Source: an optimization exercise on an open RTL-to-GDS flow (aim: small area). Production flows keep margins and buffers that such runs may drop. Where RTL was checked, it was by simulation tests only, not by an equivalence proof against the original. Some runs may be left out. An edit can pass the tests and still lose a function that they never use. For runs 5 and 6, only the layout was checked, not whether the RTL still works.

==> run.sh <==
#!/bin/bash
# synth_recipe.tcl (not shown) runs the flow's synth.tcl, then flattens the netlist and writes it again
# the make line also repeats each setting of config.mk as NAME=value (left out here)
make -C /OpenROAD-flow-scripts/flow DESIGN_CONFIG=/design/flow/config.mk WORK_HOME=/design/flow/orfs CLKGATE_MAP_FILE= SYNTH_SCRIPT=/design/flow/synth_recipe.tcl finish
==> config.mk <==
export PLATFORM = sky130hd
export DESIGN_NAME = tetris_top
export DESIGN_NICKNAME = tetris_top
export VERILOG_FILES = /design/flow/design.v
export SDC_FILE = /design/flow/constraint.sdc
export NUM_CORES = 4
export LEC_CHECK = 0
export ABC_AREA = 1
export CAP_MARGIN = 20
export CORE_MARGIN = 2
export CORE_UTILIZATION = 45
export CTS_BUF_LIST = sky130_fd_sc_hd__clkbuf_16
export CTS_CLUSTER_DIAMETER = 90
export CTS_CLUSTER_SIZE = 20
export GPL_TIMING_DRIVEN = 0
export PLACE_DENSITY = 0.6
export SLEW_MARGIN = 20
==> constraint.sdc <==
create_clock -name core_clock -period 28.0 [get_ports {clk}]
set_input_delay 5.6000 -clock core_clock [delete_from_list [all_inputs] [get_ports {clk}]]
set_output_delay 5.6000 -clock core_clock [all_outputs]
set_load 0.01 [all_outputs]
==> design.v <==
`timescale 1ns / 1ps
module tetromino_offsets(
    input [2:0] piece,
    input [1:0] rotation,
    output reg signed [2:0] ox0,
    output reg signed [2:0] oy0,
    output reg signed [2:0] ox1,
    output reg signed [2:0] oy1,
    output reg signed [2:0] ox2,
    output reg signed [2:0] oy2
    );
    parameter BOARD_EMPTY = 0;
    parameter BOARD_L = 1;
    parameter BOARD_J = 2;
    parameter BOARD_I = 3;
    parameter BOARD_O = 4;
    parameter BOARD_Z = 5;
    parameter BOARD_S = 6;
    parameter BOARD_T = 7;
    integer idx;
    reg signed [2:0] x_off[0:2];
    reg signed [2:0] y_off[0:2];
    reg signed [2:0] x_rot_off[0:2];
    reg signed [2:0] y_rot_off[0:2];
    always @(*) begin
        for (idx = 0; idx <= 2; idx = idx + 1) begin
            x_off[idx] = 0; y_off[idx] = 0;
        end
        case (piece)
            BOARD_L: begin
                x_off[0] =  1; y_off[0] =  0;
                x_off[1] = -1; y_off[1] =  0;
                x_off[2] =  1; y_off[2] =  1;
            end
            BOARD_J: begin
                x_off[0] =  1; y_off[0] =  0;
                x_off[1] = -1; y_off[1] =  0;
                x_off[2] = -1; y_off[2] =  1;
            end
            BOARD_I: begin
                x_off[0] =  1; y_off[0] =  0;
                x_off[1] = -1; y_off[1] =  0;
                x_off[2] =  2; y_off[2] =  0;
            end
            BOARD_O: begin
                x_off[0] =  1; y_off[0] =  0;
                x_off[1] =  1; y_off[1] =  1;
                x_off[2] =  0; y_off[2] =  1;
            end
            BOARD_Z: begin
                x_off[0] =  0; y_off[0] =  1;
                x_off[1] = -1; y_off[1] =  1;
                x_off[2] =  1; y_off[2] =  0;
            end
            BOARD_S: begin
                x_off[0] =  0; y_off[0] =  1;
                x_off[1] =  1; y_off[1] =  1;
                x_off[2] = -1; y_off[2] =  0;
            end
            BOARD_T: begin
                x_off[0] = -1; y_off[0] =  0;
                x_off[1] =  1; y_off[1] =  0;
                x_off[2] =  0; y_off[2] =  1;
            end
        endcase
        for (idx = 0; idx <= 2; idx = idx + 1) begin
            case (rotation)
                2'd0: begin
                    x_rot_off[idx] =  x_off[idx];
                    y_rot_off[idx] =  y_off[idx];
                end
                2'd1: begin
                    x_rot_off[idx] =  y_off[idx];
                    y_rot_off[idx] = -x_off[idx];
                end
                2'd2: begin
                    x_rot_off[idx] = -x_off[idx];
                    y_rot_off[idx] = -y_off[idx];
                end
                2'd3: begin
                    x_rot_off[idx] = -y_off[idx];
                    y_rot_off[idx] =  x_off[idx];
                end
            endcase
        end
        ox0 = x_rot_off[0]; oy0 = y_rot_off[0];
        ox1 = x_rot_off[1]; oy1 = y_rot_off[1];
        ox2 = x_rot_off[2]; oy2 = y_rot_off[2];
    end
endmodule
module tetromino_cell0(
    input [2:0] piece,
    input [1:0] cx,
    input cy,
    output reg on
    );
    always @(*) begin
        on = 1'b0;
        case ({piece, cx, cy})
            6'd2: on = 1'b1;
            6'd8: on = 1'b1;
            6'd10: on = 1'b1;
            6'd12: on = 1'b1;
            6'd13: on = 1'b1;
            6'd16: on = 1'b1;
            6'd17: on = 1'b1;
            6'd18: on = 1'b1;
            6'd20: on = 1'b1;
            6'd24: on = 1'b1;
            6'd26: on = 1'b1;
            6'd28: on = 1'b1;
            6'd30: on = 1'b1;
            6'd34: on = 1'b1;
            6'd35: on = 1'b1;
            6'd36: on = 1'b1;
            6'd37: on = 1'b1;
            6'd41: on = 1'b1;
            6'd42: on = 1'b1;
            6'd43: on = 1'b1;
            6'd44: on = 1'b1;
            6'd48: on = 1'b1;
            6'd50: on = 1'b1;
            6'd51: on = 1'b1;
            6'd53: on = 1'b1;
            6'd56: on = 1'b1;
            6'd58: on = 1'b1;
            6'd59: on = 1'b1;
            6'd60: on = 1'b1;
        endcase
    end
endmodule
`timescale 1ns / 1ps
module tetromino_rotate_datum(
    input [2:0] piece,
    input [1:0] rotation,
    input [2:0] index,
    output reg [3:0] x_off,
    output reg [5:0] y_off
    );
    always @(*) begin
        x_off = 4'd0;
        y_off = 6'd0;
        case ({piece, rotation, index})
            8'd1: begin x_off = 4'd15; y_off = 6'd0; end
            8'd2: begin x_off = 4'd15; y_off = 6'd1; end
            8'd3: begin x_off = 4'd0; y_off = 6'd62; end
            8'd4: begin x_off = 4'd15; y_off = 6'd62; end
            8'd9: begin x_off = 4'd1; y_off = 6'd0; end
            8'd10: begin x_off = 4'd1; y_off = 6'd63; end
            8'd11: begin x_off = 4'd0; y_off = 6'd2; end
            8'd12: begin x_off = 4'd1; y_off = 6'd2; end
            8'd17: begin x_off = 4'd1; y_off = 6'd0; end
            8'd18: begin x_off = 4'd1; y_off = 6'd1; end
            8'd19: begin x_off = 4'd0; y_off = 6'd62; end
            8'd20: begin x_off = 4'd1; y_off = 6'd62; end
            8'd25: begin x_off = 4'd15; y_off = 6'd0; end
            8'd26: begin x_off = 4'd15; y_off = 6'd63; end
            8'd27: begin x_off = 4'd0; y_off = 6'd2; end
            8'd28: begin x_off = 4'd15; y_off = 6'd2; end
            8'd33: begin x_off = 4'd15; y_off = 6'd0; end
            8'd34: begin x_off = 4'd15; y_off = 6'd1; end
            8'd35: begin x_off = 4'd0; y_off = 6'd62; end
            8'd36: begin x_off = 4'd15; y_off = 6'd62; end
            8'd41: begin x_off = 4'd1; y_off = 6'd0; end
            8'd42: begin x_off = 4'd1; y_off = 6'd63; end
            8'd43: begin x_off = 4'd0; y_off = 6'd2; end
            8'd44: begin x_off = 4'd1; y_off = 6'd2; end
            8'd49: begin x_off = 4'd1; y_off = 6'd0; end
            8'd50: begin x_off = 4'd1; y_off = 6'd1; end
            8'd51: begin x_off = 4'd0; y_off = 6'd62; end
            8'd52: begin x_off = 4'd1; y_off = 6'd62; end
            8'd57: begin x_off = 4'd15; y_off = 6'd0; end
            8'd58: begin x_off = 4'd15; y_off = 6'd63; end
            8'd59: begin x_off = 4'd0; y_off = 6'd2; end
            8'd60: begin x_off = 4'd15; y_off = 6'd2; end
            8'd65: begin x_off = 4'd15; y_off = 6'd0; end
            8'd66: begin x_off = 4'd15; y_off = 6'd1; end
            8'd67: begin x_off = 4'd0; y_off = 6'd62; end
            8'd68: begin x_off = 4'd15; y_off = 6'd62; end
            8'd73: begin x_off = 4'd1; y_off = 6'd0; end
            8'd74: begin x_off = 4'd1; y_off = 6'd63; end
            8'd75: begin x_off = 4'd0; y_off = 6'd2; end
            8'd76: begin x_off = 4'd1; y_off = 6'd2; end
            8'd81: begin x_off = 4'd1; y_off = 6'd0; end
            8'd82: begin x_off = 4'd1; y_off = 6'd1; end
            8'd83: begin x_off = 4'd0; y_off = 6'd62; end
            8'd84: begin x_off = 4'd1; y_off = 6'd62; end
            8'd89: begin x_off = 4'd15; y_off = 6'd0; end
            8'd90: begin x_off = 4'd15; y_off = 6'd63; end
            8'd91: begin x_off = 4'd0; y_off = 6'd2; end
            8'd92: begin x_off = 4'd15; y_off = 6'd2; end
            8'd96: begin x_off = 4'd1; y_off = 6'd0; end
            8'd97: begin x_off = 4'd15; y_off = 6'd0; end
            8'd98: begin x_off = 4'd2; y_off = 6'd0; end
            8'd99: begin x_off = 4'd15; y_off = 6'd63; end
            8'd100: begin x_off = 4'd2; y_off = 6'd2; end
            8'd104: begin x_off = 4'd0; y_off = 6'd63; end
            8'd105: begin x_off = 4'd15; y_off = 6'd63; end
            8'd106: begin x_off = 4'd2; y_off = 6'd63; end
            8'd107: begin x_off = 4'd15; y_off = 6'd1; end
            8'd108: begin x_off = 4'd2; y_off = 6'd62; end
            8'd112: begin x_off = 4'd15; y_off = 6'd0; end
            8'd113: begin x_off = 4'd1; y_off = 6'd0; end
            8'd114: begin x_off = 4'd14; y_off = 6'd0; end
            8'd115: begin x_off = 4'd1; y_off = 6'd1; end
            8'd116: begin x_off = 4'd14; y_off = 6'd62; end
            8'd120: begin x_off = 4'd0; y_off = 6'd1; end
            8'd121: begin x_off = 4'd1; y_off = 6'd1; end
            8'd122: begin x_off = 4'd14; y_off = 6'd1; end
            8'd123: begin x_off = 4'd1; y_off = 6'd63; end
            8'd124: begin x_off = 4'd14; y_off = 6'd2; end
            8'd128: begin x_off = 4'd0; y_off = 6'd1; end
            8'd129: begin x_off = 4'd0; y_off = 6'd1; end
            8'd130: begin x_off = 4'd0; y_off = 6'd1; end
            8'd131: begin x_off = 4'd0; y_off = 6'd1; end
            8'd132: begin x_off = 4'd0; y_off = 6'd1; end
            8'd133: begin x_off = 4'd0; y_off = 6'd1; end
            8'd134: begin x_off = 4'd0; y_off = 6'd1; end
            8'd135: begin x_off = 4'd0; y_off = 6'd1; end
            8'd136: begin x_off = 4'd1; y_off = 6'd0; end
            8'd137: begin x_off = 4'd1; y_off = 6'd0; end
            8'd138: begin x_off = 4'd1; y_off = 6'd0; end
            8'd139: begin x_off = 4'd1; y_off = 6'd0; end
            8'd140: begin x_off = 4'd1; y_off = 6'd0; end
            8'd141: begin x_off = 4'd1; y_off = 6'd0; end
            8'd142: begin x_off = 4'd1; y_off = 6'd0; end
            8'd143: begin x_off = 4'd1; y_off = 6'd0; end
            8'd144: begin x_off = 4'd0; y_off = 6'd63; end
            8'd145: begin x_off = 4'd0; y_off = 6'd63; end
            8'd146: begin x_off = 4'd0; y_off = 6'd63; end
            8'd147: begin x_off = 4'd0; y_off = 6'd63; end
            8'd148: begin x_off = 4'd0; y_off = 6'd63; end
            8'd149: begin x_off = 4'd0; y_off = 6'd63; end
            8'd150: begin x_off = 4'd0; y_off = 6'd63; end
            8'd151: begin x_off = 4'd0; y_off = 6'd63; end
            8'd152: begin x_off = 4'd15; y_off = 6'd0; end
            8'd153: begin x_off = 4'd15; y_off = 6'd0; end
            8'd154: begin x_off = 4'd15; y_off = 6'd0; end
            8'd155: begin x_off = 4'd15; y_off = 6'd0; end
            8'd156: begin x_off = 4'd15; y_off = 6'd0; end
            8'd157: begin x_off = 4'd15; y_off = 6'd0; end
            8'd158: begin x_off = 4'd15; y_off = 6'd0; end
            8'd159: begin x_off = 4'd15; y_off = 6'd0; end
            8'd161: begin x_off = 4'd15; y_off = 6'd0; end
            8'd162: begin x_off = 4'd15; y_off = 6'd1; end
            8'd163: begin x_off = 4'd0; y_off = 6'd62; end
            8'd164: begin x_off = 4'd15; y_off = 6'd62; end
            8'd169: begin x_off = 4'd1; y_off = 6'd0; end
            8'd170: begin x_off = 4'd1; y_off = 6'd63; end
            8'd171: begin x_off = 4'd0; y_off = 6'd2; end
            8'd172: begin x_off = 4'd1; y_off = 6'd2; end
            8'd177: begin x_off = 4'd1; y_off = 6'd0; end
            8'd178: begin x_off = 4'd1; y_off = 6'd1; end
            8'd179: begin x_off = 4'd0; y_off = 6'd62; end
            8'd180: begin x_off = 4'd1; y_off = 6'd62; end
            8'd185: begin x_off = 4'd15; y_off = 6'd0; end
            8'd186: begin x_off = 4'd15; y_off = 6'd63; end
            8'd187: begin x_off = 4'd0; y_off = 6'd2; end
            8'd188: begin x_off = 4'd15; y_off = 6'd2; end
            8'd193: begin x_off = 4'd15; y_off = 6'd0; end
            8'd194: begin x_off = 4'd15; y_off = 6'd1; end
            8'd195: begin x_off = 4'd0; y_off = 6'd62; end
            8'd196: begin x_off = 4'd15; y_off = 6'd62; end
            8'd201: begin x_off = 4'd1; y_off = 6'd0; end
            8'd202: begin x_off = 4'd1; y_off = 6'd63; end
            8'd203: begin x_off = 4'd0; y_off = 6'd2; end
            8'd204: begin x_off = 4'd1; y_off = 6'd2; end
            8'd209: begin x_off = 4'd1; y_off = 6'd0; end
            8'd210: begin x_off = 4'd1; y_off = 6'd1; end
            8'd211: begin x_off = 4'd0; y_off = 6'd62; end
            8'd212: begin x_off = 4'd1; y_off = 6'd62; end
            8'd217: begin x_off = 4'd15; y_off = 6'd0; end
            8'd218: begin x_off = 4'd15; y_off = 6'd63; end
            8'd219: begin x_off = 4'd0; y_off = 6'd2; end
            8'd220: begin x_off = 4'd15; y_off = 6'd2; end
            8'd225: begin x_off = 4'd15; y_off = 6'd0; end
            8'd226: begin x_off = 4'd15; y_off = 6'd1; end
            8'd227: begin x_off = 4'd0; y_off = 6'd62; end
            8'd228: begin x_off = 4'd15; y_off = 6'd62; end
            8'd233: begin x_off = 4'd1; y_off = 6'd0; end
            8'd234: begin x_off = 4'd1; y_off = 6'd63; end
            8'd235: begin x_off = 4'd0; y_off = 6'd2; end
            8'd236: begin x_off = 4'd1; y_off = 6'd2; end
            8'd241: begin x_off = 4'd1; y_off = 6'd0; end
            8'd242: begin x_off = 4'd1; y_off = 6'd1; end
            8'd243: begin x_off = 4'd0; y_off = 6'd62; end
            8'd244: begin x_off = 4'd1; y_off = 6'd62; end
            8'd249: begin x_off = 4'd15; y_off = 6'd0; end
            8'd250: begin x_off = 4'd15; y_off = 6'd63; end
            8'd251: begin x_off = 4'd0; y_off = 6'd2; end
            8'd252: begin x_off = 4'd15; y_off = 6'd2; end
        endcase
    end
endmodule
`timescale 1ns / 1ps
module seven_permute(  
    input clk,  
    input rst,  
    input latch,
    input  [2:0]  in_val,
    output [2:0] out_val
);
reg [2:0] rand7;
reg [2:0] rand6;
reg [2:0] rand5;
reg [1:0] rand4;
reg [1:0] rand3;
reg       rand2;
wire en4 = !rand2;                           
wire en3 = en4 && !rand4[1] && rand4[0];     
wire en6 = en3 && !rand3[1] && rand3[0];     
always @(posedge clk) begin
    if (rst == 1'b0) begin
        rand7 <= 1;
    end
    else begin
        rand7[2:1] <= rand7[1:0];
        rand7[0] <= rand7[2] ^ rand7[1];
    end
end
always @(posedge clk) begin
    if (rst == 1'b0) begin
        rand6 <= 0;
    end
    else if (en6) begin
        if (rand6 == 6 - 1) begin
            rand6 <= 0;
        end
        else begin
            rand6 <= rand6 + 1;
        end
    end
end
always @(posedge clk) begin
    if (rst == 1'b0) begin
        rand5 <= 0;
    end
    else begin
        if (rand5 == 5 - 1) begin
            rand5 <= 0;
        end
        else begin
            rand5 <= rand5 + 1;
        end
    end
end
always @(posedge clk) begin
    if (rst == 1'b0) begin
        rand4 <= 0;
    end
    else if (en4) begin
        rand4[1] <= rand4[0];
        rand4[0] <= !rand4[1];
    end
end
always @(posedge clk) begin
    if (rst == 1'b0) begin
        rand3 <= 1;
    end
    else if (en3) begin
        rand3[1] <= rand3[0];
        rand3[0] <= rand3[1] ^ rand3[0];
    end
end
always @(posedge clk) begin
    if (rst == 1'b0) begin
        rand2 <= 0;
    end
    else begin
        rand2 <= !rand2;
    end
end
reg [2:0] rand7_latch;
reg [2:0] rand6_latch;
reg [2:0] rand5_latch;
reg [1:0] rand4_latch;
reg [1:0] rand3_latch;
reg       rand2_latch;
always @(negedge clk) begin
    if (rst == 1'b0) begin
        rand7_latch <= 0;
        rand6_latch <= 0;
        rand5_latch <= 0;
        rand4_latch <= 0;
        rand3_latch <= 0;
        rand2_latch <= 0;
    end
    else if (latch) begin
        rand7_latch <= rand7 - 1;
        rand6_latch <= rand6;
        rand5_latch <= rand5;
        rand4_latch <= rand4;
        rand3_latch <= rand3 - 1;
        rand2_latch <= rand2;
    end
end
reg [2:0] p6, p5, p4, p3, p2;
reg [2:0] out_r;
always @(*) begin
    p6 = in_val - (in_val > rand7_latch);
    p5 = p6 - (p6 > rand6_latch);
    p4 = p5 - (p5 > rand5_latch);
    p3 = p4 - (p4 > {1'b0, rand4_latch});
    p2 = p3 - (p3 > {1'b0, rand3_latch});
    if (in_val == rand7_latch) out_r = 1;
    else if (p6 == rand6_latch) out_r = 2;
    else if (p5 == rand5_latch) out_r = 3;
    else if (p4 == {1'b0, rand4_latch}) out_r = 4;
    else if (p3 == {1'b0, rand3_latch}) out_r = 5;
    else if (p2 == {2'b0, rand2_latch}) out_r = 6;
    else out_r = 7;
end
assign out_val = out_r;
endmodule
`timescale 1ns / 1ps
module text_display(
    input clk,
    input ce,
    input reset,
    input p_tick,
    input [9:0] pixel_x,
    input [9:0] pixel_y,
    input go,
    output valid,
    output reg [4:0] code,
    output reg [2:0] py,
    output [2:0] px
);
    reg [1:0] s3;
    reg [2:0] p7;
    reg [4:0] c;
    always @(posedge clk) begin
        if (ce) begin
            if (reset || (p_tick && pixel_x == 10'd799)) begin
                c <= 5'd31; p7 <= 3'd0; s3 <= 2'd0;
            end
            else if (p_tick) begin
                if (pixel_x == 10'd151) begin
                    c <= 5'd0; p7 <= 3'd0; s3 <= 2'd0;
                end
                else if (c != 5'd31) begin
                    if (s3 == 2'd2) begin
                        s3 <= 2'd0;
                        if (p7 == 3'd6) begin p7 <= 3'd0; c <= c + 5'd1; end
                        else p7 <= p7 + 3'd1;
                    end
                    else s3 <= s3 + 2'd1;
                end
            end
        end
    end
    wire [4:0] cg = (p7 >= 3'd4) ? c - 5'd1 : c - 5'd2;
    wire [2:0] pg = (p7 >= 3'd4) ? p7 - 3'd4 : p7 + 3'd3;
    wire go_ok = c != 5'd31 && (c >= 5'd2 || c == 5'd1 && p7 >= 3'd4) && cg < 5'd9;
    wire menu_ok = c < 5'd16;
    wire [3:0] ch = go ? cg[3:0] : c[3:0];
    assign px = go ? pg : p7;
    wire x_ok = (go ? go_ok : menu_ok) && px < 3'd5;
    reg yv;
    always @(*) begin
        yv = 1'b1;
        case ({go, pixel_y})
            11'd220: py = 3'd0;
            11'd221: py = 3'd0;
            11'd222: py = 3'd0;
            11'd223: py = 3'd1;
            11'd224: py = 3'd1;
            11'd225: py = 3'd1;
            11'd226: py = 3'd2;
            11'd227: py = 3'd2;
            11'd228: py = 3'd2;
            11'd229: py = 3'd3;
            11'd230: py = 3'd3;
            11'd231: py = 3'd3;
            11'd232: py = 3'd4;
            11'd233: py = 3'd4;
            11'd234: py = 3'd4;
            11'd235: py = 3'd5;
            11'd236: py = 3'd5;
            11'd237: py = 3'd5;
            11'd238: py = 3'd6;
            11'd239: py = 3'd6;
            11'd240: py = 3'd6;
            11'd1204: py = 3'd0;
            11'd1205: py = 3'd0;
            11'd1206: py = 3'd0;
            11'd1207: py = 3'd1;
            11'd1208: py = 3'd1;
            11'd1209: py = 3'd1;
            11'd1210: py = 3'd2;
            11'd1211: py = 3'd2;
            11'd1212: py = 3'd2;
            11'd1213: py = 3'd3;
            11'd1214: py = 3'd3;
            11'd1215: py = 3'd3;
            11'd1216: py = 3'd4;
            11'd1217: py = 3'd4;
            11'd1218: py = 3'd4;
            11'd1219: py = 3'd5;
            11'd1220: py = 3'd5;
            11'd1221: py = 3'd5;
            11'd1222: py = 3'd6;
            11'd1223: py = 3'd6;
            11'd1224: py = 3'd6;
            default: begin py = 3'd0; yv = 1'b0; end
        endcase
    end
    always @(*) begin
        case ({go, ch})
            5'd0: code = 5'd18;
            5'd1: code = 5'd16;
            5'd2: code = 5'd11;
            5'd4: code = 5'd16;
            5'd5: code = 5'd20;
            5'd6: code = 5'd0;
            5'd8: code = 5'd17;
            5'd9: code = 5'd14;
            5'd11: code = 5'd16;
            5'd12: code = 5'd17;
            5'd13: code = 5'd10;
            5'd14: code = 5'd15;
            5'd15: code = 5'd17;
            5'd16: code = 5'd12;
            5'd17: code = 5'd10;
            5'd18: code = 5'd13;
            5'd19: code = 5'd11;
            5'd21: code = 5'd14;
            5'd22: code = 5'd19;
            5'd23: code = 5'd11;
            5'd24: code = 5'd15;
            default: code = 5'd31;
        endcase
    end
    assign valid = yv && x_ok;
endmodule
`timescale 1ns / 1ps
module score_display(
    input clk,
    input ce,
    input reset,
    input p_tick,
    input [9:0] pixel_x,
    input [9:0] pixel_y,
    input go,
    input [18:0] digits,
    output valid,
    output reg [4:0] code,
    output reg [2:0] py,
    output [2:0] px
);
    reg [2:0] p7;
    reg [4:0] k;
    always @(posedge clk) begin
        if (ce) begin
            if (reset || (p_tick && pixel_x == 10'd799)) begin
                k <= 5'd31; p7 <= 3'd0;
            end
            else if (p_tick) begin
                if (pixel_x == 10'd269) begin
                    k <= 5'd0; p7 <= 3'd0;
                end
                else if (k != 5'd31 && pixel_x[0]) begin
                    if (p7 == 3'd6) begin p7 <= 3'd0; k <= k + 5'd1; end
                    else p7 <= p7 + 3'd1;
                end
            end
        end
    end
    wire [4:0] ks = (p7 >= 3'd4) ? k - 5'd10 : k - 5'd11;
    wire [2:0] ps = (p7 >= 3'd4) ? p7 - 3'd4 : p7 + 3'd3;
    wire s_ok = k != 5'd31 && (k >= 5'd11 || k == 5'd10 && p7 >= 3'd4) && ks < 5'd5;
    wire g_ok = k < 5'd5;
    wire [2:0] di = go ? k[2:0] : ks[2:0];
    assign px = go ? p7 : ps;
    wire x_ok = (go ? g_ok : s_ok) && px < 3'd5;
    reg yv;
    always @(*) begin
        yv = 1'b1;
        case ({go, pixel_y})
            11'd352: py = 3'd0;
            11'd353: py = 3'd0;
            11'd354: py = 3'd1;
            11'd355: py = 3'd1;
            11'd356: py = 3'd2;
            11'd357: py = 3'd2;
            11'd358: py = 3'd3;
            11'd359: py = 3'd3;
            11'd360: py = 3'd4;
            11'd361: py = 3'd4;
            11'd362: py = 3'd5;
            11'd363: py = 3'd5;
            11'd364: py = 3'd6;
            11'd365: py = 3'd6;
            11'd1282: py = 3'd0;
            11'd1283: py = 3'd0;
            11'd1284: py = 3'd1;
            11'd1285: py = 3'd1;
            11'd1286: py = 3'd2;
            11'd1287: py = 3'd2;
            11'd1288: py = 3'd3;
            11'd1289: py = 3'd3;
            11'd1290: py = 3'd4;
            11'd1291: py = 3'd4;
            11'd1292: py = 3'd5;
            11'd1293: py = 3'd5;
            11'd1294: py = 3'd6;
            11'd1295: py = 3'd6;
            default: begin py = 3'd0; yv = 1'b0; end
        endcase
    end
    always @(*) begin
        case (di)
            3'd0: code = {2'b00, digits[18:16]};
            3'd1: code = {1'b0, digits[15:12]};
            3'd2: code = {1'b0, digits[11:8]};
            3'd3: code = {1'b0, digits[7:4]};
            default: code = {1'b0, digits[3:0]};
        endcase
    end
    assign valid = yv && x_ok;
endmodule
module glyph_row(
    input [4:0] code,
    input [2:0] py,
    input [2:0] px,
    output on
);
    reg [4:0] row;
    always @(*) begin
        case ({code, py})
            8'd0: row = 5'b01110;
            8'd1: row = 5'b10001;
            8'd2: row = 5'b10011;
            8'd3: row = 5'b10101;
            8'd4: row = 5'b11001;
            8'd5: row = 5'b10001;
            8'd6: row = 5'b01110;
            8'd8: row = 5'b00100;
            8'd9: row = 5'b01100;
            8'd10: row = 5'b00100;
            8'd11: row = 5'b00100;
            8'd12: row = 5'b00100;
            8'd13: row = 5'b00100;
            8'd14: row = 5'b01110;
            8'd16: row = 5'b01110;
            8'd17: row = 5'b10001;
            8'd18: row = 5'b00001;
            8'd19: row = 5'b00010;
            8'd20: row = 5'b00100;
            8'd21: row = 5'b01000;
            8'd22: row = 5'b11111;
            8'd24: row = 5'b01110;
            8'd25: row = 5'b10001;
            8'd26: row = 5'b00001;
            8'd27: row = 5'b00110;
            8'd28: row = 5'b00001;
            8'd29: row = 5'b10001;
            8'd30: row = 5'b01110;
            8'd32: row = 5'b00010;
            8'd33: row = 5'b00110;
            8'd34: row = 5'b01010;
            8'd35: row = 5'b10010;
            8'd36: row = 5'b11111;
            8'd37: row = 5'b00010;
            8'd38: row = 5'b00010;
            8'd40: row = 5'b11111;
            8'd41: row = 5'b10000;
            8'd42: row = 5'b11110;
            8'd43: row = 5'b00001;
            8'd44: row = 5'b00001;
            8'd45: row = 5'b10001;
            8'd46: row = 5'b01110;
            8'd48: row = 5'b01110;
            8'd49: row = 5'b10000;
            8'd50: row = 5'b10000;
            8'd51: row = 5'b11110;
            8'd52: row = 5'b10001;
            8'd53: row = 5'b10001;
            8'd54: row = 5'b01110;
            8'd56: row = 5'b11111;
            8'd57: row = 5'b00001;
            8'd58: row = 5'b00010;
            8'd59: row = 5'b00100;
            8'd60: row = 5'b01000;
            8'd61: row = 5'b01000;
            8'd62: row = 5'b01000;
            8'd64: row = 5'b01110;
            8'd65: row = 5'b10001;
            8'd66: row = 5'b10001;
            8'd67: row = 5'b01110;
            8'd68: row = 5'b10001;
            8'd69: row = 5'b10001;
            8'd70: row = 5'b01110;
            8'd72: row = 5'b01110;
            8'd73: row = 5'b10001;
            8'd74: row = 5'b10001;
            8'd75: row = 5'b01111;
            8'd76: row = 5'b00001;
            8'd77: row = 5'b00001;
            8'd78: row = 5'b01110;
            8'd80: row = 5'b01110;
            8'd81: row = 5'b10001;
            8'd82: row = 5'b10001;
            8'd83: row = 5'b11111;
            8'd84: row = 5'b10001;
            8'd85: row = 5'b10001;
            8'd86: row = 5'b10001;
            8'd88: row = 5'b11111;
            8'd89: row = 5'b10000;
            8'd90: row = 5'b10000;
            8'd91: row = 5'b11110;
            8'd92: row = 5'b10000;
            8'd93: row = 5'b10000;
            8'd94: row = 5'b11111;
            8'd96: row = 5'b01110;
            8'd97: row = 5'b10001;
            8'd98: row = 5'b10000;
            8'd99: row = 5'b10011;
            8'd100: row = 5'b10001;
            8'd101: row = 5'b10001;
            8'd102: row = 5'b01110;
            8'd104: row = 5'b10001;
            8'd105: row = 5'b11011;
            8'd106: row = 5'b10101;
            8'd107: row = 5'b10101;
            8'd108: row = 5'b10001;
            8'd109: row = 5'b10001;
            8'd110: row = 5'b10001;
            8'd112: row = 5'b01110;
            8'd113: row = 5'b10001;
            8'd114: row = 5'b10001;
            8'd115: row = 5'b10001;
            8'd116: row = 5'b10001;
            8'd117: row = 5'b10001;
            8'd118: row = 5'b01110;
            8'd120: row = 5'b11110;
            8'd121: row = 5'b10001;
            8'd122: row = 5'b10001;
            8'd123: row = 5'b11110;
            8'd124: row = 5'b10100;
            8'd125: row = 5'b10010;
            8'd126: row = 5'b10001;
            8'd128: row = 5'b01110;
            8'd129: row = 5'b10001;
            8'd130: row = 5'b10000;
            8'd131: row = 5'b01110;
            8'd132: row = 5'b00001;
            8'd133: row = 5'b10001;
            8'd134: row = 5'b01110;
            8'd136: row = 5'b11111;
            8'd137: row = 5'b00100;
            8'd138: row = 5'b00100;
            8'd139: row = 5'b00100;
            8'd140: row = 5'b00100;
            8'd141: row = 5'b00100;
            8'd142: row = 5'b00100;
            8'd144: row = 5'b10001;
            8'd145: row = 5'b10001;
            8'd146: row = 5'b10001;
            8'd147: row = 5'b10001;
            8'd148: row = 5'b10001;
            8'd149: row = 5'b10001;
            8'd150: row = 5'b01110;
            8'd152: row = 5'b10001;
            8'd153: row = 5'b10001;
            8'd154: row = 5'b10001;
            8'd155: row = 5'b10001;
            8'd156: row = 5'b10001;
            8'd157: row = 5'b01010;
            8'd158: row = 5'b00100;
            8'd160: row = 5'b10001;
            8'd161: row = 5'b10001;
            8'd162: row = 5'b10001;
            8'd163: row = 5'b10101;
            8'd164: row = 5'b10101;
            8'd165: row = 5'b11011;
            8'd166: row = 5'b10001;
            default: row = 5'b00000;
        endcase
    end
    assign on = row[3'd4 - px];
endmodule
`timescale 1ns / 1ps
module vga_sync(
  input clk, 
  input ce,
  input reset,
  output wire oHS, 
  output wire oVS, 
  output wire visible, 
  output wire p_tick,
  output wire [9:0] pixel_x, 
  output wire [9:0] pixel_y
  );
   parameter HD = 640;  
   parameter HF = 48 ;  
   parameter HB = 16 ;  
   parameter HR = 96 ;  
   parameter VD = 480;  
   parameter VF = 10;   
   parameter VB = 33;   
   parameter VR = 2;    
   reg mod2_reg;
   wire mod2_next;
   reg [9:0] h_count_reg, h_count_next;
   reg [9:0] v_count_reg, v_count_next;
   reg v_sync_reg, h_sync_reg;
   wire v_sync_next, h_sync_next;
   wire h_end, v_end, pixel_tick;
   always @(posedge clk) begin
      if (!ce)
         begin
         end
      else if (reset)
         begin
            mod2_reg <= 1'b0;
            v_count_reg <= 0;
            h_count_reg <= 0;
            v_sync_reg <= 1'b0;
            h_sync_reg <= 1'b0;
         end
      else
         begin
            mod2_reg <= mod2_next;
            v_count_reg <= v_count_next;
            h_count_reg <= h_count_next;
            v_sync_reg <= v_sync_next;
            h_sync_reg <= h_sync_next;
         end
	end
   assign mod2_next = ~mod2_reg;
   assign pixel_tick = mod2_reg;
   assign h_end = (h_count_reg==(HD+HF+HB+HR-1));
   assign v_end = (v_count_reg==(VD+VF+VB+VR-1));
   always @(*) begin
      if (pixel_tick) begin   
         if (h_end)
            h_count_next = 0;
         else
            h_count_next = h_count_reg + 1;
      end
	  else
         h_count_next = h_count_reg;
	end
   always @(*) begin
      if (pixel_tick & h_end) begin  
         if (v_end)
            v_count_next = 0;
         else
            v_count_next = v_count_reg + 1;
	  end
      else
         v_count_next = v_count_reg;
	end
   assign h_sync_next = (h_count_reg>=(HD+HB) &&
                         h_count_reg<=(HD+HB+HR-1));
   assign v_sync_next = (v_count_reg>=(VD+VB) &&
                         v_count_reg<=(VD+VB+VR-1));
   assign visible = (h_count_reg<HD) && (v_count_reg<VD);
   assign oHS = h_sync_reg;
   assign oVS = v_sync_reg;
   assign pixel_x = h_count_reg;
   assign pixel_y = v_count_reg;
   assign p_tick = pixel_tick;
endmodule
`timescale 1ns / 1ps
module tetris_top(
    input clk,  
    input reset_n,  
    input [3:0] usr_btn,
    input [3:0] usr_sw,
    output [3:0] usr_led,
    output VGA_HSYNC, VGA_VSYNC,
    output [3:0] VGA_RED, VGA_GREEN, VGA_BLUE
);
parameter system_clk = 30_720;  
reg vga_clk;
always @(posedge clk) begin
    if (reset_n == 1'b0) vga_clk <= 1'b0;
    else vga_clk <= !vga_clk;
end
parameter WIDTH = 640;
parameter HEIGHT = 480;
wire vedio_on, pixel_tick;
wire [9:0] pixel_y;
wire [9:0] pixel_x;
reg [4:0] rgb_reg;
reg [4:0] rgb_next;
wire [20:0] rgb_oh = 21'd1 << rgb_reg;
wire [11:0] rgb_out;
assign rgb_out[0] = |(rgb_oh & 21'h03120c);
assign rgb_out[1] = |(rgb_oh & 21'h08510c);
assign rgb_out[2] = |(rgb_oh & 21'h02900c);
assign rgb_out[3] = |(rgb_oh & 21'h04108c);
assign rgb_out[4] = |(rgb_oh & 21'h031158);
assign rgb_out[5] = |(rgb_oh & 21'h007058);
assign rgb_out[6] = |(rgb_oh & 21'h029058);
assign rgb_out[7] = |(rgb_oh & 21'h04305a);
assign rgb_out[8] = |(rgb_oh & 21'h133932);
assign rgb_out[9] = |(rgb_oh & 21'h107432);
assign rgb_out[10] = |(rgb_oh & 21'h02b032);
assign rgb_out[11] = |(rgb_oh & 21'h0430b2);
assign {VGA_RED, VGA_GREEN, VGA_BLUE} = rgb_out;
vga_sync vga(.clk(clk), .ce(!vga_clk), .reset(~reset_n), .visible(vedio_on),
            .p_tick(pixel_tick), .pixel_x(pixel_x), .pixel_y(pixel_y),
            .oHS(VGA_HSYNC), .oVS(VGA_VSYNC));
wire [9:0] h = pixel_x;
wire [9:0] v = pixel_y;
wire [5:0] bw = h[9:4] - 6'd15;                         
wire [5:0] bh = 6'd25 - v[9:4] - (v[3:0] != 4'd0);      
wire btn_left, btn_right, btn_soft_drop, btn_rot;
reg sw_hold;
reg [1:0] sw_state;
assign btn_right = usr_btn[0];
assign btn_left = usr_btn[1];
assign btn_soft_drop = usr_btn[2];
assign btn_rot = usr_btn[3];
assign usr_led = ~usr_btn;
parameter BOARD_EMPTY = 0, BOARD_L = 1, BOARD_J = 2,
          BOARD_I     = 3, BOARD_O = 4, BOARD_Z = 5,
          BOARD_S     = 6, BOARD_T = 7;
parameter ROTATION_0 = 0, ROTATION_1 = 1,
          ROTATION_2 = 2, ROTATION_3 = 3;
parameter Handling_DAS = 10, Handling_ARR = 2,
          Handling_ARE = 6;
reg rn_neg;
always @(negedge clk) rn_neg <= reset_n;
reg [8:0] cnt_frame;  
always @(posedge clk) begin
    if (rn_neg == 1'b0) begin
        cnt_frame <= 0;
    end else if (cnt_frame == 9'd511) begin
        cnt_frame <= 0;
    end else begin
        cnt_frame <= cnt_frame + 1;
    end
end
wire clk_frame_pulse = rn_neg && cnt_frame == 9'd511;
reg [7:0] restart_cnt;  
reg prev_sw0;
reg sw0_toggled;
parameter S_INIT     = 0, S_MENU     = 1,
          S_GAMEPLAY = 2, S_GAMEOVER = 3;
parameter GAMEOVER_WAIT_TIME = 180;  
reg game_over;
reg [1:0] P_next_main;  
wire [1:0] P_main = rn_neg ? P_next_main : S_INIT;
always @(posedge clk) begin
    if (reset_n == 1'b0) begin
        prev_sw0 <= usr_sw[0];
        sw0_toggled <= 1'b0;
    end else if (clk_frame_pulse) begin
        if (prev_sw0 != usr_sw[0]) begin
            sw0_toggled <= 1'b1;
            prev_sw0 <= usr_sw[0];
        end else begin
            sw0_toggled <= 1'b0;
        end
    end
end
always @(posedge clk) begin
    if (reset_n == 1'b0) begin
        P_next_main <= S_INIT;
        restart_cnt <= 0;
    end else begin
        case (P_main)
            S_INIT: begin
                P_next_main <= S_MENU;
                restart_cnt <= 0;
            end
            S_MENU: begin
                if (sw0_toggled) begin
                    P_next_main <= S_GAMEPLAY;
                end else begin
                    P_next_main <= S_MENU;
                end
            end
            S_GAMEPLAY: begin
                if (game_over) begin
                    P_next_main <= S_GAMEOVER;
                    restart_cnt <= GAMEOVER_WAIT_TIME;
                end else begin
                    P_next_main <= S_GAMEPLAY;
                end
            end
            S_GAMEOVER: begin
                if (clk_frame_pulse && restart_cnt > 0) begin
                    restart_cnt <= restart_cnt - 1;
                end
                if (restart_cnt == 0) begin
                    P_next_main <= S_MENU;
                end else begin
                    P_next_main <= S_GAMEOVER;
                end
            end
        endcase
    end
end
reg [2:0] board[0:9][0:21];
reg [9:0] board22;
reg board_clr;
reg [2:0] piece;
reg block_write;
reg [3:0] block_x;
reg [5:0] block_y;
reg [2:0] block_data;
always @(posedge clk) begin
    if (block_write && block_x < 10 && block_y < 22) begin
        board[block_x][block_y] <= block_data;
    end
    if (block_write && block_x < 10 && block_y == 22) begin
        board22[block_x] <= (block_data == BOARD_I);
    end
end
always @(negedge clk) begin
    if (reset_n == 1'b0) board_clr <= 1'b1;
    else if (block_write && block_x == 9 && block_y == 22) board_clr <= 1'b0;
end
function [2:0] board_rd;
    input [3:0] x;
    input [5:0] y;
    input [5:0] nrows;
    integer i, j;
    reg [2:0] row_v;
    begin
        board_rd = BOARD_EMPTY;
        for (j = 0; j < 23; j = j + 1) begin
            row_v = BOARD_EMPTY;
            for (i = 0; i < 10; i = i + 1)
                if (j < 22)
                    row_v = row_v | (board[i][j] & {3{x == i}});
                else
                    row_v = row_v | ({1'b0, board22[i], board22[i]} & {3{x == i}});
            if (j < nrows)
                board_rd = board_rd | (row_v & {3{y == j}});
        end
        board_rd = board_rd & {3{!board_clr}};
    end
endfunction
reg test_start;  
reg test_busy;  
wire [2:0] test_piece;
assign test_piece = piece;
reg [3:0] test_x;  
reg [5:0] test_y;  
reg [1:0] test_rotation;
reg [2:0] test_state;
reg test_result;  
reg [3:0] test_x_off;
reg [5:0] test_y_off;
wire test_collide;
wire [2:0] port2_data;
assign test_collide = port2_data == BOARD_EMPTY;
wire signed [2:0] off_x0, off_y0, off_x1, off_y1, off_x2, off_y2;
tetromino_offsets offsets(piece, ph ? test_rotation : rotation,
                          off_x0, off_y0, off_x1, off_y1, off_x2, off_y2);
reg signed [2:0] off_x, off_y;
always @(*) begin
    if (ph ? test_state == 3'd3 : P_piece == S_PIECE_PLACE_2) begin
        off_x = off_x1; off_y = off_y1;
    end
    else if (ph ? test_state == 3'd4 : P_piece == S_PIECE_PLACE_3) begin
        off_x = off_x2; off_y = off_y2;
    end
    else begin
        off_x = off_x0; off_y = off_y0;
    end
end
wire [3:0] pos_x = (ph ? test_x : piece_x) + {off_x[2], off_x};
wire [5:0] pos_y = (ph ? test_y : piece_y) + {{3{off_y[2]}}, off_y};
always @(negedge clk) begin
    if (reset_n == 1'b0) begin
        test_state <= 0;  
        test_busy <= 1'b0;
        test_result <= 1'b1;
        test_x_off <= 0;
        test_y_off <= 0;
    end else if (test_start) begin
        test_state <= 1;
        test_busy <= 1'b1;
        test_result <= 1'b1;
    end
    if (reset_n == 1'b1) case (test_state)
        1: begin
            test_state <= 2;
            test_x_off <= test_x;
            test_y_off <= test_y;
            case (test_piece)
                BOARD_I: begin
                    case (test_rotation)  
                        ROTATION_0: test_result <= test_x < 1 || test_x > 7               || test_y > 39;
                        ROTATION_1: test_result <=               test_x > 9 || test_y < 2 || test_y > 39;
                        ROTATION_2: test_result <= test_x < 2 || test_x > 8               || test_y > 39;
                        ROTATION_3: test_result <=               test_x > 9 || test_y < 1 || test_y > 39;
                    endcase
                end
                BOARD_O: begin
                    case (test_rotation)
                        ROTATION_0: test_result <=               test_x > 8               || test_y > 39;
                        ROTATION_1: test_result <=               test_x > 8 || test_y < 1 || test_y > 39;
                        ROTATION_2: test_result <= test_x < 1 || test_x > 9 || test_y < 1 || test_y > 39;
                        ROTATION_3: test_result <= test_x < 1 || test_x > 9               || test_y > 39;
                    endcase
                end
                default: begin
                    case (test_rotation)
                        ROTATION_0: test_result <= test_x < 1 || test_x > 8               || test_y > 39;
                        ROTATION_1: test_result <=               test_x > 8 || test_y < 1 || test_y > 39;
                        ROTATION_2: test_result <= test_x < 1 || test_x > 8 || test_y < 1 || test_y > 39;
                        ROTATION_3: test_result <= test_x < 1 || test_x > 9 || test_y < 1 || test_y > 39;
                    endcase
                end
            endcase
        end
        2: begin
            test_state <= 3;
            test_result <= !test_result && test_collide;
            test_x_off <= pos_x;
            test_y_off <= pos_y;
        end
        3: begin
            test_state <= 4;
            test_result <= test_result && test_collide;
            test_x_off <= pos_x;
            test_y_off <= pos_y;
        end
        4: begin
            test_state <= 5;
            test_result <= test_result && test_collide;
            test_x_off <= pos_x;
            test_y_off <= pos_y;
        end
        5: begin
            test_state <= 0;
            test_busy <= 1'b0;  
            test_result <= test_result && test_collide;
        end
    endcase
end
reg [3:0] piece_x;
reg [5:0] piece_y;
reg top_out_detect;
always @(posedge clk) begin
    if (reset_n == 1'b0) top_out_detect <= 1'b0;
    else case (test_piece)
        BOARD_I: begin
            case (test_rotation)
                ROTATION_0: top_out_detect <= piece_y > 19;
                ROTATION_1: top_out_detect <= piece_y > 21;
                ROTATION_2: top_out_detect <= piece_y > 19;
                ROTATION_3: top_out_detect <= piece_y > 20;
            endcase
        end
        BOARD_O: begin
            case (test_rotation)
                ROTATION_0: top_out_detect <= piece_y > 19;
                ROTATION_1: top_out_detect <= piece_y > 20;
                ROTATION_2: top_out_detect <= piece_y > 20;
                ROTATION_3: top_out_detect <= piece_y > 19;
            endcase
        end
        default: begin
            case (test_rotation)
                ROTATION_0: top_out_detect <= piece_y > 19;
                ROTATION_1: top_out_detect <= piece_y > 20;
                ROTATION_2: top_out_detect <= piece_y > 20;
                ROTATION_3: top_out_detect <= piece_y > 20;
            endcase
        end
    endcase
end
reg [2:0] score_d4;
reg [3:0] score_d3, score_d2, score_d1, score_d0;
reg score_added;
wire score_nz = |{score_d4, score_d3, score_d2, score_d1, score_d0};
reg [3:0] add_k;
reg [4:0] add_t2;
reg add_c2, add_c3, add_wrap;
reg [3:0] add_n2, add_n3, add_t3;
reg [2:0] add_t4;
reg [4:0] sub_t0, sub_t1, sub_t2;
reg [2:0] new_d4;
reg [3:0] new_d3, new_d2, new_d1, new_d0;
always @(*) begin
    case (line_cleared)
        1: add_k = 4'd1;
        2: add_k = 4'd3;
        3: add_k = 4'd5;
        default: add_k = 4'd8;
    endcase
    add_t2 = score_d2 + add_k;
    add_c2 = add_t2 > 9;
    add_n2 = add_c2 ? add_t2 - 10 : add_t2;
    add_t3 = score_d3 + add_c2;
    add_c3 = add_t3 > 9;
    add_n3 = add_c3 ? 4'd0 : add_t3;
    add_t4 = score_d4 + add_c3;
    add_wrap = add_t4 == 6 && (add_n3 > 5 || add_n3 == 5 && (add_n2 > 5 || add_n2 == 5 &&
               (score_d1 > 3 || score_d1 == 3 && score_d0 >= 6)));
    sub_t0 = {1'b0, score_d0} - 5'd6;
    sub_t1 = {1'b0, score_d1} - 5'd3 - sub_t0[4];
    sub_t2 = {1'b0, add_n2} - 5'd5 - sub_t1[4];
    if (add_wrap) begin
        new_d4 = 3'd0;
        new_d3 = 4'd0;
        new_d2 = sub_t2[4] ? sub_t2[3:0] + 4'd10 : sub_t2[3:0];
        new_d1 = sub_t1[4] ? sub_t1[3:0] + 4'd10 : sub_t1[3:0];
        new_d0 = sub_t0[4] ? sub_t0[3:0] + 4'd10 : sub_t0[3:0];
    end else begin
        new_d4 = add_t4;
        new_d3 = add_n3;
        new_d2 = add_n2;
        new_d1 = score_d1;
        new_d0 = score_d0;
    end
end
always @(posedge clk) begin
    if (reset_n == 1'b0) begin
        {score_d4, score_d3, score_d2, score_d1, score_d0} <= 0;
        score_added <= 0;
    end
    else if (P_next_main != S_GAMEPLAY || P_piece == S_PIECE_COUNTDOWN) begin
        score_added <= 0;
        if (P_main == S_INIT || P_main == S_MENU) begin
            {score_d4, score_d3, score_d2, score_d1, score_d0} <= 0;
        end
    end
    else if (P_main == S_GAMEPLAY && game_over && score_nz) begin
    end
    else if (P_piece == S_PIECE_LINE_CLEAR_GRAVITY_WIPE && line_cleared > 0 && !score_added) begin
        if (line_cleared <= 4)
            {score_d4, score_d3, score_d2, score_d1, score_d0} <= {new_d4, new_d3, new_d2, new_d1, new_d0};
        score_added <= 1;
    end
    else if (P_piece != S_PIECE_LINE_CLEAR_GRAVITY_WIPE) begin
        score_added <= 0;
    end
end
parameter ACTION_NONE = 0;
parameter ACTION_MOVE_L = 1;
parameter ACTION_MOVE_R = 2;
parameter ACTION_ROT_CW = 3;
parameter ACTION_HARD_DROP = 6;
reg [2:0] action;
reg [1:0] rotation;
reg DAS_active;
reg [4:0] DAS_cnt;
reg [3:0] ARE_cnt;
reg [2:0] hold_piece;
reg hold_able;
reg btn_rot_debounce;  
reg line_full;
reg line_empty;
reg [3:0] line_x;
reg [5:0] line_y_scan;
reg [5:0] line_y_write;
wire [3:0] line_scan;
wire line_scan_is_empty;
assign line_scan = {1'b0, line_rd};
assign line_scan_is_empty = (line_scan == BOARD_EMPTY);
reg [2:0] line_cleared;
parameter GRAVITY_FRAMES = 14;
reg [3:0] gravity_cnt;
reg gravity_trig;
parameter LOCK_FRAMES = 30;
parameter MOVE_RESET_LIMIT = 15;
reg [4:0] lock_cnt;
reg [3:0] move_reset;
reg on_ground;
reg on_ground_trig_test;  
reg permute_latch;
reg [2:0] queue_cnt;
wire [2:0] permute_in;
wire [2:0] permute_out;
assign permute_in = queue_cnt;
seven_permute UUT(clk, reset_n, permute_latch, permute_in, permute_out);
integer kdx;
reg [2:0] queue_q[0:12];  
reg [3:0] queue_length_q;
reg [2:0] queue[0:12];    
reg [3:0] queue_length;   
reg [2:0] queue_data;
reg queue_pop;
reg queue_add;
reg queue_clear;
always @(*) begin
    for (kdx = 0; kdx < 13; kdx = kdx + 1) begin
        queue[kdx] = queue_q[kdx];
    end
    queue_length = queue_length_q;
    if (rn_neg == 1'b0) begin
        queue_length = 0;
        for (kdx = 0; kdx < 13; kdx = kdx + 1) begin
            queue[kdx] = BOARD_EMPTY;
        end
    end else if (queue_clear) begin
        queue_length = 0;
    end else if (queue_pop) begin
        for (kdx = 0; kdx < 12; kdx = kdx + 1) begin
            queue[kdx] = queue_q[kdx + 1];
        end
        queue[12] = BOARD_EMPTY;
        queue_length = queue_length_q - 1;
    end else if (queue_add) begin
        for (kdx = 0; kdx < 13; kdx = kdx + 1) begin
            if (queue_length_q == kdx) queue[kdx] = queue_data;
        end
        queue_length = queue_length_q + 1;
    end
end
always @(posedge clk) begin
    for (kdx = 0; kdx < 13; kdx = kdx + 1) begin
        queue_q[kdx] <= queue[kdx];
    end
    queue_length_q <= queue_length;
end
reg ghost_calc;
reg [5:0] ghost_piece_y;
reg [2:0] datum_index;
wire [3:0] datum_x;
wire [5:0] datum_y;
tetromino_rotate_datum kick(piece, rotation, datum_index, datum_x, datum_y);
wire [3:0] tx_sum = piece_x + ((P_test == 3'd1) ? datum_x : (action == ACTION_MOVE_L) ? 4'hF : 4'h1);
wire [5:0] ty_sum = ((P_test == 3'd5 || P_test == 3'd7) ? test_y : piece_y) +
                    ((P_test == 3'd1) ? datum_y : 6'h3F);
wire [5:0] ty_inc = test_y + 6'd1;
parameter S_PIECE_COUNTDOWN       = 0, S_PIECE_BOARD_CLEARUP   = 1,
          S_PIECE_PREPARE_QUEUE_0 = 2, S_PIECE_PREPARE_QUEUE_1 = 3,
          S_PIECE_PREPARE_QUEUE_2 = 4, S_PIECE_SETUP           = 5,
          S_PIECE_SPAWN_DETECT    = 6, S_PIECE_DROP            = 7;
parameter S_PIECE_PLACE   =  8, S_PIECE_PLACE_0 =  9, S_PIECE_PLACE_1 = 10,
          S_PIECE_PLACE_2 = 11, S_PIECE_PLACE_3 = 12;
parameter S_PIECE_LINE_CLEAR_GRAVITY = 13;
parameter S_PIECE_LINE_CLEAR_GRAVITY_WIPE = 14;
parameter S_PIECE_ARE = 15;
wire [3:0] P_piece;
reg [3:0] P_next_piece;
reg ph_p, ph_n;
always @(posedge clk) ph_p <= reset_n ? !ph_p : 1'b0;
always @(negedge clk) ph_n <= ph_p;
wire ph = ph_p ^ ph_n;
wire [3:0] rd_x = !ph ? bw[3:0] : (test_state != 0) ? test_x_off : line_x;
wire [5:0] rd_y = !ph ? bh : (test_state != 0) ? test_y_off : line_y_scan;
assign port2_data = board_rd(rd_x, rd_y, 6'd23);
reg [2:0] line_rd;
always @(negedge clk) begin
    if (block_write && block_x < 10 && block_y < 23 && block_x == line_x && block_y == line_y_scan)
        line_rd <= !reset_n ? BOARD_EMPTY : (block_y < 22) ? block_data : {1'b0, {2{block_data == BOARD_I}}};
    else
        line_rd <= !reset_n ? BOARD_EMPTY : port2_data;
end
wire [2:0] P_test;
reg [2:0] P_next_test;
reg [2:0] nP_next_test;
assign P_piece = rn_neg ? P_next_piece : S_PIECE_COUNTDOWN;
assign P_test = rn_neg ? P_next_test : 3'd0;
always @(posedge clk) begin
    if (reset_n == 1'b0) begin
        P_next_piece <= S_PIECE_COUNTDOWN;
        P_next_test <= 0;
        nP_next_test <= 0;
        game_over <= 1'b0;
        DAS_cnt <= 0;
        DAS_active <= 1'b0;
        hold_piece <= BOARD_EMPTY;
        hold_able <= 1'b0;
        queue_pop <= 1'b0;
        queue_add <= 1'b0;
        queue_cnt <= 0;
        queue_clear <= 1'b0;
        queue_data <= 0;
        permute_latch <= 1'b0;
        line_x <= 0;
        line_y_write <= 0;
        line_y_scan <= 0;
        line_empty <= 1'b0;
        line_full <= 1'b0;
        line_cleared <= 0;
        sw_state <= 0;
        sw_hold <= 1'b0;
        block_x <= 0;
        block_y <= 0;
        block_data <= 0;
        block_write <= 1'b0;
        piece <= BOARD_EMPTY;
        piece_x <= 0;
        piece_y <= 0;
        test_x <= 0;
        test_y <= 0;
        rotation <= 0;
        test_rotation <= 0;
        btn_rot_debounce <= 1'b0;
        ARE_cnt <= 0;
        gravity_cnt <= 0;
        gravity_trig <= 1'b0;
        test_start <= 1'b0;
        lock_cnt <= 0;
        move_reset <= 0;
        action <= ACTION_NONE;
        on_ground <= 1'b0;
        on_ground_trig_test <= 1'b0;
        ghost_calc <= 1'b0;
        ghost_piece_y <= 0;
        datum_index <= 0;
    end
    else if (P_next_main != S_GAMEPLAY) begin
        P_next_piece <= S_PIECE_COUNTDOWN;
        game_over <= 1'b0;
    end
    else begin
        case (P_piece)
            S_PIECE_COUNTDOWN: begin
                P_next_piece <= S_PIECE_BOARD_CLEARUP;
                DAS_cnt <= 0;
                hold_piece <= BOARD_EMPTY;
                hold_able <= 1'b1;
                game_over <= 1'b0;
                queue_pop <= 1'b0;
                queue_add <= 1'b0;
                queue_cnt <= 0;
                queue_clear <= 1'b1;
                line_x <= 0;
                line_y_write <= 0;
                sw_state <= {2{usr_sw[3]}};
                sw_hold <= 0;
            end
            S_PIECE_BOARD_CLEARUP: begin
                block_x <= line_x;
                block_y <= line_y_write;
                block_data <= BOARD_EMPTY;
                if (line_y_write == 40) begin
                    block_write <= 1'b0;
                    P_next_piece <= S_PIECE_PREPARE_QUEUE_0;
                end
                else begin
                    block_write <= 1'b1;
                end
                if (line_x == 9) begin
                    line_x <= 0;
                    line_y_write <= line_y_write + 1;
                end
                else begin
                    line_x <= line_x + 1;
                end
            end
            S_PIECE_PREPARE_QUEUE_0: begin
                queue_clear <= 1'b0;
                if (queue_length < 7) begin
                    P_next_piece <= S_PIECE_PREPARE_QUEUE_1;
                end
                else begin
                    P_next_piece <= S_PIECE_SETUP;
                end
                queue_add <= 1'b0;
                queue_cnt <= 6;
                permute_latch <= 1'b1;
            end
            S_PIECE_PREPARE_QUEUE_1: begin
                permute_latch <= 1'b0;
                queue_data <= permute_out;
                queue_cnt <= queue_cnt - 1;
                queue_add <= 1'b1;
                if (queue_cnt == 0) begin
                    P_next_piece <= S_PIECE_PREPARE_QUEUE_2;
                end
            end
            S_PIECE_PREPARE_QUEUE_2: begin
                queue_add <= 1'b0;
                P_next_piece <= S_PIECE_SETUP;
            end
            S_PIECE_SETUP: begin
                if (hold_able || piece == BOARD_EMPTY) begin
                    piece <= queue[0];
                    queue_pop <= 1'b1;
                end
                piece_x <= 4;
                piece_y <= 21;
                test_x <= 4;
                test_y <= 21;
                if (btn_rot) begin
                    rotation <= ROTATION_1;
                    test_rotation <= ROTATION_1;
                    btn_rot_debounce <= 1'b1;  
                end
                else begin
                    rotation <= ROTATION_0;
                    test_rotation <= ROTATION_0;
                end
                P_next_piece <= S_PIECE_SPAWN_DETECT;
                ARE_cnt <= Handling_ARE;
                gravity_cnt <= 0;
                test_start <= 1'b1;
                lock_cnt <= 0;
                move_reset <= 0;
            end
            S_PIECE_SPAWN_DETECT: begin
                queue_pop <= 1'b0;
                test_start <= 1'b0;
                if (!test_busy) begin
                    if (test_result) begin
                        P_next_piece <= S_PIECE_DROP;
                    end
                    else begin
                        game_over <= 1'b1;
                    end
                end
            end
            S_PIECE_DROP: begin
                if (clk_frame_pulse) begin
                    if (btn_left ^ btn_right) begin
                        DAS_active <= 1'b1;
                        if (!DAS_active) begin  
                            DAS_cnt <= Handling_DAS;
                        end
                        else if (DAS_cnt == 0) begin
                            DAS_cnt <= Handling_ARR;
                        end
                        else begin
                            DAS_cnt <= DAS_cnt - 1;
                        end
                    end
                    else begin
                        DAS_active <= 1'b0;
                    end
                    if (gravity_cnt >= GRAVITY_FRAMES - 1 || btn_soft_drop && gravity_cnt >= GRAVITY_FRAMES / 6 - 1) begin
                        gravity_cnt <= 0;
                        gravity_trig <= 1'b1;
                    end
                    else begin
                        gravity_cnt <= gravity_cnt + 1;
                    end
                    if (btn_left && !btn_right) begin
                        if (!DAS_active || DAS_cnt == 0) begin
                            action <= ACTION_MOVE_L;
                        end
                    end
                    else if (!btn_left && btn_right) begin
                        if (!DAS_active || DAS_cnt == 0) begin
                            action <= ACTION_MOVE_R;
                        end
                    end
                    if (!btn_rot_debounce && btn_rot) begin
                        action <= ACTION_ROT_CW;
                    end
                    btn_rot_debounce <= btn_rot;
                    P_next_test <= 0;
                    if (on_ground) begin
                        lock_cnt <= lock_cnt + 1;
                    end
                    if (lock_cnt == 30 - 1 || move_reset == 15) begin
                        action <= ACTION_HARD_DROP;
                    end
                    on_ground_trig_test <= 1'b1;  
                    ghost_calc <= 1'b1;
                    sw_state <= {sw_state[0], usr_sw[3]};
                    if (^sw_state && hold_able) begin
                        piece <= hold_piece;
                        hold_piece <= piece;
                        hold_able <= 0;
                        P_next_piece <= S_PIECE_SETUP;
                    end
                end
                else begin
                    case (P_test)
                        0: begin  
                            if (action == ACTION_MOVE_L || action == ACTION_MOVE_R) begin
                                if (action == ACTION_MOVE_L) begin
                                    test_x <= tx_sum;
                                end
                                else begin
                                    test_x <= tx_sum;
                                end
                                test_y <= piece_y;
                                test_rotation <= rotation;
                                P_next_test <= 1;
                                nP_next_test <= 3;
                            end
                            else if (action == ACTION_ROT_CW ) begin
                                test_rotation <= rotation + 1;
                                P_next_test <= 1;
                                nP_next_test <= 2;
                                datum_index <= 0;
                            end
                            else if (action == ACTION_HARD_DROP) begin
                                test_x <= piece_x;
                                test_y <= ty_sum;
                                test_rotation <= rotation;
                                action <= ACTION_NONE;
                                P_next_test <= 1;
                                nP_next_test <= 5;
                            end
                            else if (gravity_trig) begin
                                gravity_trig <= 1'b0;
                                test_x <= piece_x;
                                test_y <= ty_sum;
                                test_rotation <= rotation;
                                P_next_test <= 1;
                                nP_next_test <= 4;
                            end
                            else if (on_ground_trig_test) begin
                                on_ground_trig_test <= 1'b0;
                                test_x <= piece_x;
                                test_y <= ty_sum;
                                test_rotation <= rotation;
                                P_next_test <= 1;
                                nP_next_test <= 6;
                            end
                            else if (ghost_calc) begin
                                ghost_calc <= 1'b0;
                                test_x <= piece_x;
                                test_y <= piece_y;
                                test_rotation <= rotation;
                                P_next_test <= 1;
                                nP_next_test <= 7;
                            end
                            else begin
                                P_next_test <= 0;
                                nP_next_test <= 0;
                            end
                            test_start <= 1'b0;
                        end
                        1: begin  
                            test_start <= 1'b1;
                            P_next_test <= nP_next_test;
                            if (nP_next_test == 2) begin
                                test_x <= tx_sum;
                                test_y <= ty_sum;
                            end
                        end
                        2: begin  
                            test_start <= 1'b0;
                            if (!test_busy) begin
                                if (test_result) begin
                                    P_next_test <= 4;
                                end
                                else if (datum_index == 4) begin
                                    P_next_test <= 0;
                                    action <= ACTION_NONE;
                                end
                                else begin
                                    datum_index <= datum_index + 1;
                                    P_next_test <= 1;
                                    nP_next_test <= 2;
                                end
                            end
                        end
                        3: begin  
                            test_start <= 1'b0;
                            if (!test_busy) begin
                                P_next_test <= 4;
                            end
                        end
                        4: begin  
                            if (!test_busy) begin
                                P_next_test <= 0;
                                action <= ACTION_NONE;
                                if (test_result) begin
                                    piece_x <= test_x;
                                    piece_y <= test_y;
                                    rotation <= test_rotation;
                                    if (lock_cnt != 0) begin
                                        lock_cnt <= 0;
                                        move_reset <= move_reset + 1;
                                    end
                                end
                            end
                        end
                        5: begin  
                            test_start <= 1'b0;
                            if (!test_busy) begin
                                if (test_result) begin
                                    test_y <= ty_sum;
                                    test_start <= 1'b1;
                                end
                                else begin
                                    piece_y <= ty_inc;
                                    P_next_test <= 0;
                                    P_next_piece <= S_PIECE_PLACE;
                                end
                            end
                        end
                        6: begin  
                            if (!test_busy) begin
                                P_next_test <= 0;
                                on_ground <= !test_result;
                            end
                        end
                        7: begin  
                            test_start <= 1'b0;
                            if (!test_busy) begin
                                if (test_result) begin
                                    test_y <= ty_sum;
                                    test_start <= 1'b1;
                                end
                                else begin
                                    ghost_piece_y <= ty_inc;
                                    P_next_test <= 0;
                                end
                            end
                        end
                    endcase
                end
            end
            S_PIECE_PLACE: begin
                block_data <= piece;
                block_write <= 1'b0;
                P_next_piece <= S_PIECE_PLACE_0;
            end
            S_PIECE_PLACE_0: begin
                block_x <= piece_x;
                block_y <= piece_y;
                block_write <= 1'b1;
                P_next_piece <= S_PIECE_PLACE_1;
            end
            S_PIECE_PLACE_1: begin
                block_x <= pos_x;
                block_y <= pos_y;
                P_next_piece <= S_PIECE_PLACE_2;
            end
            S_PIECE_PLACE_2: begin
                block_x <= pos_x;
                block_y <= pos_y;
                P_next_piece <= S_PIECE_PLACE_3;
            end
            S_PIECE_PLACE_3: begin
                block_x <= pos_x;
                block_y <= pos_y;
                P_next_piece <= S_PIECE_LINE_CLEAR_GRAVITY;
                line_x <= 0;
                line_y_scan <= 0;
                line_y_write <= 0;
                line_empty <= 1'b1;
                line_full <= 1'b1;
                if (top_out_detect) begin
                    game_over <= 1'b1;
                end
            end
            S_PIECE_LINE_CLEAR_GRAVITY: begin
                block_x <= line_x;
                block_y <= line_y_write;
                block_data <= line_scan;
                if (line_x == 9) begin
                    line_x <= 0;
                    if (line_empty && line_scan_is_empty) begin
                        line_cleared <= line_y_scan - line_y_write;
                        P_next_piece <= S_PIECE_LINE_CLEAR_GRAVITY_WIPE;
                    end
                    if (!(line_full && !line_scan_is_empty)) begin
                        line_y_write <= line_y_write + 1;
                    end
                    line_y_scan <= line_y_scan + 1;
                    line_empty <= 1'b1;
                    line_full <= 1'b1;
                end
                else begin
                    line_x <= line_x + 1;
                    line_empty <= line_empty && line_scan_is_empty;
                    line_full <= line_full && !line_scan_is_empty;
                end
            end
            S_PIECE_LINE_CLEAR_GRAVITY_WIPE: begin
                block_x <= line_x;
                block_y <= line_y_write;
                block_data <= BOARD_EMPTY;
                if (line_y_write == line_y_scan) begin
                    P_next_piece <= S_PIECE_ARE;
                end
                if (line_x == 9) begin
                    line_x <= 0;
                    line_y_write <= line_y_write + 1;
                end
                else begin
                    line_x <= line_x + 1;
                end
            end
            S_PIECE_ARE: begin
                block_write <= 1'b0;
                hold_able <= 1'b1;
                if (clk_frame_pulse) begin
                    ARE_cnt <= ARE_cnt - 1;
                    if (ARE_cnt == 0) begin
                        P_next_piece <= S_PIECE_PREPARE_QUEUE_0;
                    end
                end
            end
        endcase
    end
end
    parameter CENTER_W = WIDTH / 2;
    parameter CENTER_H = HEIGHT / 2;
    parameter BLOCK_SIZE = 16;
    parameter LINE_WIDTH = 4;
    parameter LEFT_BOUND  = CENTER_W - BLOCK_SIZE * 5;   
    parameter RIGHT_BOUND = CENTER_W + BLOCK_SIZE * 5;   
    parameter TOP_BOUND   = CENTER_H - BLOCK_SIZE * 10;  
    parameter BOTTOM_BOUND= CENTER_H + BLOCK_SIZE * 10;  
    parameter HOLD_W_START = LEFT_BOUND - BLOCK_SIZE * 5 - 10;
    parameter HOLD_W_END   = LEFT_BOUND - 10;
    parameter HOLD_H_START = TOP_BOUND;
    parameter HOLD_H_END   = TOP_BOUND + BLOCK_SIZE * 5;  
    parameter SCORE_W_START = RIGHT_BOUND + 10;
    parameter SCORE_W_END   = RIGHT_BOUND + BLOCK_SIZE * 5 + 10;
    parameter SCORE_H_END   = BOTTOM_BOUND;
    parameter SCORE_H_START = BOTTOM_BOUND - BLOCK_SIZE * 4;  
    parameter NEXT_W_START = RIGHT_BOUND + 10;
    parameter NEXT_W_END   = RIGHT_BOUND + BLOCK_SIZE * 5 + 10;
    parameter NEXT_H_START = TOP_BOUND;
    parameter NEXT_H_END   = SCORE_H_START - 10;
    wire [3:0] pdx = bw[3:0] - piece_x;
    wire [5:0] pdy = bh - piece_y;
    wire [5:0] gdy = bh - ghost_piece_y;
    function cell_match;
        input [3:0] dx;
        input [5:0] dy;
        begin
            cell_match = (dx == 4'd0 && dy == 6'd0) ||
                         (dx == {off_x0[2], off_x0} && dy == {{3{off_y0[2]}}, off_y0}) ||
                         (dx == {off_x1[2], off_x1} && dy == {{3{off_y1[2]}}, off_y1}) ||
                         (dx == {off_x2[2], off_x2} && dy == {{3{off_y2[2]}}, off_y2});
        end
    endfunction
    wire piece_cell = cell_match(pdx, pdy);
    wire ghost_cell = cell_match(pdx, gdy);
    wire index_is_piece = piece_cell && (P_piece == S_PIECE_DROP);
    wire ghost_piece_render = ghost_cell && (P_piece == S_PIECE_DROP);
    wire render_fwd = block_write && block_x < 10 && block_y < 23 && block_x == bw[3:0] && block_y == bh && !board_clr;
    wire [2:0] index_item = render_fwd ? ((block_y < 22) ? block_data : {1'b0, {2{block_data == BOARD_I}}}) : port2_data;
    wire [9:0] hn = 10'd240 - h;
    wire [5:0] hj = hn[9:4];
    wire hold_col = hj >= 1 && hj <= 4;
    wire [1:0] hold_cx = 3'd4 - hj[2:0];
    wire hold_row = bh == 17 || bh == 18;
    wire hold_cell;
    tetromino_cell0 cell_hold(hold_piece, hold_cx, bh == 18, hold_cell);
    wire hold_piece_render = hold_col && hold_row && hold_cell && hold_piece != BOARD_EMPTY;
    reg [2:0] q_slot_piece;
    reg q_row, q_cy;
    always @(*) begin
        q_row = 1'b1;
        q_cy = 1'b0;
        q_slot_piece = queue[0];
        case (bh)
            6'd17: q_slot_piece = queue[0];
            6'd18: begin q_slot_piece = queue[0]; q_cy = 1'b1; end
            6'd14: q_slot_piece = queue[1];
            6'd15: begin q_slot_piece = queue[1]; q_cy = 1'b1; end
            6'd11: q_slot_piece = queue[2];
            6'd12: begin q_slot_piece = queue[2]; q_cy = 1'b1; end
            6'd8:  q_slot_piece = queue[3];
            6'd9:  begin q_slot_piece = queue[3]; q_cy = 1'b1; end
            6'd5:  q_slot_piece = queue[4];
            6'd6:  begin q_slot_piece = queue[4]; q_cy = 1'b1; end
            default: q_row = 1'b0;
        endcase
    end
    wire q_col = bw >= 11 && bw <= 14;
    wire [5:0] q_cx6 = bw - 6'd11;
    wire q_cell;
    tetromino_cell0 cell_queue(q_slot_piece, q_cx6[1:0], q_cy, q_cell);
    wire queue_piece_render_all = q_col && q_row && q_cell;
    wire go_screen = (P_main == S_GAMEOVER);
    wire text_valid, digit_valid;
    wire [4:0] text_code, digit_code;
    wire [2:0] text_py, text_px, digit_py, digit_px;
    text_display text(.clk(clk), .ce(!vga_clk), .reset(~reset_n), .p_tick(pixel_tick),
        .pixel_x(h), .pixel_y(v), .go(go_screen),
        .valid(text_valid), .code(text_code), .py(text_py), .px(text_px));
    score_display digits(.clk(clk), .ce(!vga_clk), .reset(~reset_n), .p_tick(pixel_tick),
        .pixel_x(h), .pixel_y(v), .go(go_screen),
        .digits({score_d4, score_d3, score_d2, score_d1, score_d0}),
        .valid(digit_valid), .code(digit_code), .py(digit_py), .px(digit_px));
    wire glyph_on;
    glyph_row glyph(text_valid ? text_code : digit_code, text_valid ? text_py : digit_py,
                    text_valid ? text_px : digit_px, glyph_on);
    wire text_lit = text_valid && glyph_on;
    wire digit_lit = digit_valid && !text_valid && glyph_on;
    wire grid_line = (h[3:0] == 0) || (v[3:0] == 0);
    wire [4:0] diag = h[4:0] + v[4:0];
    wire stripe = diag[4];
    function [4:0] piece_color;
        input [2:0] p;
        input [4:0] dflt;
        begin
            piece_color = (p != BOARD_EMPTY) ? {2'b00, p} : dflt;
        end
    endfunction
    always@(posedge clk) begin
        if (reset_n == 1'b0) rgb_reg <= 5'd0;
        else if(pixel_tick) rgb_reg <= rgb_next;
    end
    always @(*) begin
        if (vedio_on) begin
            if (P_main == S_MENU) begin
                if (text_lit) rgb_next = 5'd4;
                else if (stripe) rgb_next = 5'd8;
                else rgb_next = 5'd9;
            end
            else if (P_main == S_GAMEOVER) begin
                if (text_lit) rgb_next = 5'd5;
                else if (digit_lit) rgb_next = 5'd4;
                else if (stripe) rgb_next = 5'd10;
                else rgb_next = 5'd11;
            end
            else begin
            if (((h >= LEFT_BOUND - LINE_WIDTH && h < LEFT_BOUND) ||
                (h >= RIGHT_BOUND && h < RIGHT_BOUND + LINE_WIDTH)) &&
                (v >= TOP_BOUND - LINE_WIDTH && v < BOTTOM_BOUND + LINE_WIDTH) ||
                ((v >= TOP_BOUND - LINE_WIDTH && v < TOP_BOUND) ||
                (v >= BOTTOM_BOUND && v < BOTTOM_BOUND + LINE_WIDTH)) &&
                (h >= LEFT_BOUND - LINE_WIDTH && h < RIGHT_BOUND + LINE_WIDTH) ) begin
                rgb_next = 5'd3;
            end
            else if(((h >= HOLD_W_START - LINE_WIDTH && h < HOLD_W_START) ||
                    (h >= HOLD_W_END && h < HOLD_W_END + LINE_WIDTH)) &&
                    (v >= HOLD_H_START && v < HOLD_H_END) ||
                    ((v >= HOLD_H_START - LINE_WIDTH && v < HOLD_H_START) ||
                    (v >= HOLD_H_END && v < HOLD_H_END + LINE_WIDTH)) &&
                    (h >= HOLD_W_START && h < HOLD_W_END) ) begin
                rgb_next = 5'd12;
            end
            else if(((h >= NEXT_W_START - LINE_WIDTH && h < NEXT_W_START) ||
                    (h >= NEXT_W_END && h < NEXT_W_END + LINE_WIDTH)) &&
                    (v >= NEXT_H_START && v < NEXT_H_END) ||
                    ((v >= NEXT_H_START - LINE_WIDTH && v < NEXT_H_START) ||
                    (v >= NEXT_H_END && v < NEXT_H_END + LINE_WIDTH)) &&
                    (h >= NEXT_W_START && h < NEXT_W_END) ) begin
                rgb_next = 5'd12;
            end
            else if(((h >= SCORE_W_START - LINE_WIDTH && h < SCORE_W_START) ||
                    (h >= SCORE_W_END && h < SCORE_W_END + LINE_WIDTH)) &&
                    (v >= SCORE_H_START && v < SCORE_H_END) ||
                    ((v >= SCORE_H_START - LINE_WIDTH && v < SCORE_H_START) ||
                    (v >= SCORE_H_END && v < SCORE_H_END + LINE_WIDTH)) &&
                    (h >= SCORE_W_START && h < SCORE_W_END) ) begin
                rgb_next = 5'd13;
            end
            else if (hold_piece_render && !hold_able) begin
                if (grid_line) rgb_next = 5'd14;
                else rgb_next = 5'd15;
            end
            else if (hold_piece_render || queue_piece_render_all) begin
                if (grid_line) rgb_next = 5'd16;
                else rgb_next = piece_color(hold_piece_render ? hold_piece : q_slot_piece, 5'd17);
            end
            else if(h >= LEFT_BOUND && h < RIGHT_BOUND &&
                    v >= TOP_BOUND && v < BOTTOM_BOUND) begin
                if (index_is_piece || (bh <= 19 && index_item != BOARD_EMPTY)) begin
                    if (grid_line) rgb_next = 5'd14;
                    else if (index_is_piece) rgb_next = piece_color(piece, 5'd12);
                    else rgb_next = piece_color(index_item, 5'd18);
                end
                else if (ghost_piece_render) begin
                    if (grid_line) rgb_next = 5'd0;
                    else rgb_next = 5'd15;
                end
                else begin
                    if (grid_line) rgb_next = 5'd14;
                    else rgb_next = 5'd0;
                end
            end
            else if(h >= HOLD_W_START && h < HOLD_W_END &&
                    v >= HOLD_H_START && v < HOLD_H_END) begin
                rgb_next = 5'd19;
            end
            else if(h >= NEXT_W_START && h < NEXT_W_END &&
                    v >= NEXT_H_START && v < NEXT_H_END) begin
                rgb_next = 5'd19;
            end
            else if(h >= SCORE_W_START && h < SCORE_W_END &&
                    v >= SCORE_H_START && v < SCORE_H_END) begin
                if (digit_lit) rgb_next = 5'd4;
                else rgb_next = 5'd20;
            end
            else begin
                if (stripe) rgb_next = 5'd8;
                else rgb_next = 5'd9;
            end
            end
        end
        else begin
            rgb_next = 5'd0;  
        end
    end
endmodule
Run 1, M2 wires:
Scale bar: 100 um. Cells faint in the background.
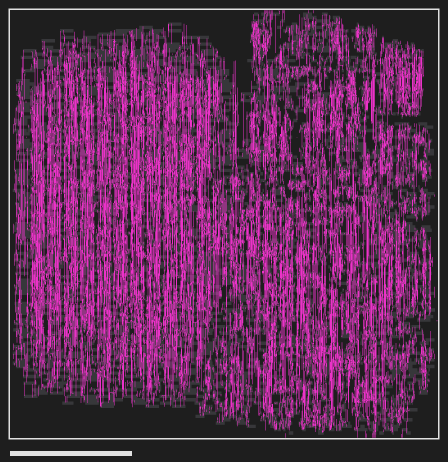
nets with wire on the layer: 5379
main direction: vertical
longest straight run: 135 um
final wirelength: 209600 um
Vias: 47950
GRT met2 Usage: 0.5387

Run 1, local utilization:
The die is cut into 35 by 35 equal tiles; dark purple is low, yellow is high, 0 to 100% covered.
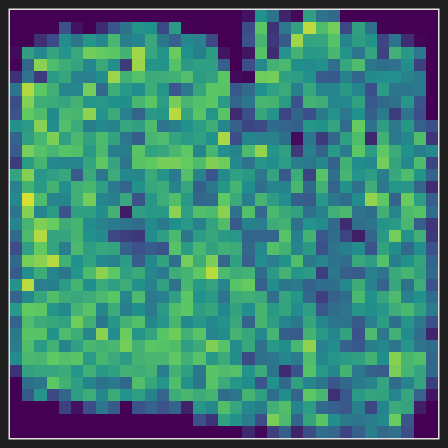
tiles over 75% full: 5.4%
fullest tile: 94%
mean over tiles: 46%
Initial Util: 0.4520
Util after Layout: 0.4894
core footprint: 119300 um^2

Run 1, selected gate families:
Scale bar: 100 um.
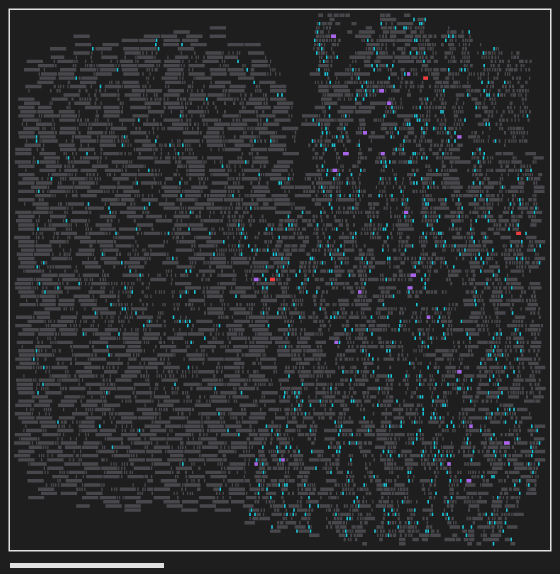
| family | color | cells | most used |
|---|---|---|---|
| inv cells | cyan | 745 | inv_1 |
| mux cells | red | 3 | mux2i_1 |
| non-inverting ao/oa cells | purple | 23 | o21a_1 |

Run 1, wiring by layer:
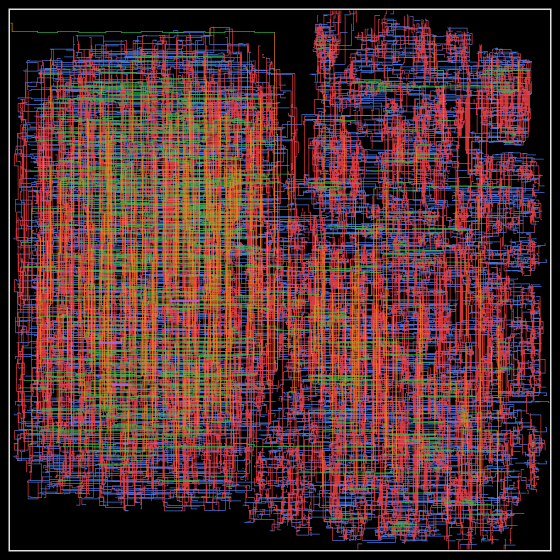
| layer | color | wire length |
|---|---|---|
| metal 1 | blue | 79.7 mm |
| metal 2 | red | 94.5 mm |
| metal 5 | purple | 40.5 um |
| metal 3 | green | 20.3 mm |
| metal 4 | orange | 15000 um |
drt wl/cell: 25.18 um
total track usage: 0.3348

==> impl_metrics.yaml, run 1 <==
critical_path:
  crit_top_cell: "clkbuf_1"
  cp-end-kind: "register"
  worstRegToRegCells: 46
  worst_ep_required_time_ns: 14.58
floorplan:
  rows: 127
  die_w_um: 350.2
  die_h_um: 350.2
clocking:
  cts_resized: 0
  root_buffer: "clkbuf_16"
sta:
  relSlewSlack: 0.08950
  whs_ns: 0.4375
global_route:
  grt_max_degree: 69
  grt_pass1_wl_um: 299200
  first_global_vias: 44230
  antenna_found_initial: 7
  grt_busiest_layer: "met2"
route:
  dr.pass1.iters: 6
  ant_nets: 0
cells_and_area:
  area_delta_synth_final_pct: 8.282
  drive_above_1_share: 0.04950
outcome:
  outcome: "finished clean"
placed_design:
  io_buffer_count: 25
logic_synthesis:
  yosysWarnings: 15
  yosysTopAreaCell: "edfxtp_1"
run 1: tightest hold or removal path, stage by stage (launching register included):
cell and delay, ns:
dfxtp_1 0.32, nand2_1 0.06, inv_1 0.03
run 1: routing by layer:
layer / wire [um] / share of wire
met5: 40 / 0.00019
met1: 79710 / 0.38
met3: 20280 / 0.097
met4: 15010 / 0.072
met2: 94520 / 0.45
run 1: through the flow:
stage	util	worst slack, ns	instance area [um^2]	cells
floorplan	-	7.512	53930	6540
global placement	0.4710	5.187	56200	8177
detailed placement	0.4736	5.194	56520	8189
CTS	0.4890	5.945	58350	8316
global route	0.4893	5.568	58390	8319
finish	0.4894	5.871	58400	8322
run 1: cell type report:
| type | count | area (um^2) |
|---|---|---|
| diodes | 3 | 7.507 |
| well taps | 1612 | 2017 |
| clock buffers | 58 | 1451 |
| multi-input cells | 4601 | 23340 |
| flip-flops and latches | 981 | 26780 |
| repair buffers | 40 | 559.3 |
| clock inverters | 70 | 380.4 |
| fillers | 11780 | 60930 |
| plain buffers | 212 | 1075 |
| inverters | 745 | 2796 |
run 1: Yosys cell counts, types with 36 or more instances:
cell and number:
edfxtp_1 712, nor2_1 831, inv_1 705, a211oi_1 51, nor3_1 88, a21oi_1 330
xor2_1 81, nand3_1 481, o21ai_0 382, a31oi_1 46, nand2_1 1651, xnor2_1 39
dfxtp_1 269, buf_2 60, nand3b_1 36, nand4_1 42, ha_1 208, clkbuf_1 110
run 1: logic make-up after synthesis:
| family | synth area share |
|---|---|
| AO/OA/AOI/OAI | 0.1074 |
| XOR/XNOR | 0.01979 |
| adder cells (fa/ha/maj) | 0.05271 |
| buffers and inverters | 0.07113 |
| flip-flops | 0.4963 |
| multiplexers | 0.0005568 |
| AND/OR/NAND/NOR | 0.2522 |
run 1: worst max path at each step:
stage	startpoint	endpoint	slack (ns)
after floorplan	UUT.rand7_latch[2]	queue_data[0]	7.51
after CTS	reset_n	test_y_off[1]	5.94
after global placement	reset_n	test_y_off[1]	5.19
after detailed placement	reset_n	test_y_off[1]	5.19
final	reset_n	test_y_off[1]	5.87
after global routing	UUT.rand7_latch[1]	queue_data[0]	5.57
run 1: cell usage in the layout (no fill, tap or decap), types with 12 or more instances in the layout:
cell type,n
nand2_1,1651
nor3_1,87
clkbuf_2,27
ha_1,208
o211ai_1,35
or2_2,12
o22ai_1,20
clkbuf_1,84
xnor2_1,39
nand3_1,481
nor4_1,26
inv_2,34
clkbuf_16,58
nor2_1,831
o21ai_1,32
clkdlybuf4s50_1,25
a21oi_1,330
buf_6,14
nand2_2,27
a31oi_1,46
edfxtp_1,712
a221oi_1,14
dfxtp_1,266
a22oi_1,16
a211oi_1,51
fa_1,12
buf_4,22
buf_2,64
nand4_1,42
nand3b_1,36
o21ai_0,382
xor2_1,81
inv_1,754
clkinv_1,16
Run 1, final layout:
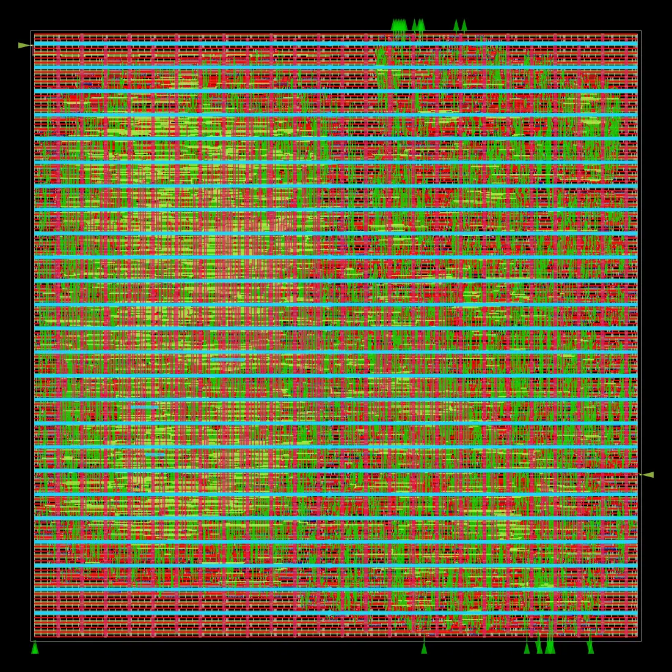

--- run 2 (diff from run 1) ---
--- a/config.mk
+++ b/config.mk
@@ -12,6 +12,5 @@
 export CTS_BUF_LIST = sky130_fd_sc_hd__clkbuf_16
 export CTS_CLUSTER_DIAMETER = 90
 export CTS_CLUSTER_SIZE = 20
-export GPL_TIMING_DRIVEN = 0
 export PLACE_DENSITY = 0.6
 export SLEW_MARGIN = 20
Run 2, final layout:
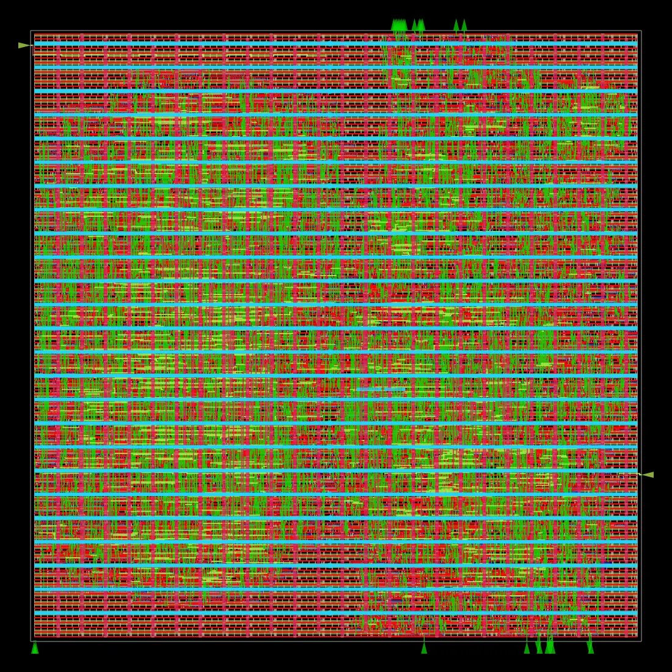
DIE WIDTH: 350.2 um
Die ar.: 122600 um^2
Die H: 350.2 um
Final Instance Count excl. Fillers: 8162

Run 2, critical path on the layout:
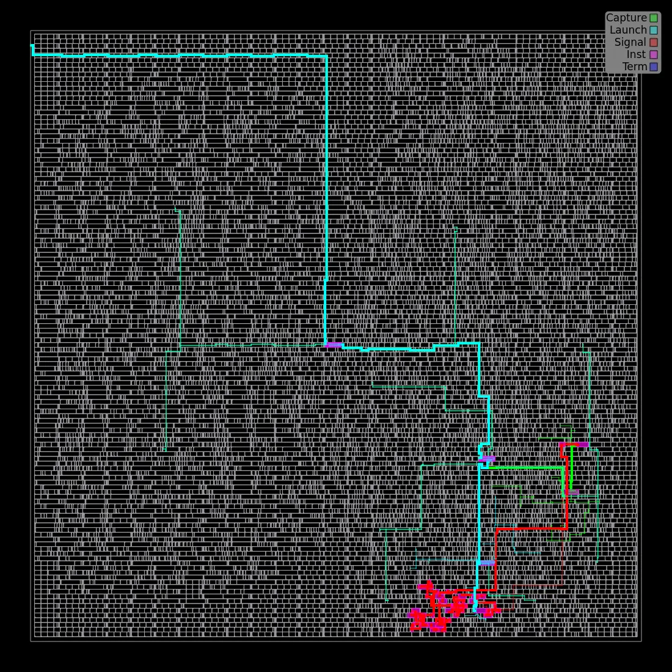
total negative slack: 0 ns
Util after Layout: 0.4831
worst setup margin: 6.437 ns

==> run 2 against run 1 <==
Net effect: still clean on timing, DRC and antenna; count of clock-buffer cells in the layout increased by 2; design area fell by 1.3%; synthesized cell count did not move; first-iteration DRC count is 20% lower; largest cell class unchanged; highest routed layer unchanged.
==> impl_metrics.yaml, run 2 <==
clocking:
  cts_resized: 0
  root_buffer: "clkbuf_16"
global_route:
  grt_busiest_layer: "met2"
  antenna_found_initial: 2
  grt_pass1_wl_um: 255100
  grt_max_degree: 102
  first_global_vias: 42340
  met2_usage: 0.4557
  track_usage: 0.2705
floorplan:
  io-pin-count: 28
  coreArea_um2: 119300
  rows: 127
  start_util: 0.4520
critical_path:
  cp-end-kind: "register"
  worstRegToRegCells: 46
  crit_top_cell: "ha_1"
  endpoint: "queue_data[0]"
  worst_ep_required_time_ns: 28.59
  startpoint: "UUT.rand7_latch[2]"
cells_and_area:
  final_cell_mix: "nand2_1 (1646), nor2_1 (830), inv_1 (754)"
  multiInputGateArea_um2: 23360
  drive_above_1_share: 0.04183
  diodes: 0
  final_area_um2: 57650
  area_delta_synth_final_pct: 6.897
  nFillCells: 11640
  fin_nets: 6745
  seq_area_um2: 26780
  final_common_cell: "nand2_1"
route:
  dr.pass1.iters: 6
  drc: 0
  vias: 45360
  drt_iter0_drc: 4713
  wirelength_um: 168400
  ant_nets: 0
  drt-wirelength-per-cell_um: 20.63
logic_synthesis:
  yosysMostFrequentCell: "nand2_1"
  yosysWarnings: 15
  synth_edf_count: 712
  yosysTopAreaCell: "edfxtp_1"
  synth_common_cells: "nand2_1 (1651), nor2_1 (831), edfxtp_1 (712)"
  ys_top_cells_by_area: "edfxtp_1 (40%), nand2_1 (11%), dfxtp_1 (10%), nor2_1 (5.8%), inv_1 (4.9%)"
placed_design:
  place_ws_ns: 6.451
  dp_hpwl_um: 113000
  dp.cells: 8031
  dpl_cell_area_um2: 55700
  io_buffer_count: 25
sta:
  relSlewSlack: 0.2296
outcome:
  outcome: "finished clean"
## run 2: routing by layer
metal,up-vias,part of all wire
met5,-,0.00013
met4,4,0.038
met2,1674,0.47
li1,21810,-
met1,21550,0.42
met3,325,0.067
## run 2: worst max-delay path, delay by kind of cell, from the launching register on
family | cells | cell delay [ns]
xor+xnor | 2 | 0.49
buf+inv | 7 | 0.40
simple gates | 12 | 1.28
fa+ha+maj | 15 | 3.60
flops | 1 | 0.30
compound gates | 10 | 1.34
## run 2: cell type report
type                       instances  share of cell area
clock inverter                    72            0.007856
timing repair buffer              91             0.01302
multi-input combinational       4601              0.4051
sequential                       981              0.4644
inverter                         745             0.04853
tap                             1612             0.03498
clock buffer                      60             0.02604
## run 2: logic make-up (layout without fill, tap and decap cells)
group | after synthesis | count (layout) | synth area share
buf+inv | 958 | 968 | 0.07113
simple gates | 3247 | 3247 | 0.2522
xor+xnor | 121 | 121 | 0.01979
compound gates | 1010 | 1010 | 0.1074
flops | 981 | 981 | 0.4963
mux | 3 | 3 | 0.0005568
fa+ha+maj | 220 | 220 | 0.05271
## run 2: stage by stage
stage | util | hold WS [ns]
3_5_place_dp | 0.4667 | 0.4294
2_1_floorplan | - | 0.4133
4_1_cts | 0.4831 | 0.4416
3_3_place_gp | 0.4667 | 0.4223
6_report | 0.4831 | 0.4390
5_1_grt | 0.4831 | 0.4843
## run 2: worst min-delay path by stage
| stage | end | startpoint |
|---|---|---|
| 6_report | vga_clk | vga_clk |
| 5_1_grt | DAS_cnt[4] | DAS_cnt[4] |
| 4_1_cts | vga_clk | vga_clk |
| 3_5_place_dp | vga_clk | vga_clk |
| 3_3_place_gp | UUT.rand7[2] | UUT.rand7[1] |
| 2_1_floorplan | UUT.rand7[2] | UUT.rand7[1] |
--- run 3 (diff from run 2) ---
--- a/config.mk
+++ b/config.mk
@@ -8,9 +8,9 @@
 export ABC_AREA = 1
 export CAP_MARGIN = 20
 export CORE_MARGIN = 2
-export CORE_UTILIZATION = 45
+export CORE_UTILIZATION = 60
 export CTS_BUF_LIST = sky130_fd_sc_hd__clkbuf_16
 export CTS_CLUSTER_DIAMETER = 90
 export CTS_CLUSTER_SIZE = 20
-export PLACE_DENSITY = 0.6
+export PLACE_DENSITY = 0.7
 export SLEW_MARGIN = 20
Run 3, selected gate families:
Scale bar: 100 um.
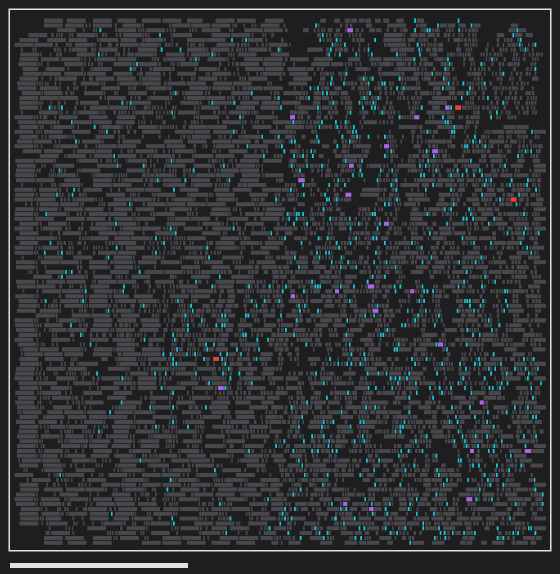
| family | color | cells | most used |
|---|---|---|---|
| mux cells | red | 3 | mux2i_1 |
| non-inverting ao/oa cells | purple | 23 | o21a_1 |
| inv cells | cyan | 745 | inv_1 |

Run 3, M2 wires:
Scale bar: 100 um. Cells faint in the background.
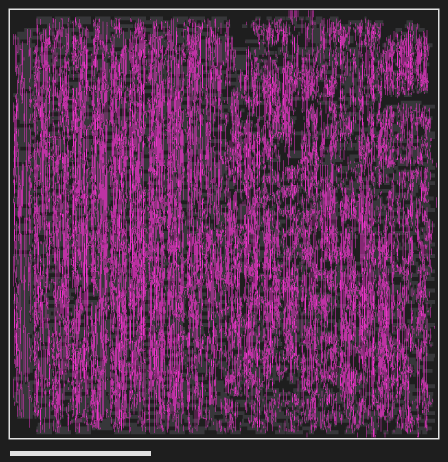
longest straight run: 105 um
nets with wire on the layer: 5195
wire length on this layer: 74.3 mm
share of all routed wire: 46%
main direction: vertical
Vias: 45970
final wirelength: 162600 um
GRT met2 Usage: 0.5632

==> run 3 against run 2 <==
Net effect: still clean on timing, DRC and antenna; sequential share of layout area up 0.49 points; worst hold slack better by 0.0074 ns; first-iteration DRC count grew 4.7%; final cell count fell by 5.5%; non-clock buffer count did not move; synthesized cell count is the same.
==> impl_metrics.yaml, run 3 <==
outcome:
  outcome: "finished clean"
cells_and_area:
  drive_above_1_share: 0.04076
  final_cell_mix: "nand2_1 (1649), nor2_1 (830), inv_1 (757)"
  nFillCells: 7804
logic_synthesis:
  yosysWarnings: 15
  ys_top_cells_by_area: "edfxtp_1 (40%), nand2_1 (11%), dfxtp_1 (10%), nor2_1 (5.8%), inv_1 (4.9%)"
  synth_common_cells: "nand2_1 (1651), nor2_1 (831), edfxtp_1 (712)"
critical_path:
  worst_ep_required_time_ns: 28.52
  crit_family: "adder cells"
sta:
  relSlewSlack: 0.1819
  setup_tns_ns: 0
placed_design:
  dpl_cell_area_um2: 55140
route:
  drt-wirelength-per-cell_um: 21.08
  drt_iter0_drc: 4936
global_route:
  antenna_found_initial: 1
  first_global_vias: 42730
floorplan:
  die_h_um: 303.8
  rows: 109
  io-pin-count: 28
  die_w_um: 303.8
  coreArea_um2: 88780
clocking:
  root_buffer: "clkbuf_16"
run 3: cell counts after synthesis:
Identical to the previous run, type by type.
run 3: layer usage:
layer / part of all wire / up-vias / GRT usage
met5: 0.000061 / - / 0
met2: 0.46 / 2240 / 0.5632
met3: 0.094 / 446 / 0.04680
li1: - / 21780 / -
met1: 0.40 / 21500 / 0.4595
met4: 0.052 / 2 / 0.1569
run 3: layout make-up:
| type | count | area (um^2) | area share |
|---|---|---|---|
| antenna | 1 | 2.502 | 0.00004387 |
| clock buffer | 60 | 1501 | 0.02632 |
| clock inverter | 72 | 405.4 | 0.007106 |
| inverter | 745 | 2798 | 0.04904 |
| multi-input combinational | 4601 | 23350 | 0.4093 |
| sequential | 981 | 26780 | 0.4694 |
| tap | 1165 | 1458 | 0.02555 |
| timing repair buffer | 91 | 755.7 | 0.01325 |
run 3: cell families after synthesis:
family | count (synthesis) | share of synthesized area
simple gates | 3247 | 0.2522
compound gates | 1010 | 0.1074
flops | 981 | 0.4963
buf+inv | 958 | 0.07113
fa+ha+maj | 220 | 0.05271
xor+xnor | 121 | 0.01979
mux | 3 | 0.0005568
run 3: worst paths after layout:
path / startpoint / endpoint / depth (start not counted)
worst max-delay path: UUT.rand7_latch[1] / queue_data[0] / 47
worst min-delay path: cnt_frame[0] / cnt_frame[0] / 1
worst max register to register: UUT.rand7_latch[1] / queue_data[0] / 47
worst min register to register: cnt_frame[0] / cnt_frame[0] / 1
run 3: through the flow:
step	setup slack, ns	instances	utilization
floorplan	7.512	6540	-
global placement	6.432	7584	0.6211
detailed placement	6.401	7584	0.6211
CTS	6.673	7715	0.6425
global route	5.972	7715	0.6425
finish	6.638	7716	0.6425
--- run 4 (diff from run 3) ---
--- a/design.v
+++ b/design.v
@@ -1016,25 +1016,20 @@
     if (reset_n == 1'b0) board_clr <= 1'b1;
     else if (block_write && block_x == 9 && block_y == 22) board_clr <= 1'b0;
 end
-function [2:0] board_rd;
-    input [3:0] x;
-    input [5:0] y;
-    input [5:0] nrows;
-    integer i, j;
-    reg [2:0] row_v;
+function [2:0] or10;
+    input [29:0] c;
+    integer i;
     begin
-        board_rd = BOARD_EMPTY;
-        for (j = 0; j < 23; j = j + 1) begin
-            row_v = BOARD_EMPTY;
-            for (i = 0; i < 10; i = i + 1)
-                if (j < 22)
-                    row_v = row_v | (board[i][j] & {3{x == i}});
-                else
-                    row_v = row_v | ({1'b0, board22[i], board22[i]} & {3{x == i}});
-            if (j < nrows)
-                board_rd = board_rd | (row_v & {3{y == j}});
-        end
-        board_rd = board_rd & {3{!board_clr}};
+        or10 = 3'd0;
+        for (i = 0; i < 10; i = i + 1) or10 = or10 | c[3*i +: 3];
+    end
+endfunction
+function [2:0] or23;
+    input [68:0] c;
+    integer i;
+    begin
+        or23 = 3'd0;
+        for (i = 0; i < 23; i = i + 1) or23 = or23 | c[3*i +: 3];
     end
 endfunction
 reg test_start;  
@@ -1341,7 +1336,29 @@
 wire ph = ph_p ^ ph_n;
 wire [3:0] rd_x = !ph ? bw[3:0] : (test_state != 0) ? test_x_off : line_x;
 wire [5:0] rd_y = !ph ? bh : (test_state != 0) ? test_y_off : line_y_scan;
-assign port2_data = board_rd(rd_x, rd_y, 6'd23);
+wire [9:0] rd_col;
+wire [22:0] rd_row;
+wire [68:0] rd_rowv;
+genvar gi, gj;
+generate
+    for (gi = 0; gi < 10; gi = gi + 1) begin : g_rd_col
+        assign rd_col[gi] = (rd_x == gi);
+    end
+    for (gj = 0; gj < 23; gj = gj + 1) begin : g_rd_row
+        wire [29:0] cells;
+        assign rd_row[gj] = (rd_y == gj);
+        for (gi = 0; gi < 10; gi = gi + 1) begin : g_cell
+            if (gj < 22) begin : g_full
+                assign cells[3*gi +: 3] = board[gi][gj] & {3{rd_col[gi]}};
+            end
+            else begin : g_top
+                assign cells[3*gi +: 3] = {1'b0, board22[gi], board22[gi]} & {3{rd_col[gi]}};
+            end
+        end
+        assign rd_rowv[3*gj +: 3] = or10(cells) & {3{rd_row[gj]}};
+    end
+endgenerate
+assign port2_data = or23(rd_rowv) & {3{!board_clr}};
 reg [2:0] line_rd;
 always @(negedge clk) begin
     if (block_write && block_x < 10 && block_y < 23 && block_x == line_x && block_y == line_y_scan)
@@ -1812,15 +1829,17 @@
     function cell_match;
         input [3:0] dx;
         input [5:0] dy;
+        input [17:0] o;    
         begin
             cell_match = (dx == 4'd0 && dy == 6'd0) ||
-                         (dx == {off_x0[2], off_x0} && dy == {{3{off_y0[2]}}, off_y0}) ||
-                         (dx == {off_x1[2], off_x1} && dy == {{3{off_y1[2]}}, off_y1}) ||
-                         (dx == {off_x2[2], off_x2} && dy == {{3{off_y2[2]}}, off_y2});
+                         (dx == {o[17], o[17:15]} && dy == {{3{o[14]}}, o[14:12]}) ||
+                         (dx == {o[11], o[11:9]}  && dy == {{3{o[8]}},  o[8:6]})   ||
+                         (dx == {o[5], o[5:3]}    && dy == {{3{o[2]}},  o[2:0]});
         end
     endfunction
-    wire piece_cell = cell_match(pdx, pdy);
-    wire ghost_cell = cell_match(pdx, gdy);
+    wire [17:0] piece_offs = {off_x0, off_y0, off_x1, off_y1, off_x2, off_y2};
+    wire piece_cell = cell_match(pdx, pdy, piece_offs);
+    wire ghost_cell = cell_match(pdx, gdy, piece_offs);
     wire index_is_piece = piece_cell && (P_piece == S_PIECE_DROP);
     wire ghost_piece_render = ghost_cell && (P_piece == S_PIECE_DROP);
     wire render_fwd = block_write && block_x < 10 && block_y < 23 && block_x == bw[3:0] && block_y == bh && !board_clr;
--- a/config.mk
+++ b/config.mk
@@ -8,9 +8,9 @@
 export ABC_AREA = 1
 export CAP_MARGIN = 20
 export CORE_MARGIN = 2
-export CORE_UTILIZATION = 60
+export CORE_UTILIZATION = 45
 export CTS_BUF_LIST = sky130_fd_sc_hd__clkbuf_16
 export CTS_CLUSTER_DIAMETER = 90
 export CTS_CLUSTER_SIZE = 20
-export PLACE_DENSITY = 0.7
+export PLACE_DENSITY = 0.6
 export SLEW_MARGIN = 20
Run 4, local utilization:
The die is cut into 35 by 35 equal tiles; dark purple is low, yellow is high, 0 to 100% covered.
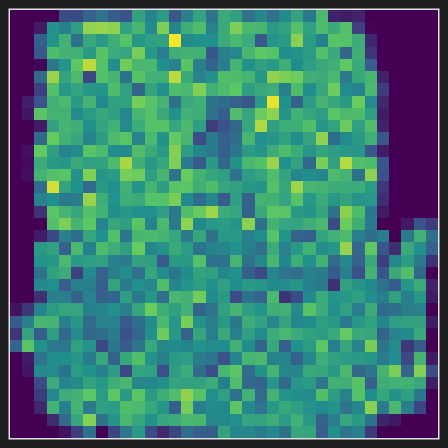
nearly empty tiles: 13%
mean over tiles: 45%
tiles over 75% full: 5.2%
emptiest ninth of the die: north-east
fullest tile: 99%
Initial Util: 0.4528
Util after Layout: 0.4806

Run 4, wiring by layer:
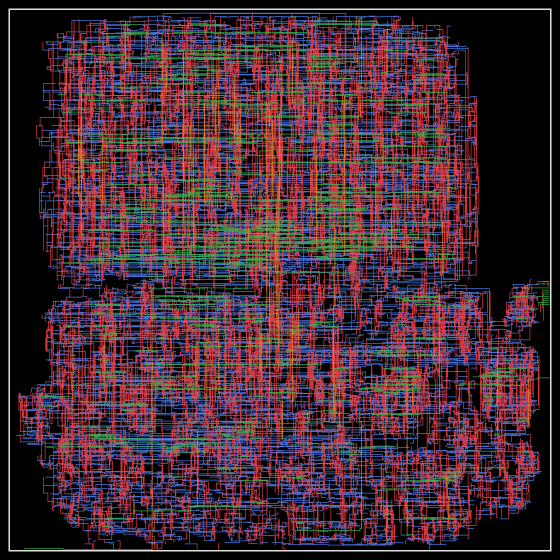
| layer | color | wire length |
|---|---|---|
| metal 3 | green | 14900 um |
| metal 4 | orange | 3750 um |
| metal 2 | red | 74.1 mm |
| metal 1 | blue | 75.2 mm |
drt wl/cell: 20.53 um
total track usage: 0.2685
Vias: 45630

==> run 4 against run 3 <==
Net effect: still clean; global-route usage decreased by 7.6 points; flip-flop and latch count unchanged; synthesized cell count increased by 0.87%; area after synthesis increased by 0.46%; register-to-register slack improved by 0.17 ns; setup slack improved by 0.17 ns; non-clock buffer count decreased by 16; design area increased by 0.80%; routed wire length increased by 3.2%; critical endpoint unchanged; largest cell class unchanged; highest routed layer is now met4.
==> impl_metrics.yaml, run 4 <==
clocking:
  root_buffer: "clkbuf_16"
floorplan:
  die_w_um: 351.0
  coreArea_um2: 119700
  rows: 127
  io-pin-count: 28
  die_h_um: 351.0
placed_design:
  dp.cells: 8061
  dpl_cell_area_um2: 55690
cells_and_area:
  diodes: 0
  drive_above_1_share: 0.03473
global_route:
  first_global_vias: 42230
  antenna_found_initial: 2
sta:
  setup_tns_ns: 0
route:
  drt_iter0_drc: 4955
  wirelength_um: 167900
outcome:
  outcome: "finished clean"
critical_path:
  cp-end-kind: "register"
  worst_ep_required_time_ns: 28.51
  crit_family: "adder cells"
logic_synthesis:
  synth_flop_cell: "edfxtp_1"
  synth-xor-area-share: 0.01956
  ys_top_cells_by_area: "edfxtp_1 (39%), nand2_1 (11%), dfxtp_1 (9.9%), nor2_1 (6.1%), inv_1 (5.2%)"
  synthMuxAreaShare: 0.0002078
  yosysMostFrequentCell: "nand2_1"
  synth_common_cells: "nand2_1 (1582), nor2_1 (875), inv_1 (756)"
  synth_compound_area_frac: 0.1057
  yosysWarnings: 15
## run 4: worst paths after layout
path | start | to | slack [ns] | depth (start not counted)
worst max-delay path | UUT.rand7_latch[2] | queue_data[0] | 6.81 | 47
worst min-delay path | UUT.rand7[1] | UUT.rand7[2] | 0.44 | 2
worst max register to register | UUT.rand7_latch[2] | queue_data[0] | 6.81 | 47
worst min register to register | UUT.rand7[1] | UUT.rand7[2] | 0.44 | 2
## run 4: final cells by class
type	instances	area, um^2
well taps	1612	2017
flip-flops and latches	981	26780
multi-input cells	4617	23330
clock buffers	58	1451
repair buffers	75	668.1
clock inverters	58	342.8
inverters	776	2918
fillers	11660	62150
## run 4: cells by family (layout without fill, tap and decap cells)
| logic type | Yosys count | count (layout) |
|---|---|---|
| buffers and inverters | 999 | 967 |
| AND/OR/NAND/NOR | 3266 | 3266 |
| adder cells (fa/ha/maj) | 223 | 223 |
| flip-flops | 981 | 981 |
| XOR/XNOR | 121 | 121 |
| multiplexers | 1 | 1 |
| AO/OA/AOI/OAI | 1006 | 1006 |
## run 4: worst min-delay path, delay by kind of cell (launching register included)
family	cells	cell delay [ns]
flops	1	0.32
simple gates	1	0.06
buf+inv	1	0.03
## run 4: layer usage
metal	share of wire	GRT usage	up-vias
li1	-	-	21910
met1	0.45	0.3908	21660
met2	0.44	0.4218	1861
met3	0.089	0.03913	201
met4	0.022	0.06210	0
met5	0	0	-
## run 4: metrics by stage
step / utilization / worst slack, ns
after floorplan: - / 7.421
after global placement: 0.4654 / 6.575
after detailed placement: 0.4654 / 6.570
after CTS: 0.4804 / 6.769
after global routing: 0.4806 / 6.198
final: 0.4806 / 6.808
Run 4, selected gate families:
Scale bar: 100 um.
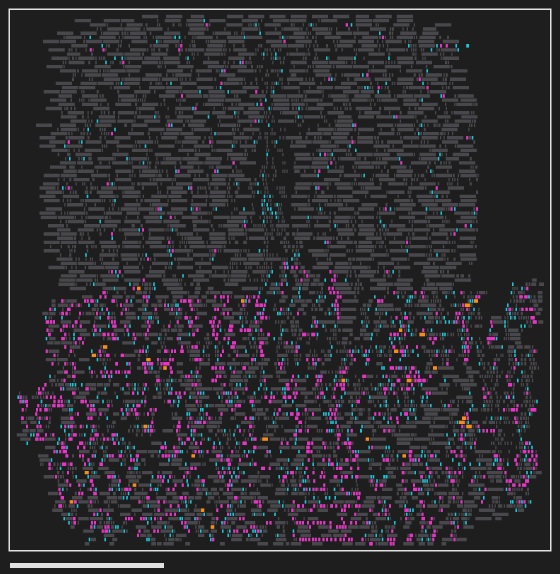

--- run 5 (diff from run 4) ---
--- a/design.v
+++ b/design.v
@@ -394,23 +394,73 @@
         rand2_latch <= rand2;
     end
 end
-reg [2:0] p6, p5, p4, p3, p2;
-reg [2:0] out_r;
+reg [6:0] pool7;
+reg [5:0] pool6;
+reg [4:0] pool5;
+reg [3:0] pool4;
+reg [2:0] pool3;
+reg [1:0] pool2;
+reg [6:0] out_bit;
 always @(*) begin
-    p6 = in_val - (in_val > rand7_latch);
-    p5 = p6 - (p6 > rand6_latch);
-    p4 = p5 - (p5 > rand5_latch);
-    p3 = p4 - (p4 > {1'b0, rand4_latch});
-    p2 = p3 - (p3 > {1'b0, rand3_latch});
-    if (in_val == rand7_latch) out_r = 1;
-    else if (p6 == rand6_latch) out_r = 2;
-    else if (p5 == rand5_latch) out_r = 3;
-    else if (p4 == {1'b0, rand4_latch}) out_r = 4;
-    else if (p3 == {1'b0, rand3_latch}) out_r = 5;
-    else if (p2 == {2'b0, rand2_latch}) out_r = 6;
-    else out_r = 7;
+    pool7 = 0; pool6 = 0; pool5 = 0; pool4 = 0; pool3 = 0; pool2 = 0;
+    case (in_val)
+        0: pool7 = 7'b0000001;
+        1: pool7 = 7'b0000010;
+        2: pool7 = 7'b0000100;
+        3: pool7 = 7'b0001000;
+        4: pool7 = 7'b0010000;
+        5: pool7 = 7'b0100000;
+        6: pool7 = 7'b1000000;
+    endcase
+    out_bit[0] = pool7[rand7_latch];
+    case (rand7_latch)
+        0: pool6 = pool7[6:1];
+        1: pool6 = {pool7[6:2], pool7[0]};
+        2: pool6 = {pool7[6:3], pool7[1:0]};
+        3: pool6 = {pool7[6:4], pool7[2:0]};
+        4: pool6 = {pool7[6:5], pool7[3:0]};
+        5: pool6 = {pool7[6], pool7[4:0]};
+        6: pool6 = pool7[5:0];
+    endcase
+    out_bit[1] = pool6[rand6_latch];
+    case (rand6_latch)
+        0: pool5 = pool6[5:1];
+        1: pool5 = {pool6[5:2], pool6[0]};
+        2: pool5 = {pool6[5:3], pool6[1:0]};
+        3: pool5 = {pool6[5:4], pool6[2:0]};
+        4: pool5 = {pool6[5], pool6[3:0]};
+        5: pool5 = pool6[4:0];
+    endcase
+    out_bit[2] = pool5[rand5_latch];
+    case (rand5_latch)
+        0: pool4 = pool5[4:1];
+        1: pool4 = {pool5[4:2], pool5[0]};
+        2: pool4 = {pool5[4:3], pool5[1:0]};
+        3: pool4 = {pool5[4], pool5[2:0]};
+        4: pool4 = pool5[3:0];
+    endcase
+    out_bit[3] = pool4[rand4_latch];
+    case (rand4_latch)
+        0: pool3 = pool4[3:1];
+        1: pool3 = {pool4[3:2], pool4[0]};
+        2: pool3 = {pool4[3], pool4[1:0]};
+        3: pool3 = pool4[2:0];
+    endcase
+    out_bit[4] = pool3[rand3_latch];
+    case (rand3_latch)
+        0: pool2 = pool3[2:1];
+        1: pool2 = {pool3[2], pool3[0]};
+        2: pool2 = pool3[1:0];
+    endcase
+    out_bit[5] = pool2[rand2_latch];
+    out_bit[6] = pool2[!rand2_latch];
 end
-assign out_val = out_r;
+assign out_val = out_bit[0] ? 1 :
+                 out_bit[1] ? 2 :
+                 out_bit[2] ? 3 :
+                 out_bit[3] ? 4 :
+                 out_bit[4] ? 5 :
+                 out_bit[5] ? 6 : 7;
 endmodule
 `timescale 1ns / 1ps
 module text_display(
@@ -923,11 +973,9 @@
           ROTATION_2 = 2, ROTATION_3 = 3;
 parameter Handling_DAS = 10, Handling_ARR = 2,
           Handling_ARE = 6;
-reg rn_neg;
-always @(negedge clk) rn_neg <= reset_n;
 reg [8:0] cnt_frame;  
 always @(posedge clk) begin
-    if (rn_neg == 1'b0) begin
+    if (reset_n == 1'b0) begin
         cnt_frame <= 0;
     end else if (cnt_frame == 9'd511) begin
         cnt_frame <= 0;
@@ -935,7 +983,7 @@
         cnt_frame <= cnt_frame + 1;
     end
 end
-wire clk_frame_pulse = rn_neg && cnt_frame == 9'd511;
+wire clk_frame_pulse = reset_n && cnt_frame == 9'd511;
 reg [7:0] restart_cnt;  
 reg prev_sw0;
 reg sw0_toggled;
@@ -944,7 +992,7 @@
 parameter GAMEOVER_WAIT_TIME = 180;  
 reg game_over;
 reg [1:0] P_next_main;  
-wire [1:0] P_main = rn_neg ? P_next_main : S_INIT;
+wire [1:0] P_main = reset_n ? P_next_main : S_INIT;
 always @(posedge clk) begin
     if (reset_n == 1'b0) begin
         prev_sw0 <= usr_sw[0];
@@ -1012,24 +1060,29 @@
         board22[block_x] <= (block_data == BOARD_I);
     end
 end
-always @(negedge clk) begin
+always @(posedge clk) begin
     if (reset_n == 1'b0) board_clr <= 1'b1;
     else if (block_write && block_x == 9 && block_y == 22) board_clr <= 1'b0;
 end
-function [2:0] or10;
-    input [29:0] c;
-    integer i;
+function [2:0] board_rd;
+    input [3:0] x;
+    input [5:0] y;
+    input [5:0] nrows;
+    integer i, j;
+    reg [2:0] row_v;
     begin
-        or10 = 3'd0;
-        for (i = 0; i < 10; i = i + 1) or10 = or10 | c[3*i +: 3];
-    end
-endfunction
-function [2:0] or23;
-    input [68:0] c;
-    integer i;
-    begin
-        or23 = 3'd0;
-        for (i = 0; i < 23; i = i + 1) or23 = or23 | c[3*i +: 3];
+        board_rd = BOARD_EMPTY;
+        for (j = 0; j < 23; j = j + 1) begin
+            row_v = BOARD_EMPTY;
+            for (i = 0; i < 10; i = i + 1)
+                if (j < 22)
+                    row_v = row_v | (board[i][j] & {3{x == i}});
+                else
+                    row_v = row_v | ({1'b0, board22[i], board22[i]} & {3{x == i}});
+            if (j < nrows)
+                board_rd = board_rd | (row_v & {3{y == j}});
+        end
+        board_rd = board_rd & {3{!board_clr}};
     end
 endfunction
 reg test_start;  
@@ -1283,7 +1336,7 @@
         queue[kdx] = queue_q[kdx];
     end
     queue_length = queue_length_q;
-    if (rn_neg == 1'b0) begin
+    if (reset_n == 1'b0) begin
         queue_length = 0;
         for (kdx = 0; kdx < 13; kdx = kdx + 1) begin
             queue[kdx] = BOARD_EMPTY;
@@ -1331,46 +1384,24 @@
 wire [3:0] P_piece;
 reg [3:0] P_next_piece;
 reg ph_p, ph_n;
-always @(posedge clk) ph_p <= reset_n ? !ph_p : 1'b0;
+always @(posedge clk) ph_p <= !ph_p;
 always @(negedge clk) ph_n <= ph_p;
 wire ph = ph_p ^ ph_n;
 wire [3:0] rd_x = !ph ? bw[3:0] : (test_state != 0) ? test_x_off : line_x;
 wire [5:0] rd_y = !ph ? bh : (test_state != 0) ? test_y_off : line_y_scan;
-wire [9:0] rd_col;
-wire [22:0] rd_row;
-wire [68:0] rd_rowv;
-genvar gi, gj;
-generate
-    for (gi = 0; gi < 10; gi = gi + 1) begin : g_rd_col
-        assign rd_col[gi] = (rd_x == gi);
-    end
-    for (gj = 0; gj < 23; gj = gj + 1) begin : g_rd_row
-        wire [29:0] cells;
-        assign rd_row[gj] = (rd_y == gj);
-        for (gi = 0; gi < 10; gi = gi + 1) begin : g_cell
-            if (gj < 22) begin : g_full
-                assign cells[3*gi +: 3] = board[gi][gj] & {3{rd_col[gi]}};
-            end
-            else begin : g_top
-                assign cells[3*gi +: 3] = {1'b0, board22[gi], board22[gi]} & {3{rd_col[gi]}};
-            end
-        end
-        assign rd_rowv[3*gj +: 3] = or10(cells) & {3{rd_row[gj]}};
-    end
-endgenerate
-assign port2_data = or23(rd_rowv) & {3{!board_clr}};
+assign port2_data = board_rd(rd_x, rd_y, 6'd23);
 reg [2:0] line_rd;
 always @(negedge clk) begin
     if (block_write && block_x < 10 && block_y < 23 && block_x == line_x && block_y == line_y_scan)
-        line_rd <= !reset_n ? BOARD_EMPTY : (block_y < 22) ? block_data : {1'b0, {2{block_data == BOARD_I}}};
+        line_rd <= (block_y < 22) ? block_data : {1'b0, {2{block_data == BOARD_I}}};
     else
-        line_rd <= !reset_n ? BOARD_EMPTY : port2_data;
+        line_rd <= port2_data;
 end
 wire [2:0] P_test;
 reg [2:0] P_next_test;
 reg [2:0] nP_next_test;
-assign P_piece = rn_neg ? P_next_piece : S_PIECE_COUNTDOWN;
-assign P_test = rn_neg ? P_next_test : 3'd0;
+assign P_piece = reset_n ? P_next_piece : S_PIECE_COUNTDOWN;
+assign P_test = reset_n ? P_next_test : 3'd0;
 always @(posedge clk) begin
     if (reset_n == 1'b0) begin
         P_next_piece <= S_PIECE_COUNTDOWN;
@@ -1829,17 +1860,15 @@
     function cell_match;
         input [3:0] dx;
         input [5:0] dy;
-        input [17:0] o;    
         begin
             cell_match = (dx == 4'd0 && dy == 6'd0) ||
-                         (dx == {o[17], o[17:15]} && dy == {{3{o[14]}}, o[14:12]}) ||
-                         (dx == {o[11], o[11:9]}  && dy == {{3{o[8]}},  o[8:6]})   ||
-                         (dx == {o[5], o[5:3]}    && dy == {{3{o[2]}},  o[2:0]});
+                         (dx == {off_x0[2], off_x0} && dy == {{3{off_y0[2]}}, off_y0}) ||
+                         (dx == {off_x1[2], off_x1} && dy == {{3{off_y1[2]}}, off_y1}) ||
+                         (dx == {off_x2[2], off_x2} && dy == {{3{off_y2[2]}}, off_y2});
         end
     endfunction
-    wire [17:0] piece_offs = {off_x0, off_y0, off_x1, off_y1, off_x2, off_y2};
-    wire piece_cell = cell_match(pdx, pdy, piece_offs);
-    wire ghost_cell = cell_match(pdx, gdy, piece_offs);
+    wire piece_cell = cell_match(pdx, pdy);
+    wire ghost_cell = cell_match(pdx, gdy);
     wire index_is_piece = piece_cell && (P_piece == S_PIECE_DROP);
     wire ghost_piece_render = ghost_cell && (P_piece == S_PIECE_DROP);
     wire render_fwd = block_write && block_x < 10 && block_y < 23 && block_x == bw[3:0] && block_y == bh && !board_clr;
==> config.mk (replaced) <==
export PLATFORM = sky130hd
export DESIGN_NAME = tetris_top
export DESIGN_NICKNAME = tetris_top
export VERILOG_FILES = /design/flow/design.v
export SDC_FILE = /design/flow/constraint.sdc
export NUM_CORES = 4
export LEC_CHECK = 0
export CAP_MARGIN = 5
export CORE_MARGIN = 2
export CORE_UTILIZATION = 45
export CTS_BUF_LIST = sky130_fd_sc_hd__clkbuf_8
export CTS_CLUSTER_DIAMETER = 70
export CTS_CLUSTER_SIZE = 14
export PLACE_DENSITY = 0.6
export SLEW_MARGIN = 5
Run 5, selected gate families:
Scale bar: 100 um.
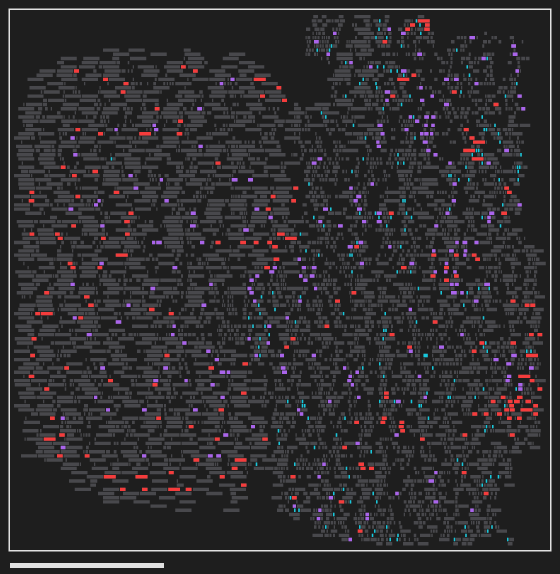
| family | color | cells | most used |
|---|---|---|---|
| non-inverting ao/oa cells | purple | 213 | a21o_1 |
| inv cells | cyan | 192 | inv_1 |
| mux cells | red | 178 | mux2i_1 |
Final Instance Count excl. Fillers: 7111
commonest non-fill, non-tap cell in the layout: edfxtp_1

==> run 5 against run 4 <==
Net effect: global-route usage up 3.9 points; worst hold slack got worse by 0.0061 ns; flip-flop and latch count is 1 lower; count of clock-buffer cells in the layout rose by 36; clock skew rose by 0.065 ns; first-iteration DRC count grew 27%; non-clock buffer count grew 72; synthesized cell count fell by 16%; utilization increased by 0.54 points; register-to-register slack worse by 0.33 ns; final cell count shrank 13%.
==> impl_metrics.yaml, run 5 <==
route:
  wirelength_um: 193100
  drt_iter0_drc: 6273
  drt-wirelength-per-cell_um: 27.15
  viasPerCell: 6.464
  vias: 45960
global_route:
  first_global_vias: 42970
  grt_remaining_overflow: 0
  track_usage: 0.3074
  antenna_found_initial: 6
logic_synthesis:
  yosysSeqAreaShare: 0.4932
  synth_compound_area_frac: 0.1843
  synth_flop_cell: "edfxtp_1"
  ys_types: 98
  yosysTopAreaCell: "edfxtp_1"
  synthMuxAreaShare: 0.03761
  yosysMostFrequentCell: "edfxtp_1"
  synth-xor-area-share: 0.02877
  ys_top_cells_by_area: "edfxtp_1 (39%), dfxtp_1 (9.9%), nor2_1 (4.7%), ha_1 (4.4%), nand2_1 (3.5%)"
  synth_common_cells: "edfxtp_1 (712), nor2_1 (678), nand2_1 (506)"
  yosysWarnings: 15
outcome:
  outcome: "finished clean"
critical_path:
  rr_startpoint: "vga.v_count_reg[2]"
  startpoint: "reset_n"
  worst_ep_required_time_ns: 14.63
  cp-end-kind: "register"
  crit_family: "compound AO/OA/AOI/OAI gates"
  critPathBufInv: 1
  cp_cell_sequence: "buf_4, nand3_1, or3_1, o21ai_0, nand2_1, o211ai_1, o21ai_0, ha_1, a21o_1, a21oi_1, o21bai_1, a21oi_1, xor2_1, xnor2_1, nor2_1, a221oi_1, nor2_1"
floorplan:
  die_h_um: 351.1
  die_w_um: 351.1
  io-pin-count: 28
  rows: 127
  coreArea_um2: 119700
sta:
  finalHoldViolCount: 0
  setup_tns_ns: 0
  setup_slack_ns: 5.493
cells_and_area:
  drive_above_1_share: 0.07204
  nFillCells: 11090
  seq_area_um2: 26760
  multiInputGateArea_um2: 25570
  largest-register: "board"
placed_design:
  dp.cells: 6929
  place_ws_ns: 4.781
  dpl_cell_area_um2: 56260
clocking:
  root_buffer: "clkbuf_8"
  cts.sinks: 980
worst_hold_path:
  holdCritStartpoint: "DAS_cnt[4]"
Run 5, local utilization:
The die is cut into 35 by 35 equal tiles; dark purple is low, yellow is high, 0 to 100% covered.
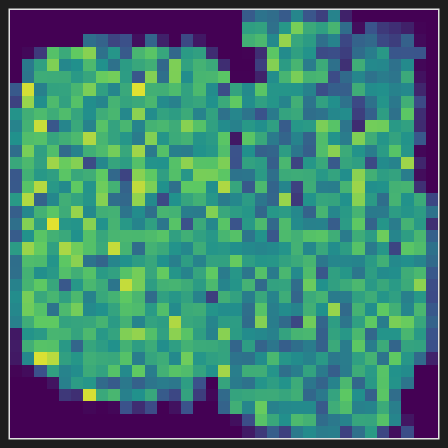
mean over tiles: 46%
tiles over 75% full: 7.7%
fullest tile: 96%
nearly empty tiles: 13%
densest ninth of the die: west
Initial Util: 0.4532
Util after Layout: 0.4860

==> run 5: cell types whose count changed after synthesis, moves of 85 or more <==
cell,change
inv_1,-567
clkbuf_1,+176
a22oi_1,+85
nand3_1,-364
nor2_1,-197
nand2_1,-1076
mux2i_1,+125
o21ai_0,-111
==> run 5: path summary, 6_finish.rpt <==
check | slack [ns] | cells after the start | endpoint
hold / removal | 0.43 | 2 | DAS_cnt[4]
hold reg to reg | 0.43 | 2 | DAS_cnt[4]
setup reg to reg | 6.48 | 18 | test_result
setup / recovery | 5.49 | 17 | test_y_off[5]
==> run 5: worst reg2reg max path: cells and delay by family, from the launching register on <==
kind,cells,cell delay [ns]
compound gates,3,1.24
buf+inv,2,0.70
simple gates,10,3.73
fa+ha+maj,2,0.43
flops,1,0.68
xor+xnor,1,0.60
==> run 5: through the flow <==
step	hold slack [ns]	util
after floorplan	0.3975	-
after global placement	0.4191	0.4702
after detailed placement	0.4226	0.4702
after CTS	0.4368	0.4859
after global routing	0.4745	0.4860
final	0.4347	0.4860
==> run 5: final cells by class <==
type | instances | share of cell area
flip-flops and latches | 980 | 0.4602
multi-input cells | 3997 | 0.4397
clock inverters | 87 | 0.01018
clock buffers | 94 | 0.02225
inverters | 192 | 0.01248
diodes | 2 | 0.00008607
repair buffers | 147 | 0.02044
well taps | 1612 | 0.03469
==> run 5: logic make-up after synthesis <==
logic type / Yosys count
and+or+nand+nor: 1954
AOI/OAI and AO/OA: 1484
DFF: 980
buffers and inverters: 548
adders and majority gates: 206
muxes: 178
xor gates and xnor gates: 175
==> run 5: layer usage <==
metal  track usage  vias up  routed length [um]
li1              -    20500                   -
met5      0.001177        -                  30
met3       0.06034      614               19990
met2        0.4821     2637               86950
met4        0.1563        6               11120
met1        0.4048    22200               75010
--- run 6 (diff from run 5) ---
--- a/config.mk
+++ b/config.mk
@@ -8,8 +8,8 @@
 export CAP_MARGIN = 5
 export CORE_MARGIN = 2
 export CORE_UTILIZATION = 45
-export CTS_BUF_LIST = sky130_fd_sc_hd__clkbuf_8
-export CTS_CLUSTER_DIAMETER = 70
-export CTS_CLUSTER_SIZE = 14
+export CTS_BUF_LIST = sky130_fd_sc_hd__clkbuf_16
+export CTS_CLUSTER_DIAMETER = 100
+export CTS_CLUSTER_SIZE = 25
 export PLACE_DENSITY = 0.6
 export SLEW_MARGIN = 5
Run 6, critical path on the layout:
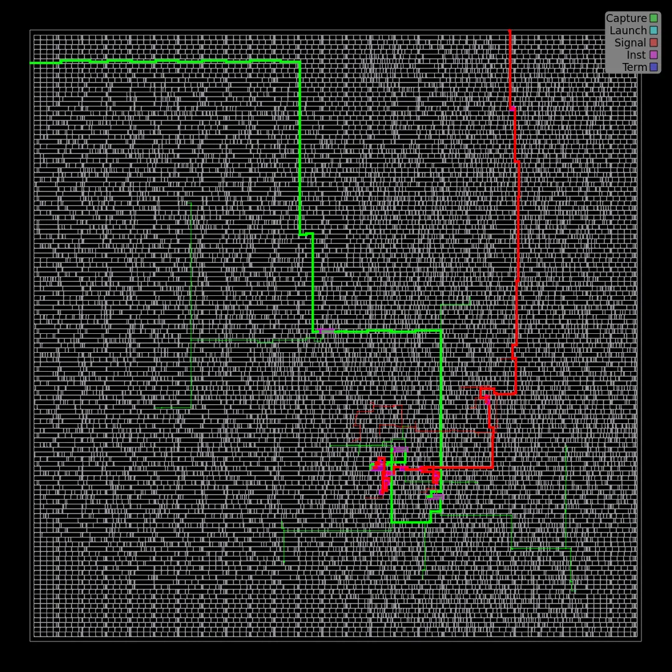
Util after Layout: 0.4841
worst setup margin: 5.416 ns
Final Instance Count excl. Fillers: 7036

Run 6, wiring by layer:
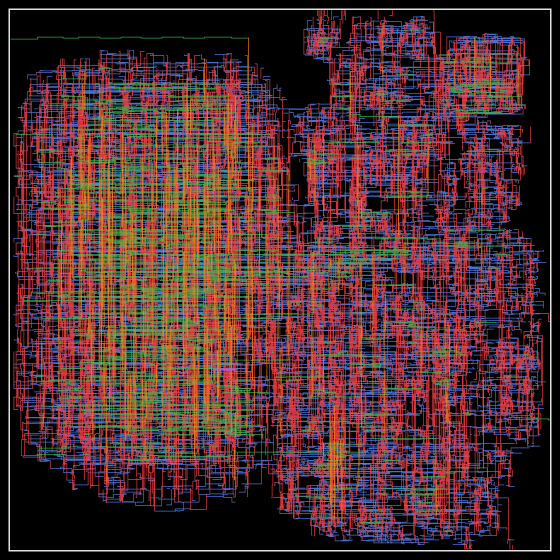
| layer | color | wire length |
|---|---|---|
| metal 4 | orange | 10700 um |
| metal 2 | red | 86.4 mm |
| metal 3 | green | 19300 um |
| metal 1 | blue | 74.8 mm |
| metal 5 | purple | 12.9 um |
drt wl/cell: 27.17 um
Vias: 45660
final wirelength: 191200 um
total track usage: 0.3043

==> run 6 against run 5 <==
Net effect: sequential share of layout area is 0.18 points higher; global-route usage is 0.31 points lower; first-iteration DRC count is 5.2% lower; final cell count is 1.1% lower; register-to-register slack better by 0.10 ns; flip-flop and latch count stayed put; synthesized cell count stayed put; via count is 0.66% lower; clock skew is 0.067 ns lower; critical endpoint unchanged; largest cell class unchanged.
==> impl_metrics.yaml, run 6 <==
critical_path:
  worstRegToRegCells: 18
  r2r-end: "test_result"
  ff2ff_setup_slack_ns: 6.58
  cp-end-kind: "register"
  crit_cells: 17
  cp_cell_sequence: "buf_4, nand3_1, or3_1, o21ai_0, nand2_1, o211ai_1, o21ai_0, ha_1, a21o_1, a21oi_1, o21bai_1, a21oi_1, xor2_1, xnor2_1, nor2_1, a221oi_1, nor2_1"
  rr_startpoint: "vga.v_count_reg[2]"
  worst_ep_required_time_ns: 14.54
sta:
  whs_ns: 0.4341
  finalHoldViolCount: 0
cells_and_area:
  nFillCells: 11080
  drive_above_1_share: 0.06127
  largest-register: "board"
  final_common_cell: "edfxtp_1"
global_route:
  grt_remaining_overflow: 0
  first_global_vias: 42520
logic_synthesis:
  synth_common_cells: "edfxtp_1 (712), nor2_1 (678), nand2_1 (506)"
  yosysMostFrequentCell: "edfxtp_1"
  ys_top_cells_by_area: "edfxtp_1 (39%), dfxtp_1 (9.9%), nor2_1 (4.7%), ha_1 (4.4%), nand2_1 (3.5%)"
  synth_flop_cell: "edfxtp_1"
placed_design:
  place_ws_ns: 4.781
  dpl_cell_area_um2: 56260
  dp.cells: 6929
floorplan:
  io-pin-count: 28
  coreArea_um2: 119700
  rows: 127
  start_util: 0.4532
  die_w_um: 351.1
clocking:
  root_buffer: "clkbuf_16"
outcome:
  outcome: "finished clean"
worst_hold_path:
  whs_endpoint: "DAS_cnt[4]"
  worstHoldPathCells: 2
  holdCritStartpoint: "DAS_cnt[4]"
route:
  viasPerCell: 6.490
## run 6: cell types whose count changed in the layout (fill, tap and decap cells not counted), moves of 2 or more
cell,delta
clkinvlp_2,-2
clkbuf_8,-94
inv_1,-11
inv_8,-10
inv_6,-5
clkinv_4,-2
diode_2,+3
clkinv_1,-3
clkinv_2,-2
clkbuf_16,+51
clkinvlp_4,-4
inv_2,+2
## run 6: worst max-delay path by stage
stage | slack [ns] | end | start
after detailed placement | 4.78 | test_y_off[5] | reset_n
after global routing | 5.10 | test_y_off[5] | reset_n
after CTS | 5.48 | test_y_off[5] | reset_n
after global placement | 4.81 | test_y_off[5] | reset_n
final | 5.42 | test_y_off[5] | reset_n
after floorplan | 5.30 | test_y_off[5] | reset_n
## run 6: final cells by class
| type | count | area, um^2 | area share |
|---|---|---|---|
| Multi-Input combinational cell | 3997 | 25570 | 0.4414 |
| Clock buffer | 51 | 1276 | 0.02203 |
| Tap cell | 1612 | 2017 | 0.03482 |
| Antenna cell | 5 | 12.51 | 0.0002160 |
| Inverter | 192 | 725.7 | 0.01253 |
| Sequential cell | 980 | 26760 | 0.4620 |
| Timing Repair Buffer | 147 | 1189 | 0.02052 |
| Clock inverter | 52 | 374.1 | 0.006459 |
## run 6: worst min-delay path: stages, from the launching register on
cell	delay, ns
dfxtp_1	0.32
nand2_1	0.05
nor2_1	0.03
## run 6: cell families after synthesis
| family | synth area share |
|---|---|
| compound gates | 0.1843 |
| xor+xnor | 0.02877 |
| fa+ha+maj | 0.04924 |
| buf+inv | 0.03892 |
| flops | 0.4932 |
| mux | 0.03761 |
| simple gates | 0.1679 |
## run 6: per-layer routing
metal / up-vias / share of wire / wire, um / track usage
li1: 20390 / - / - / -
met1: 22160 / 0.39 / 74820 / 0.4052
met2: 2570 / 0.45 / 86430 / 0.4801
met3: 536 / 0.10 / 19260 / 0.05404
met4: 2 / 0.056 / 10660 / 0.1467
met5: - / 0.000063 / 12 / 0
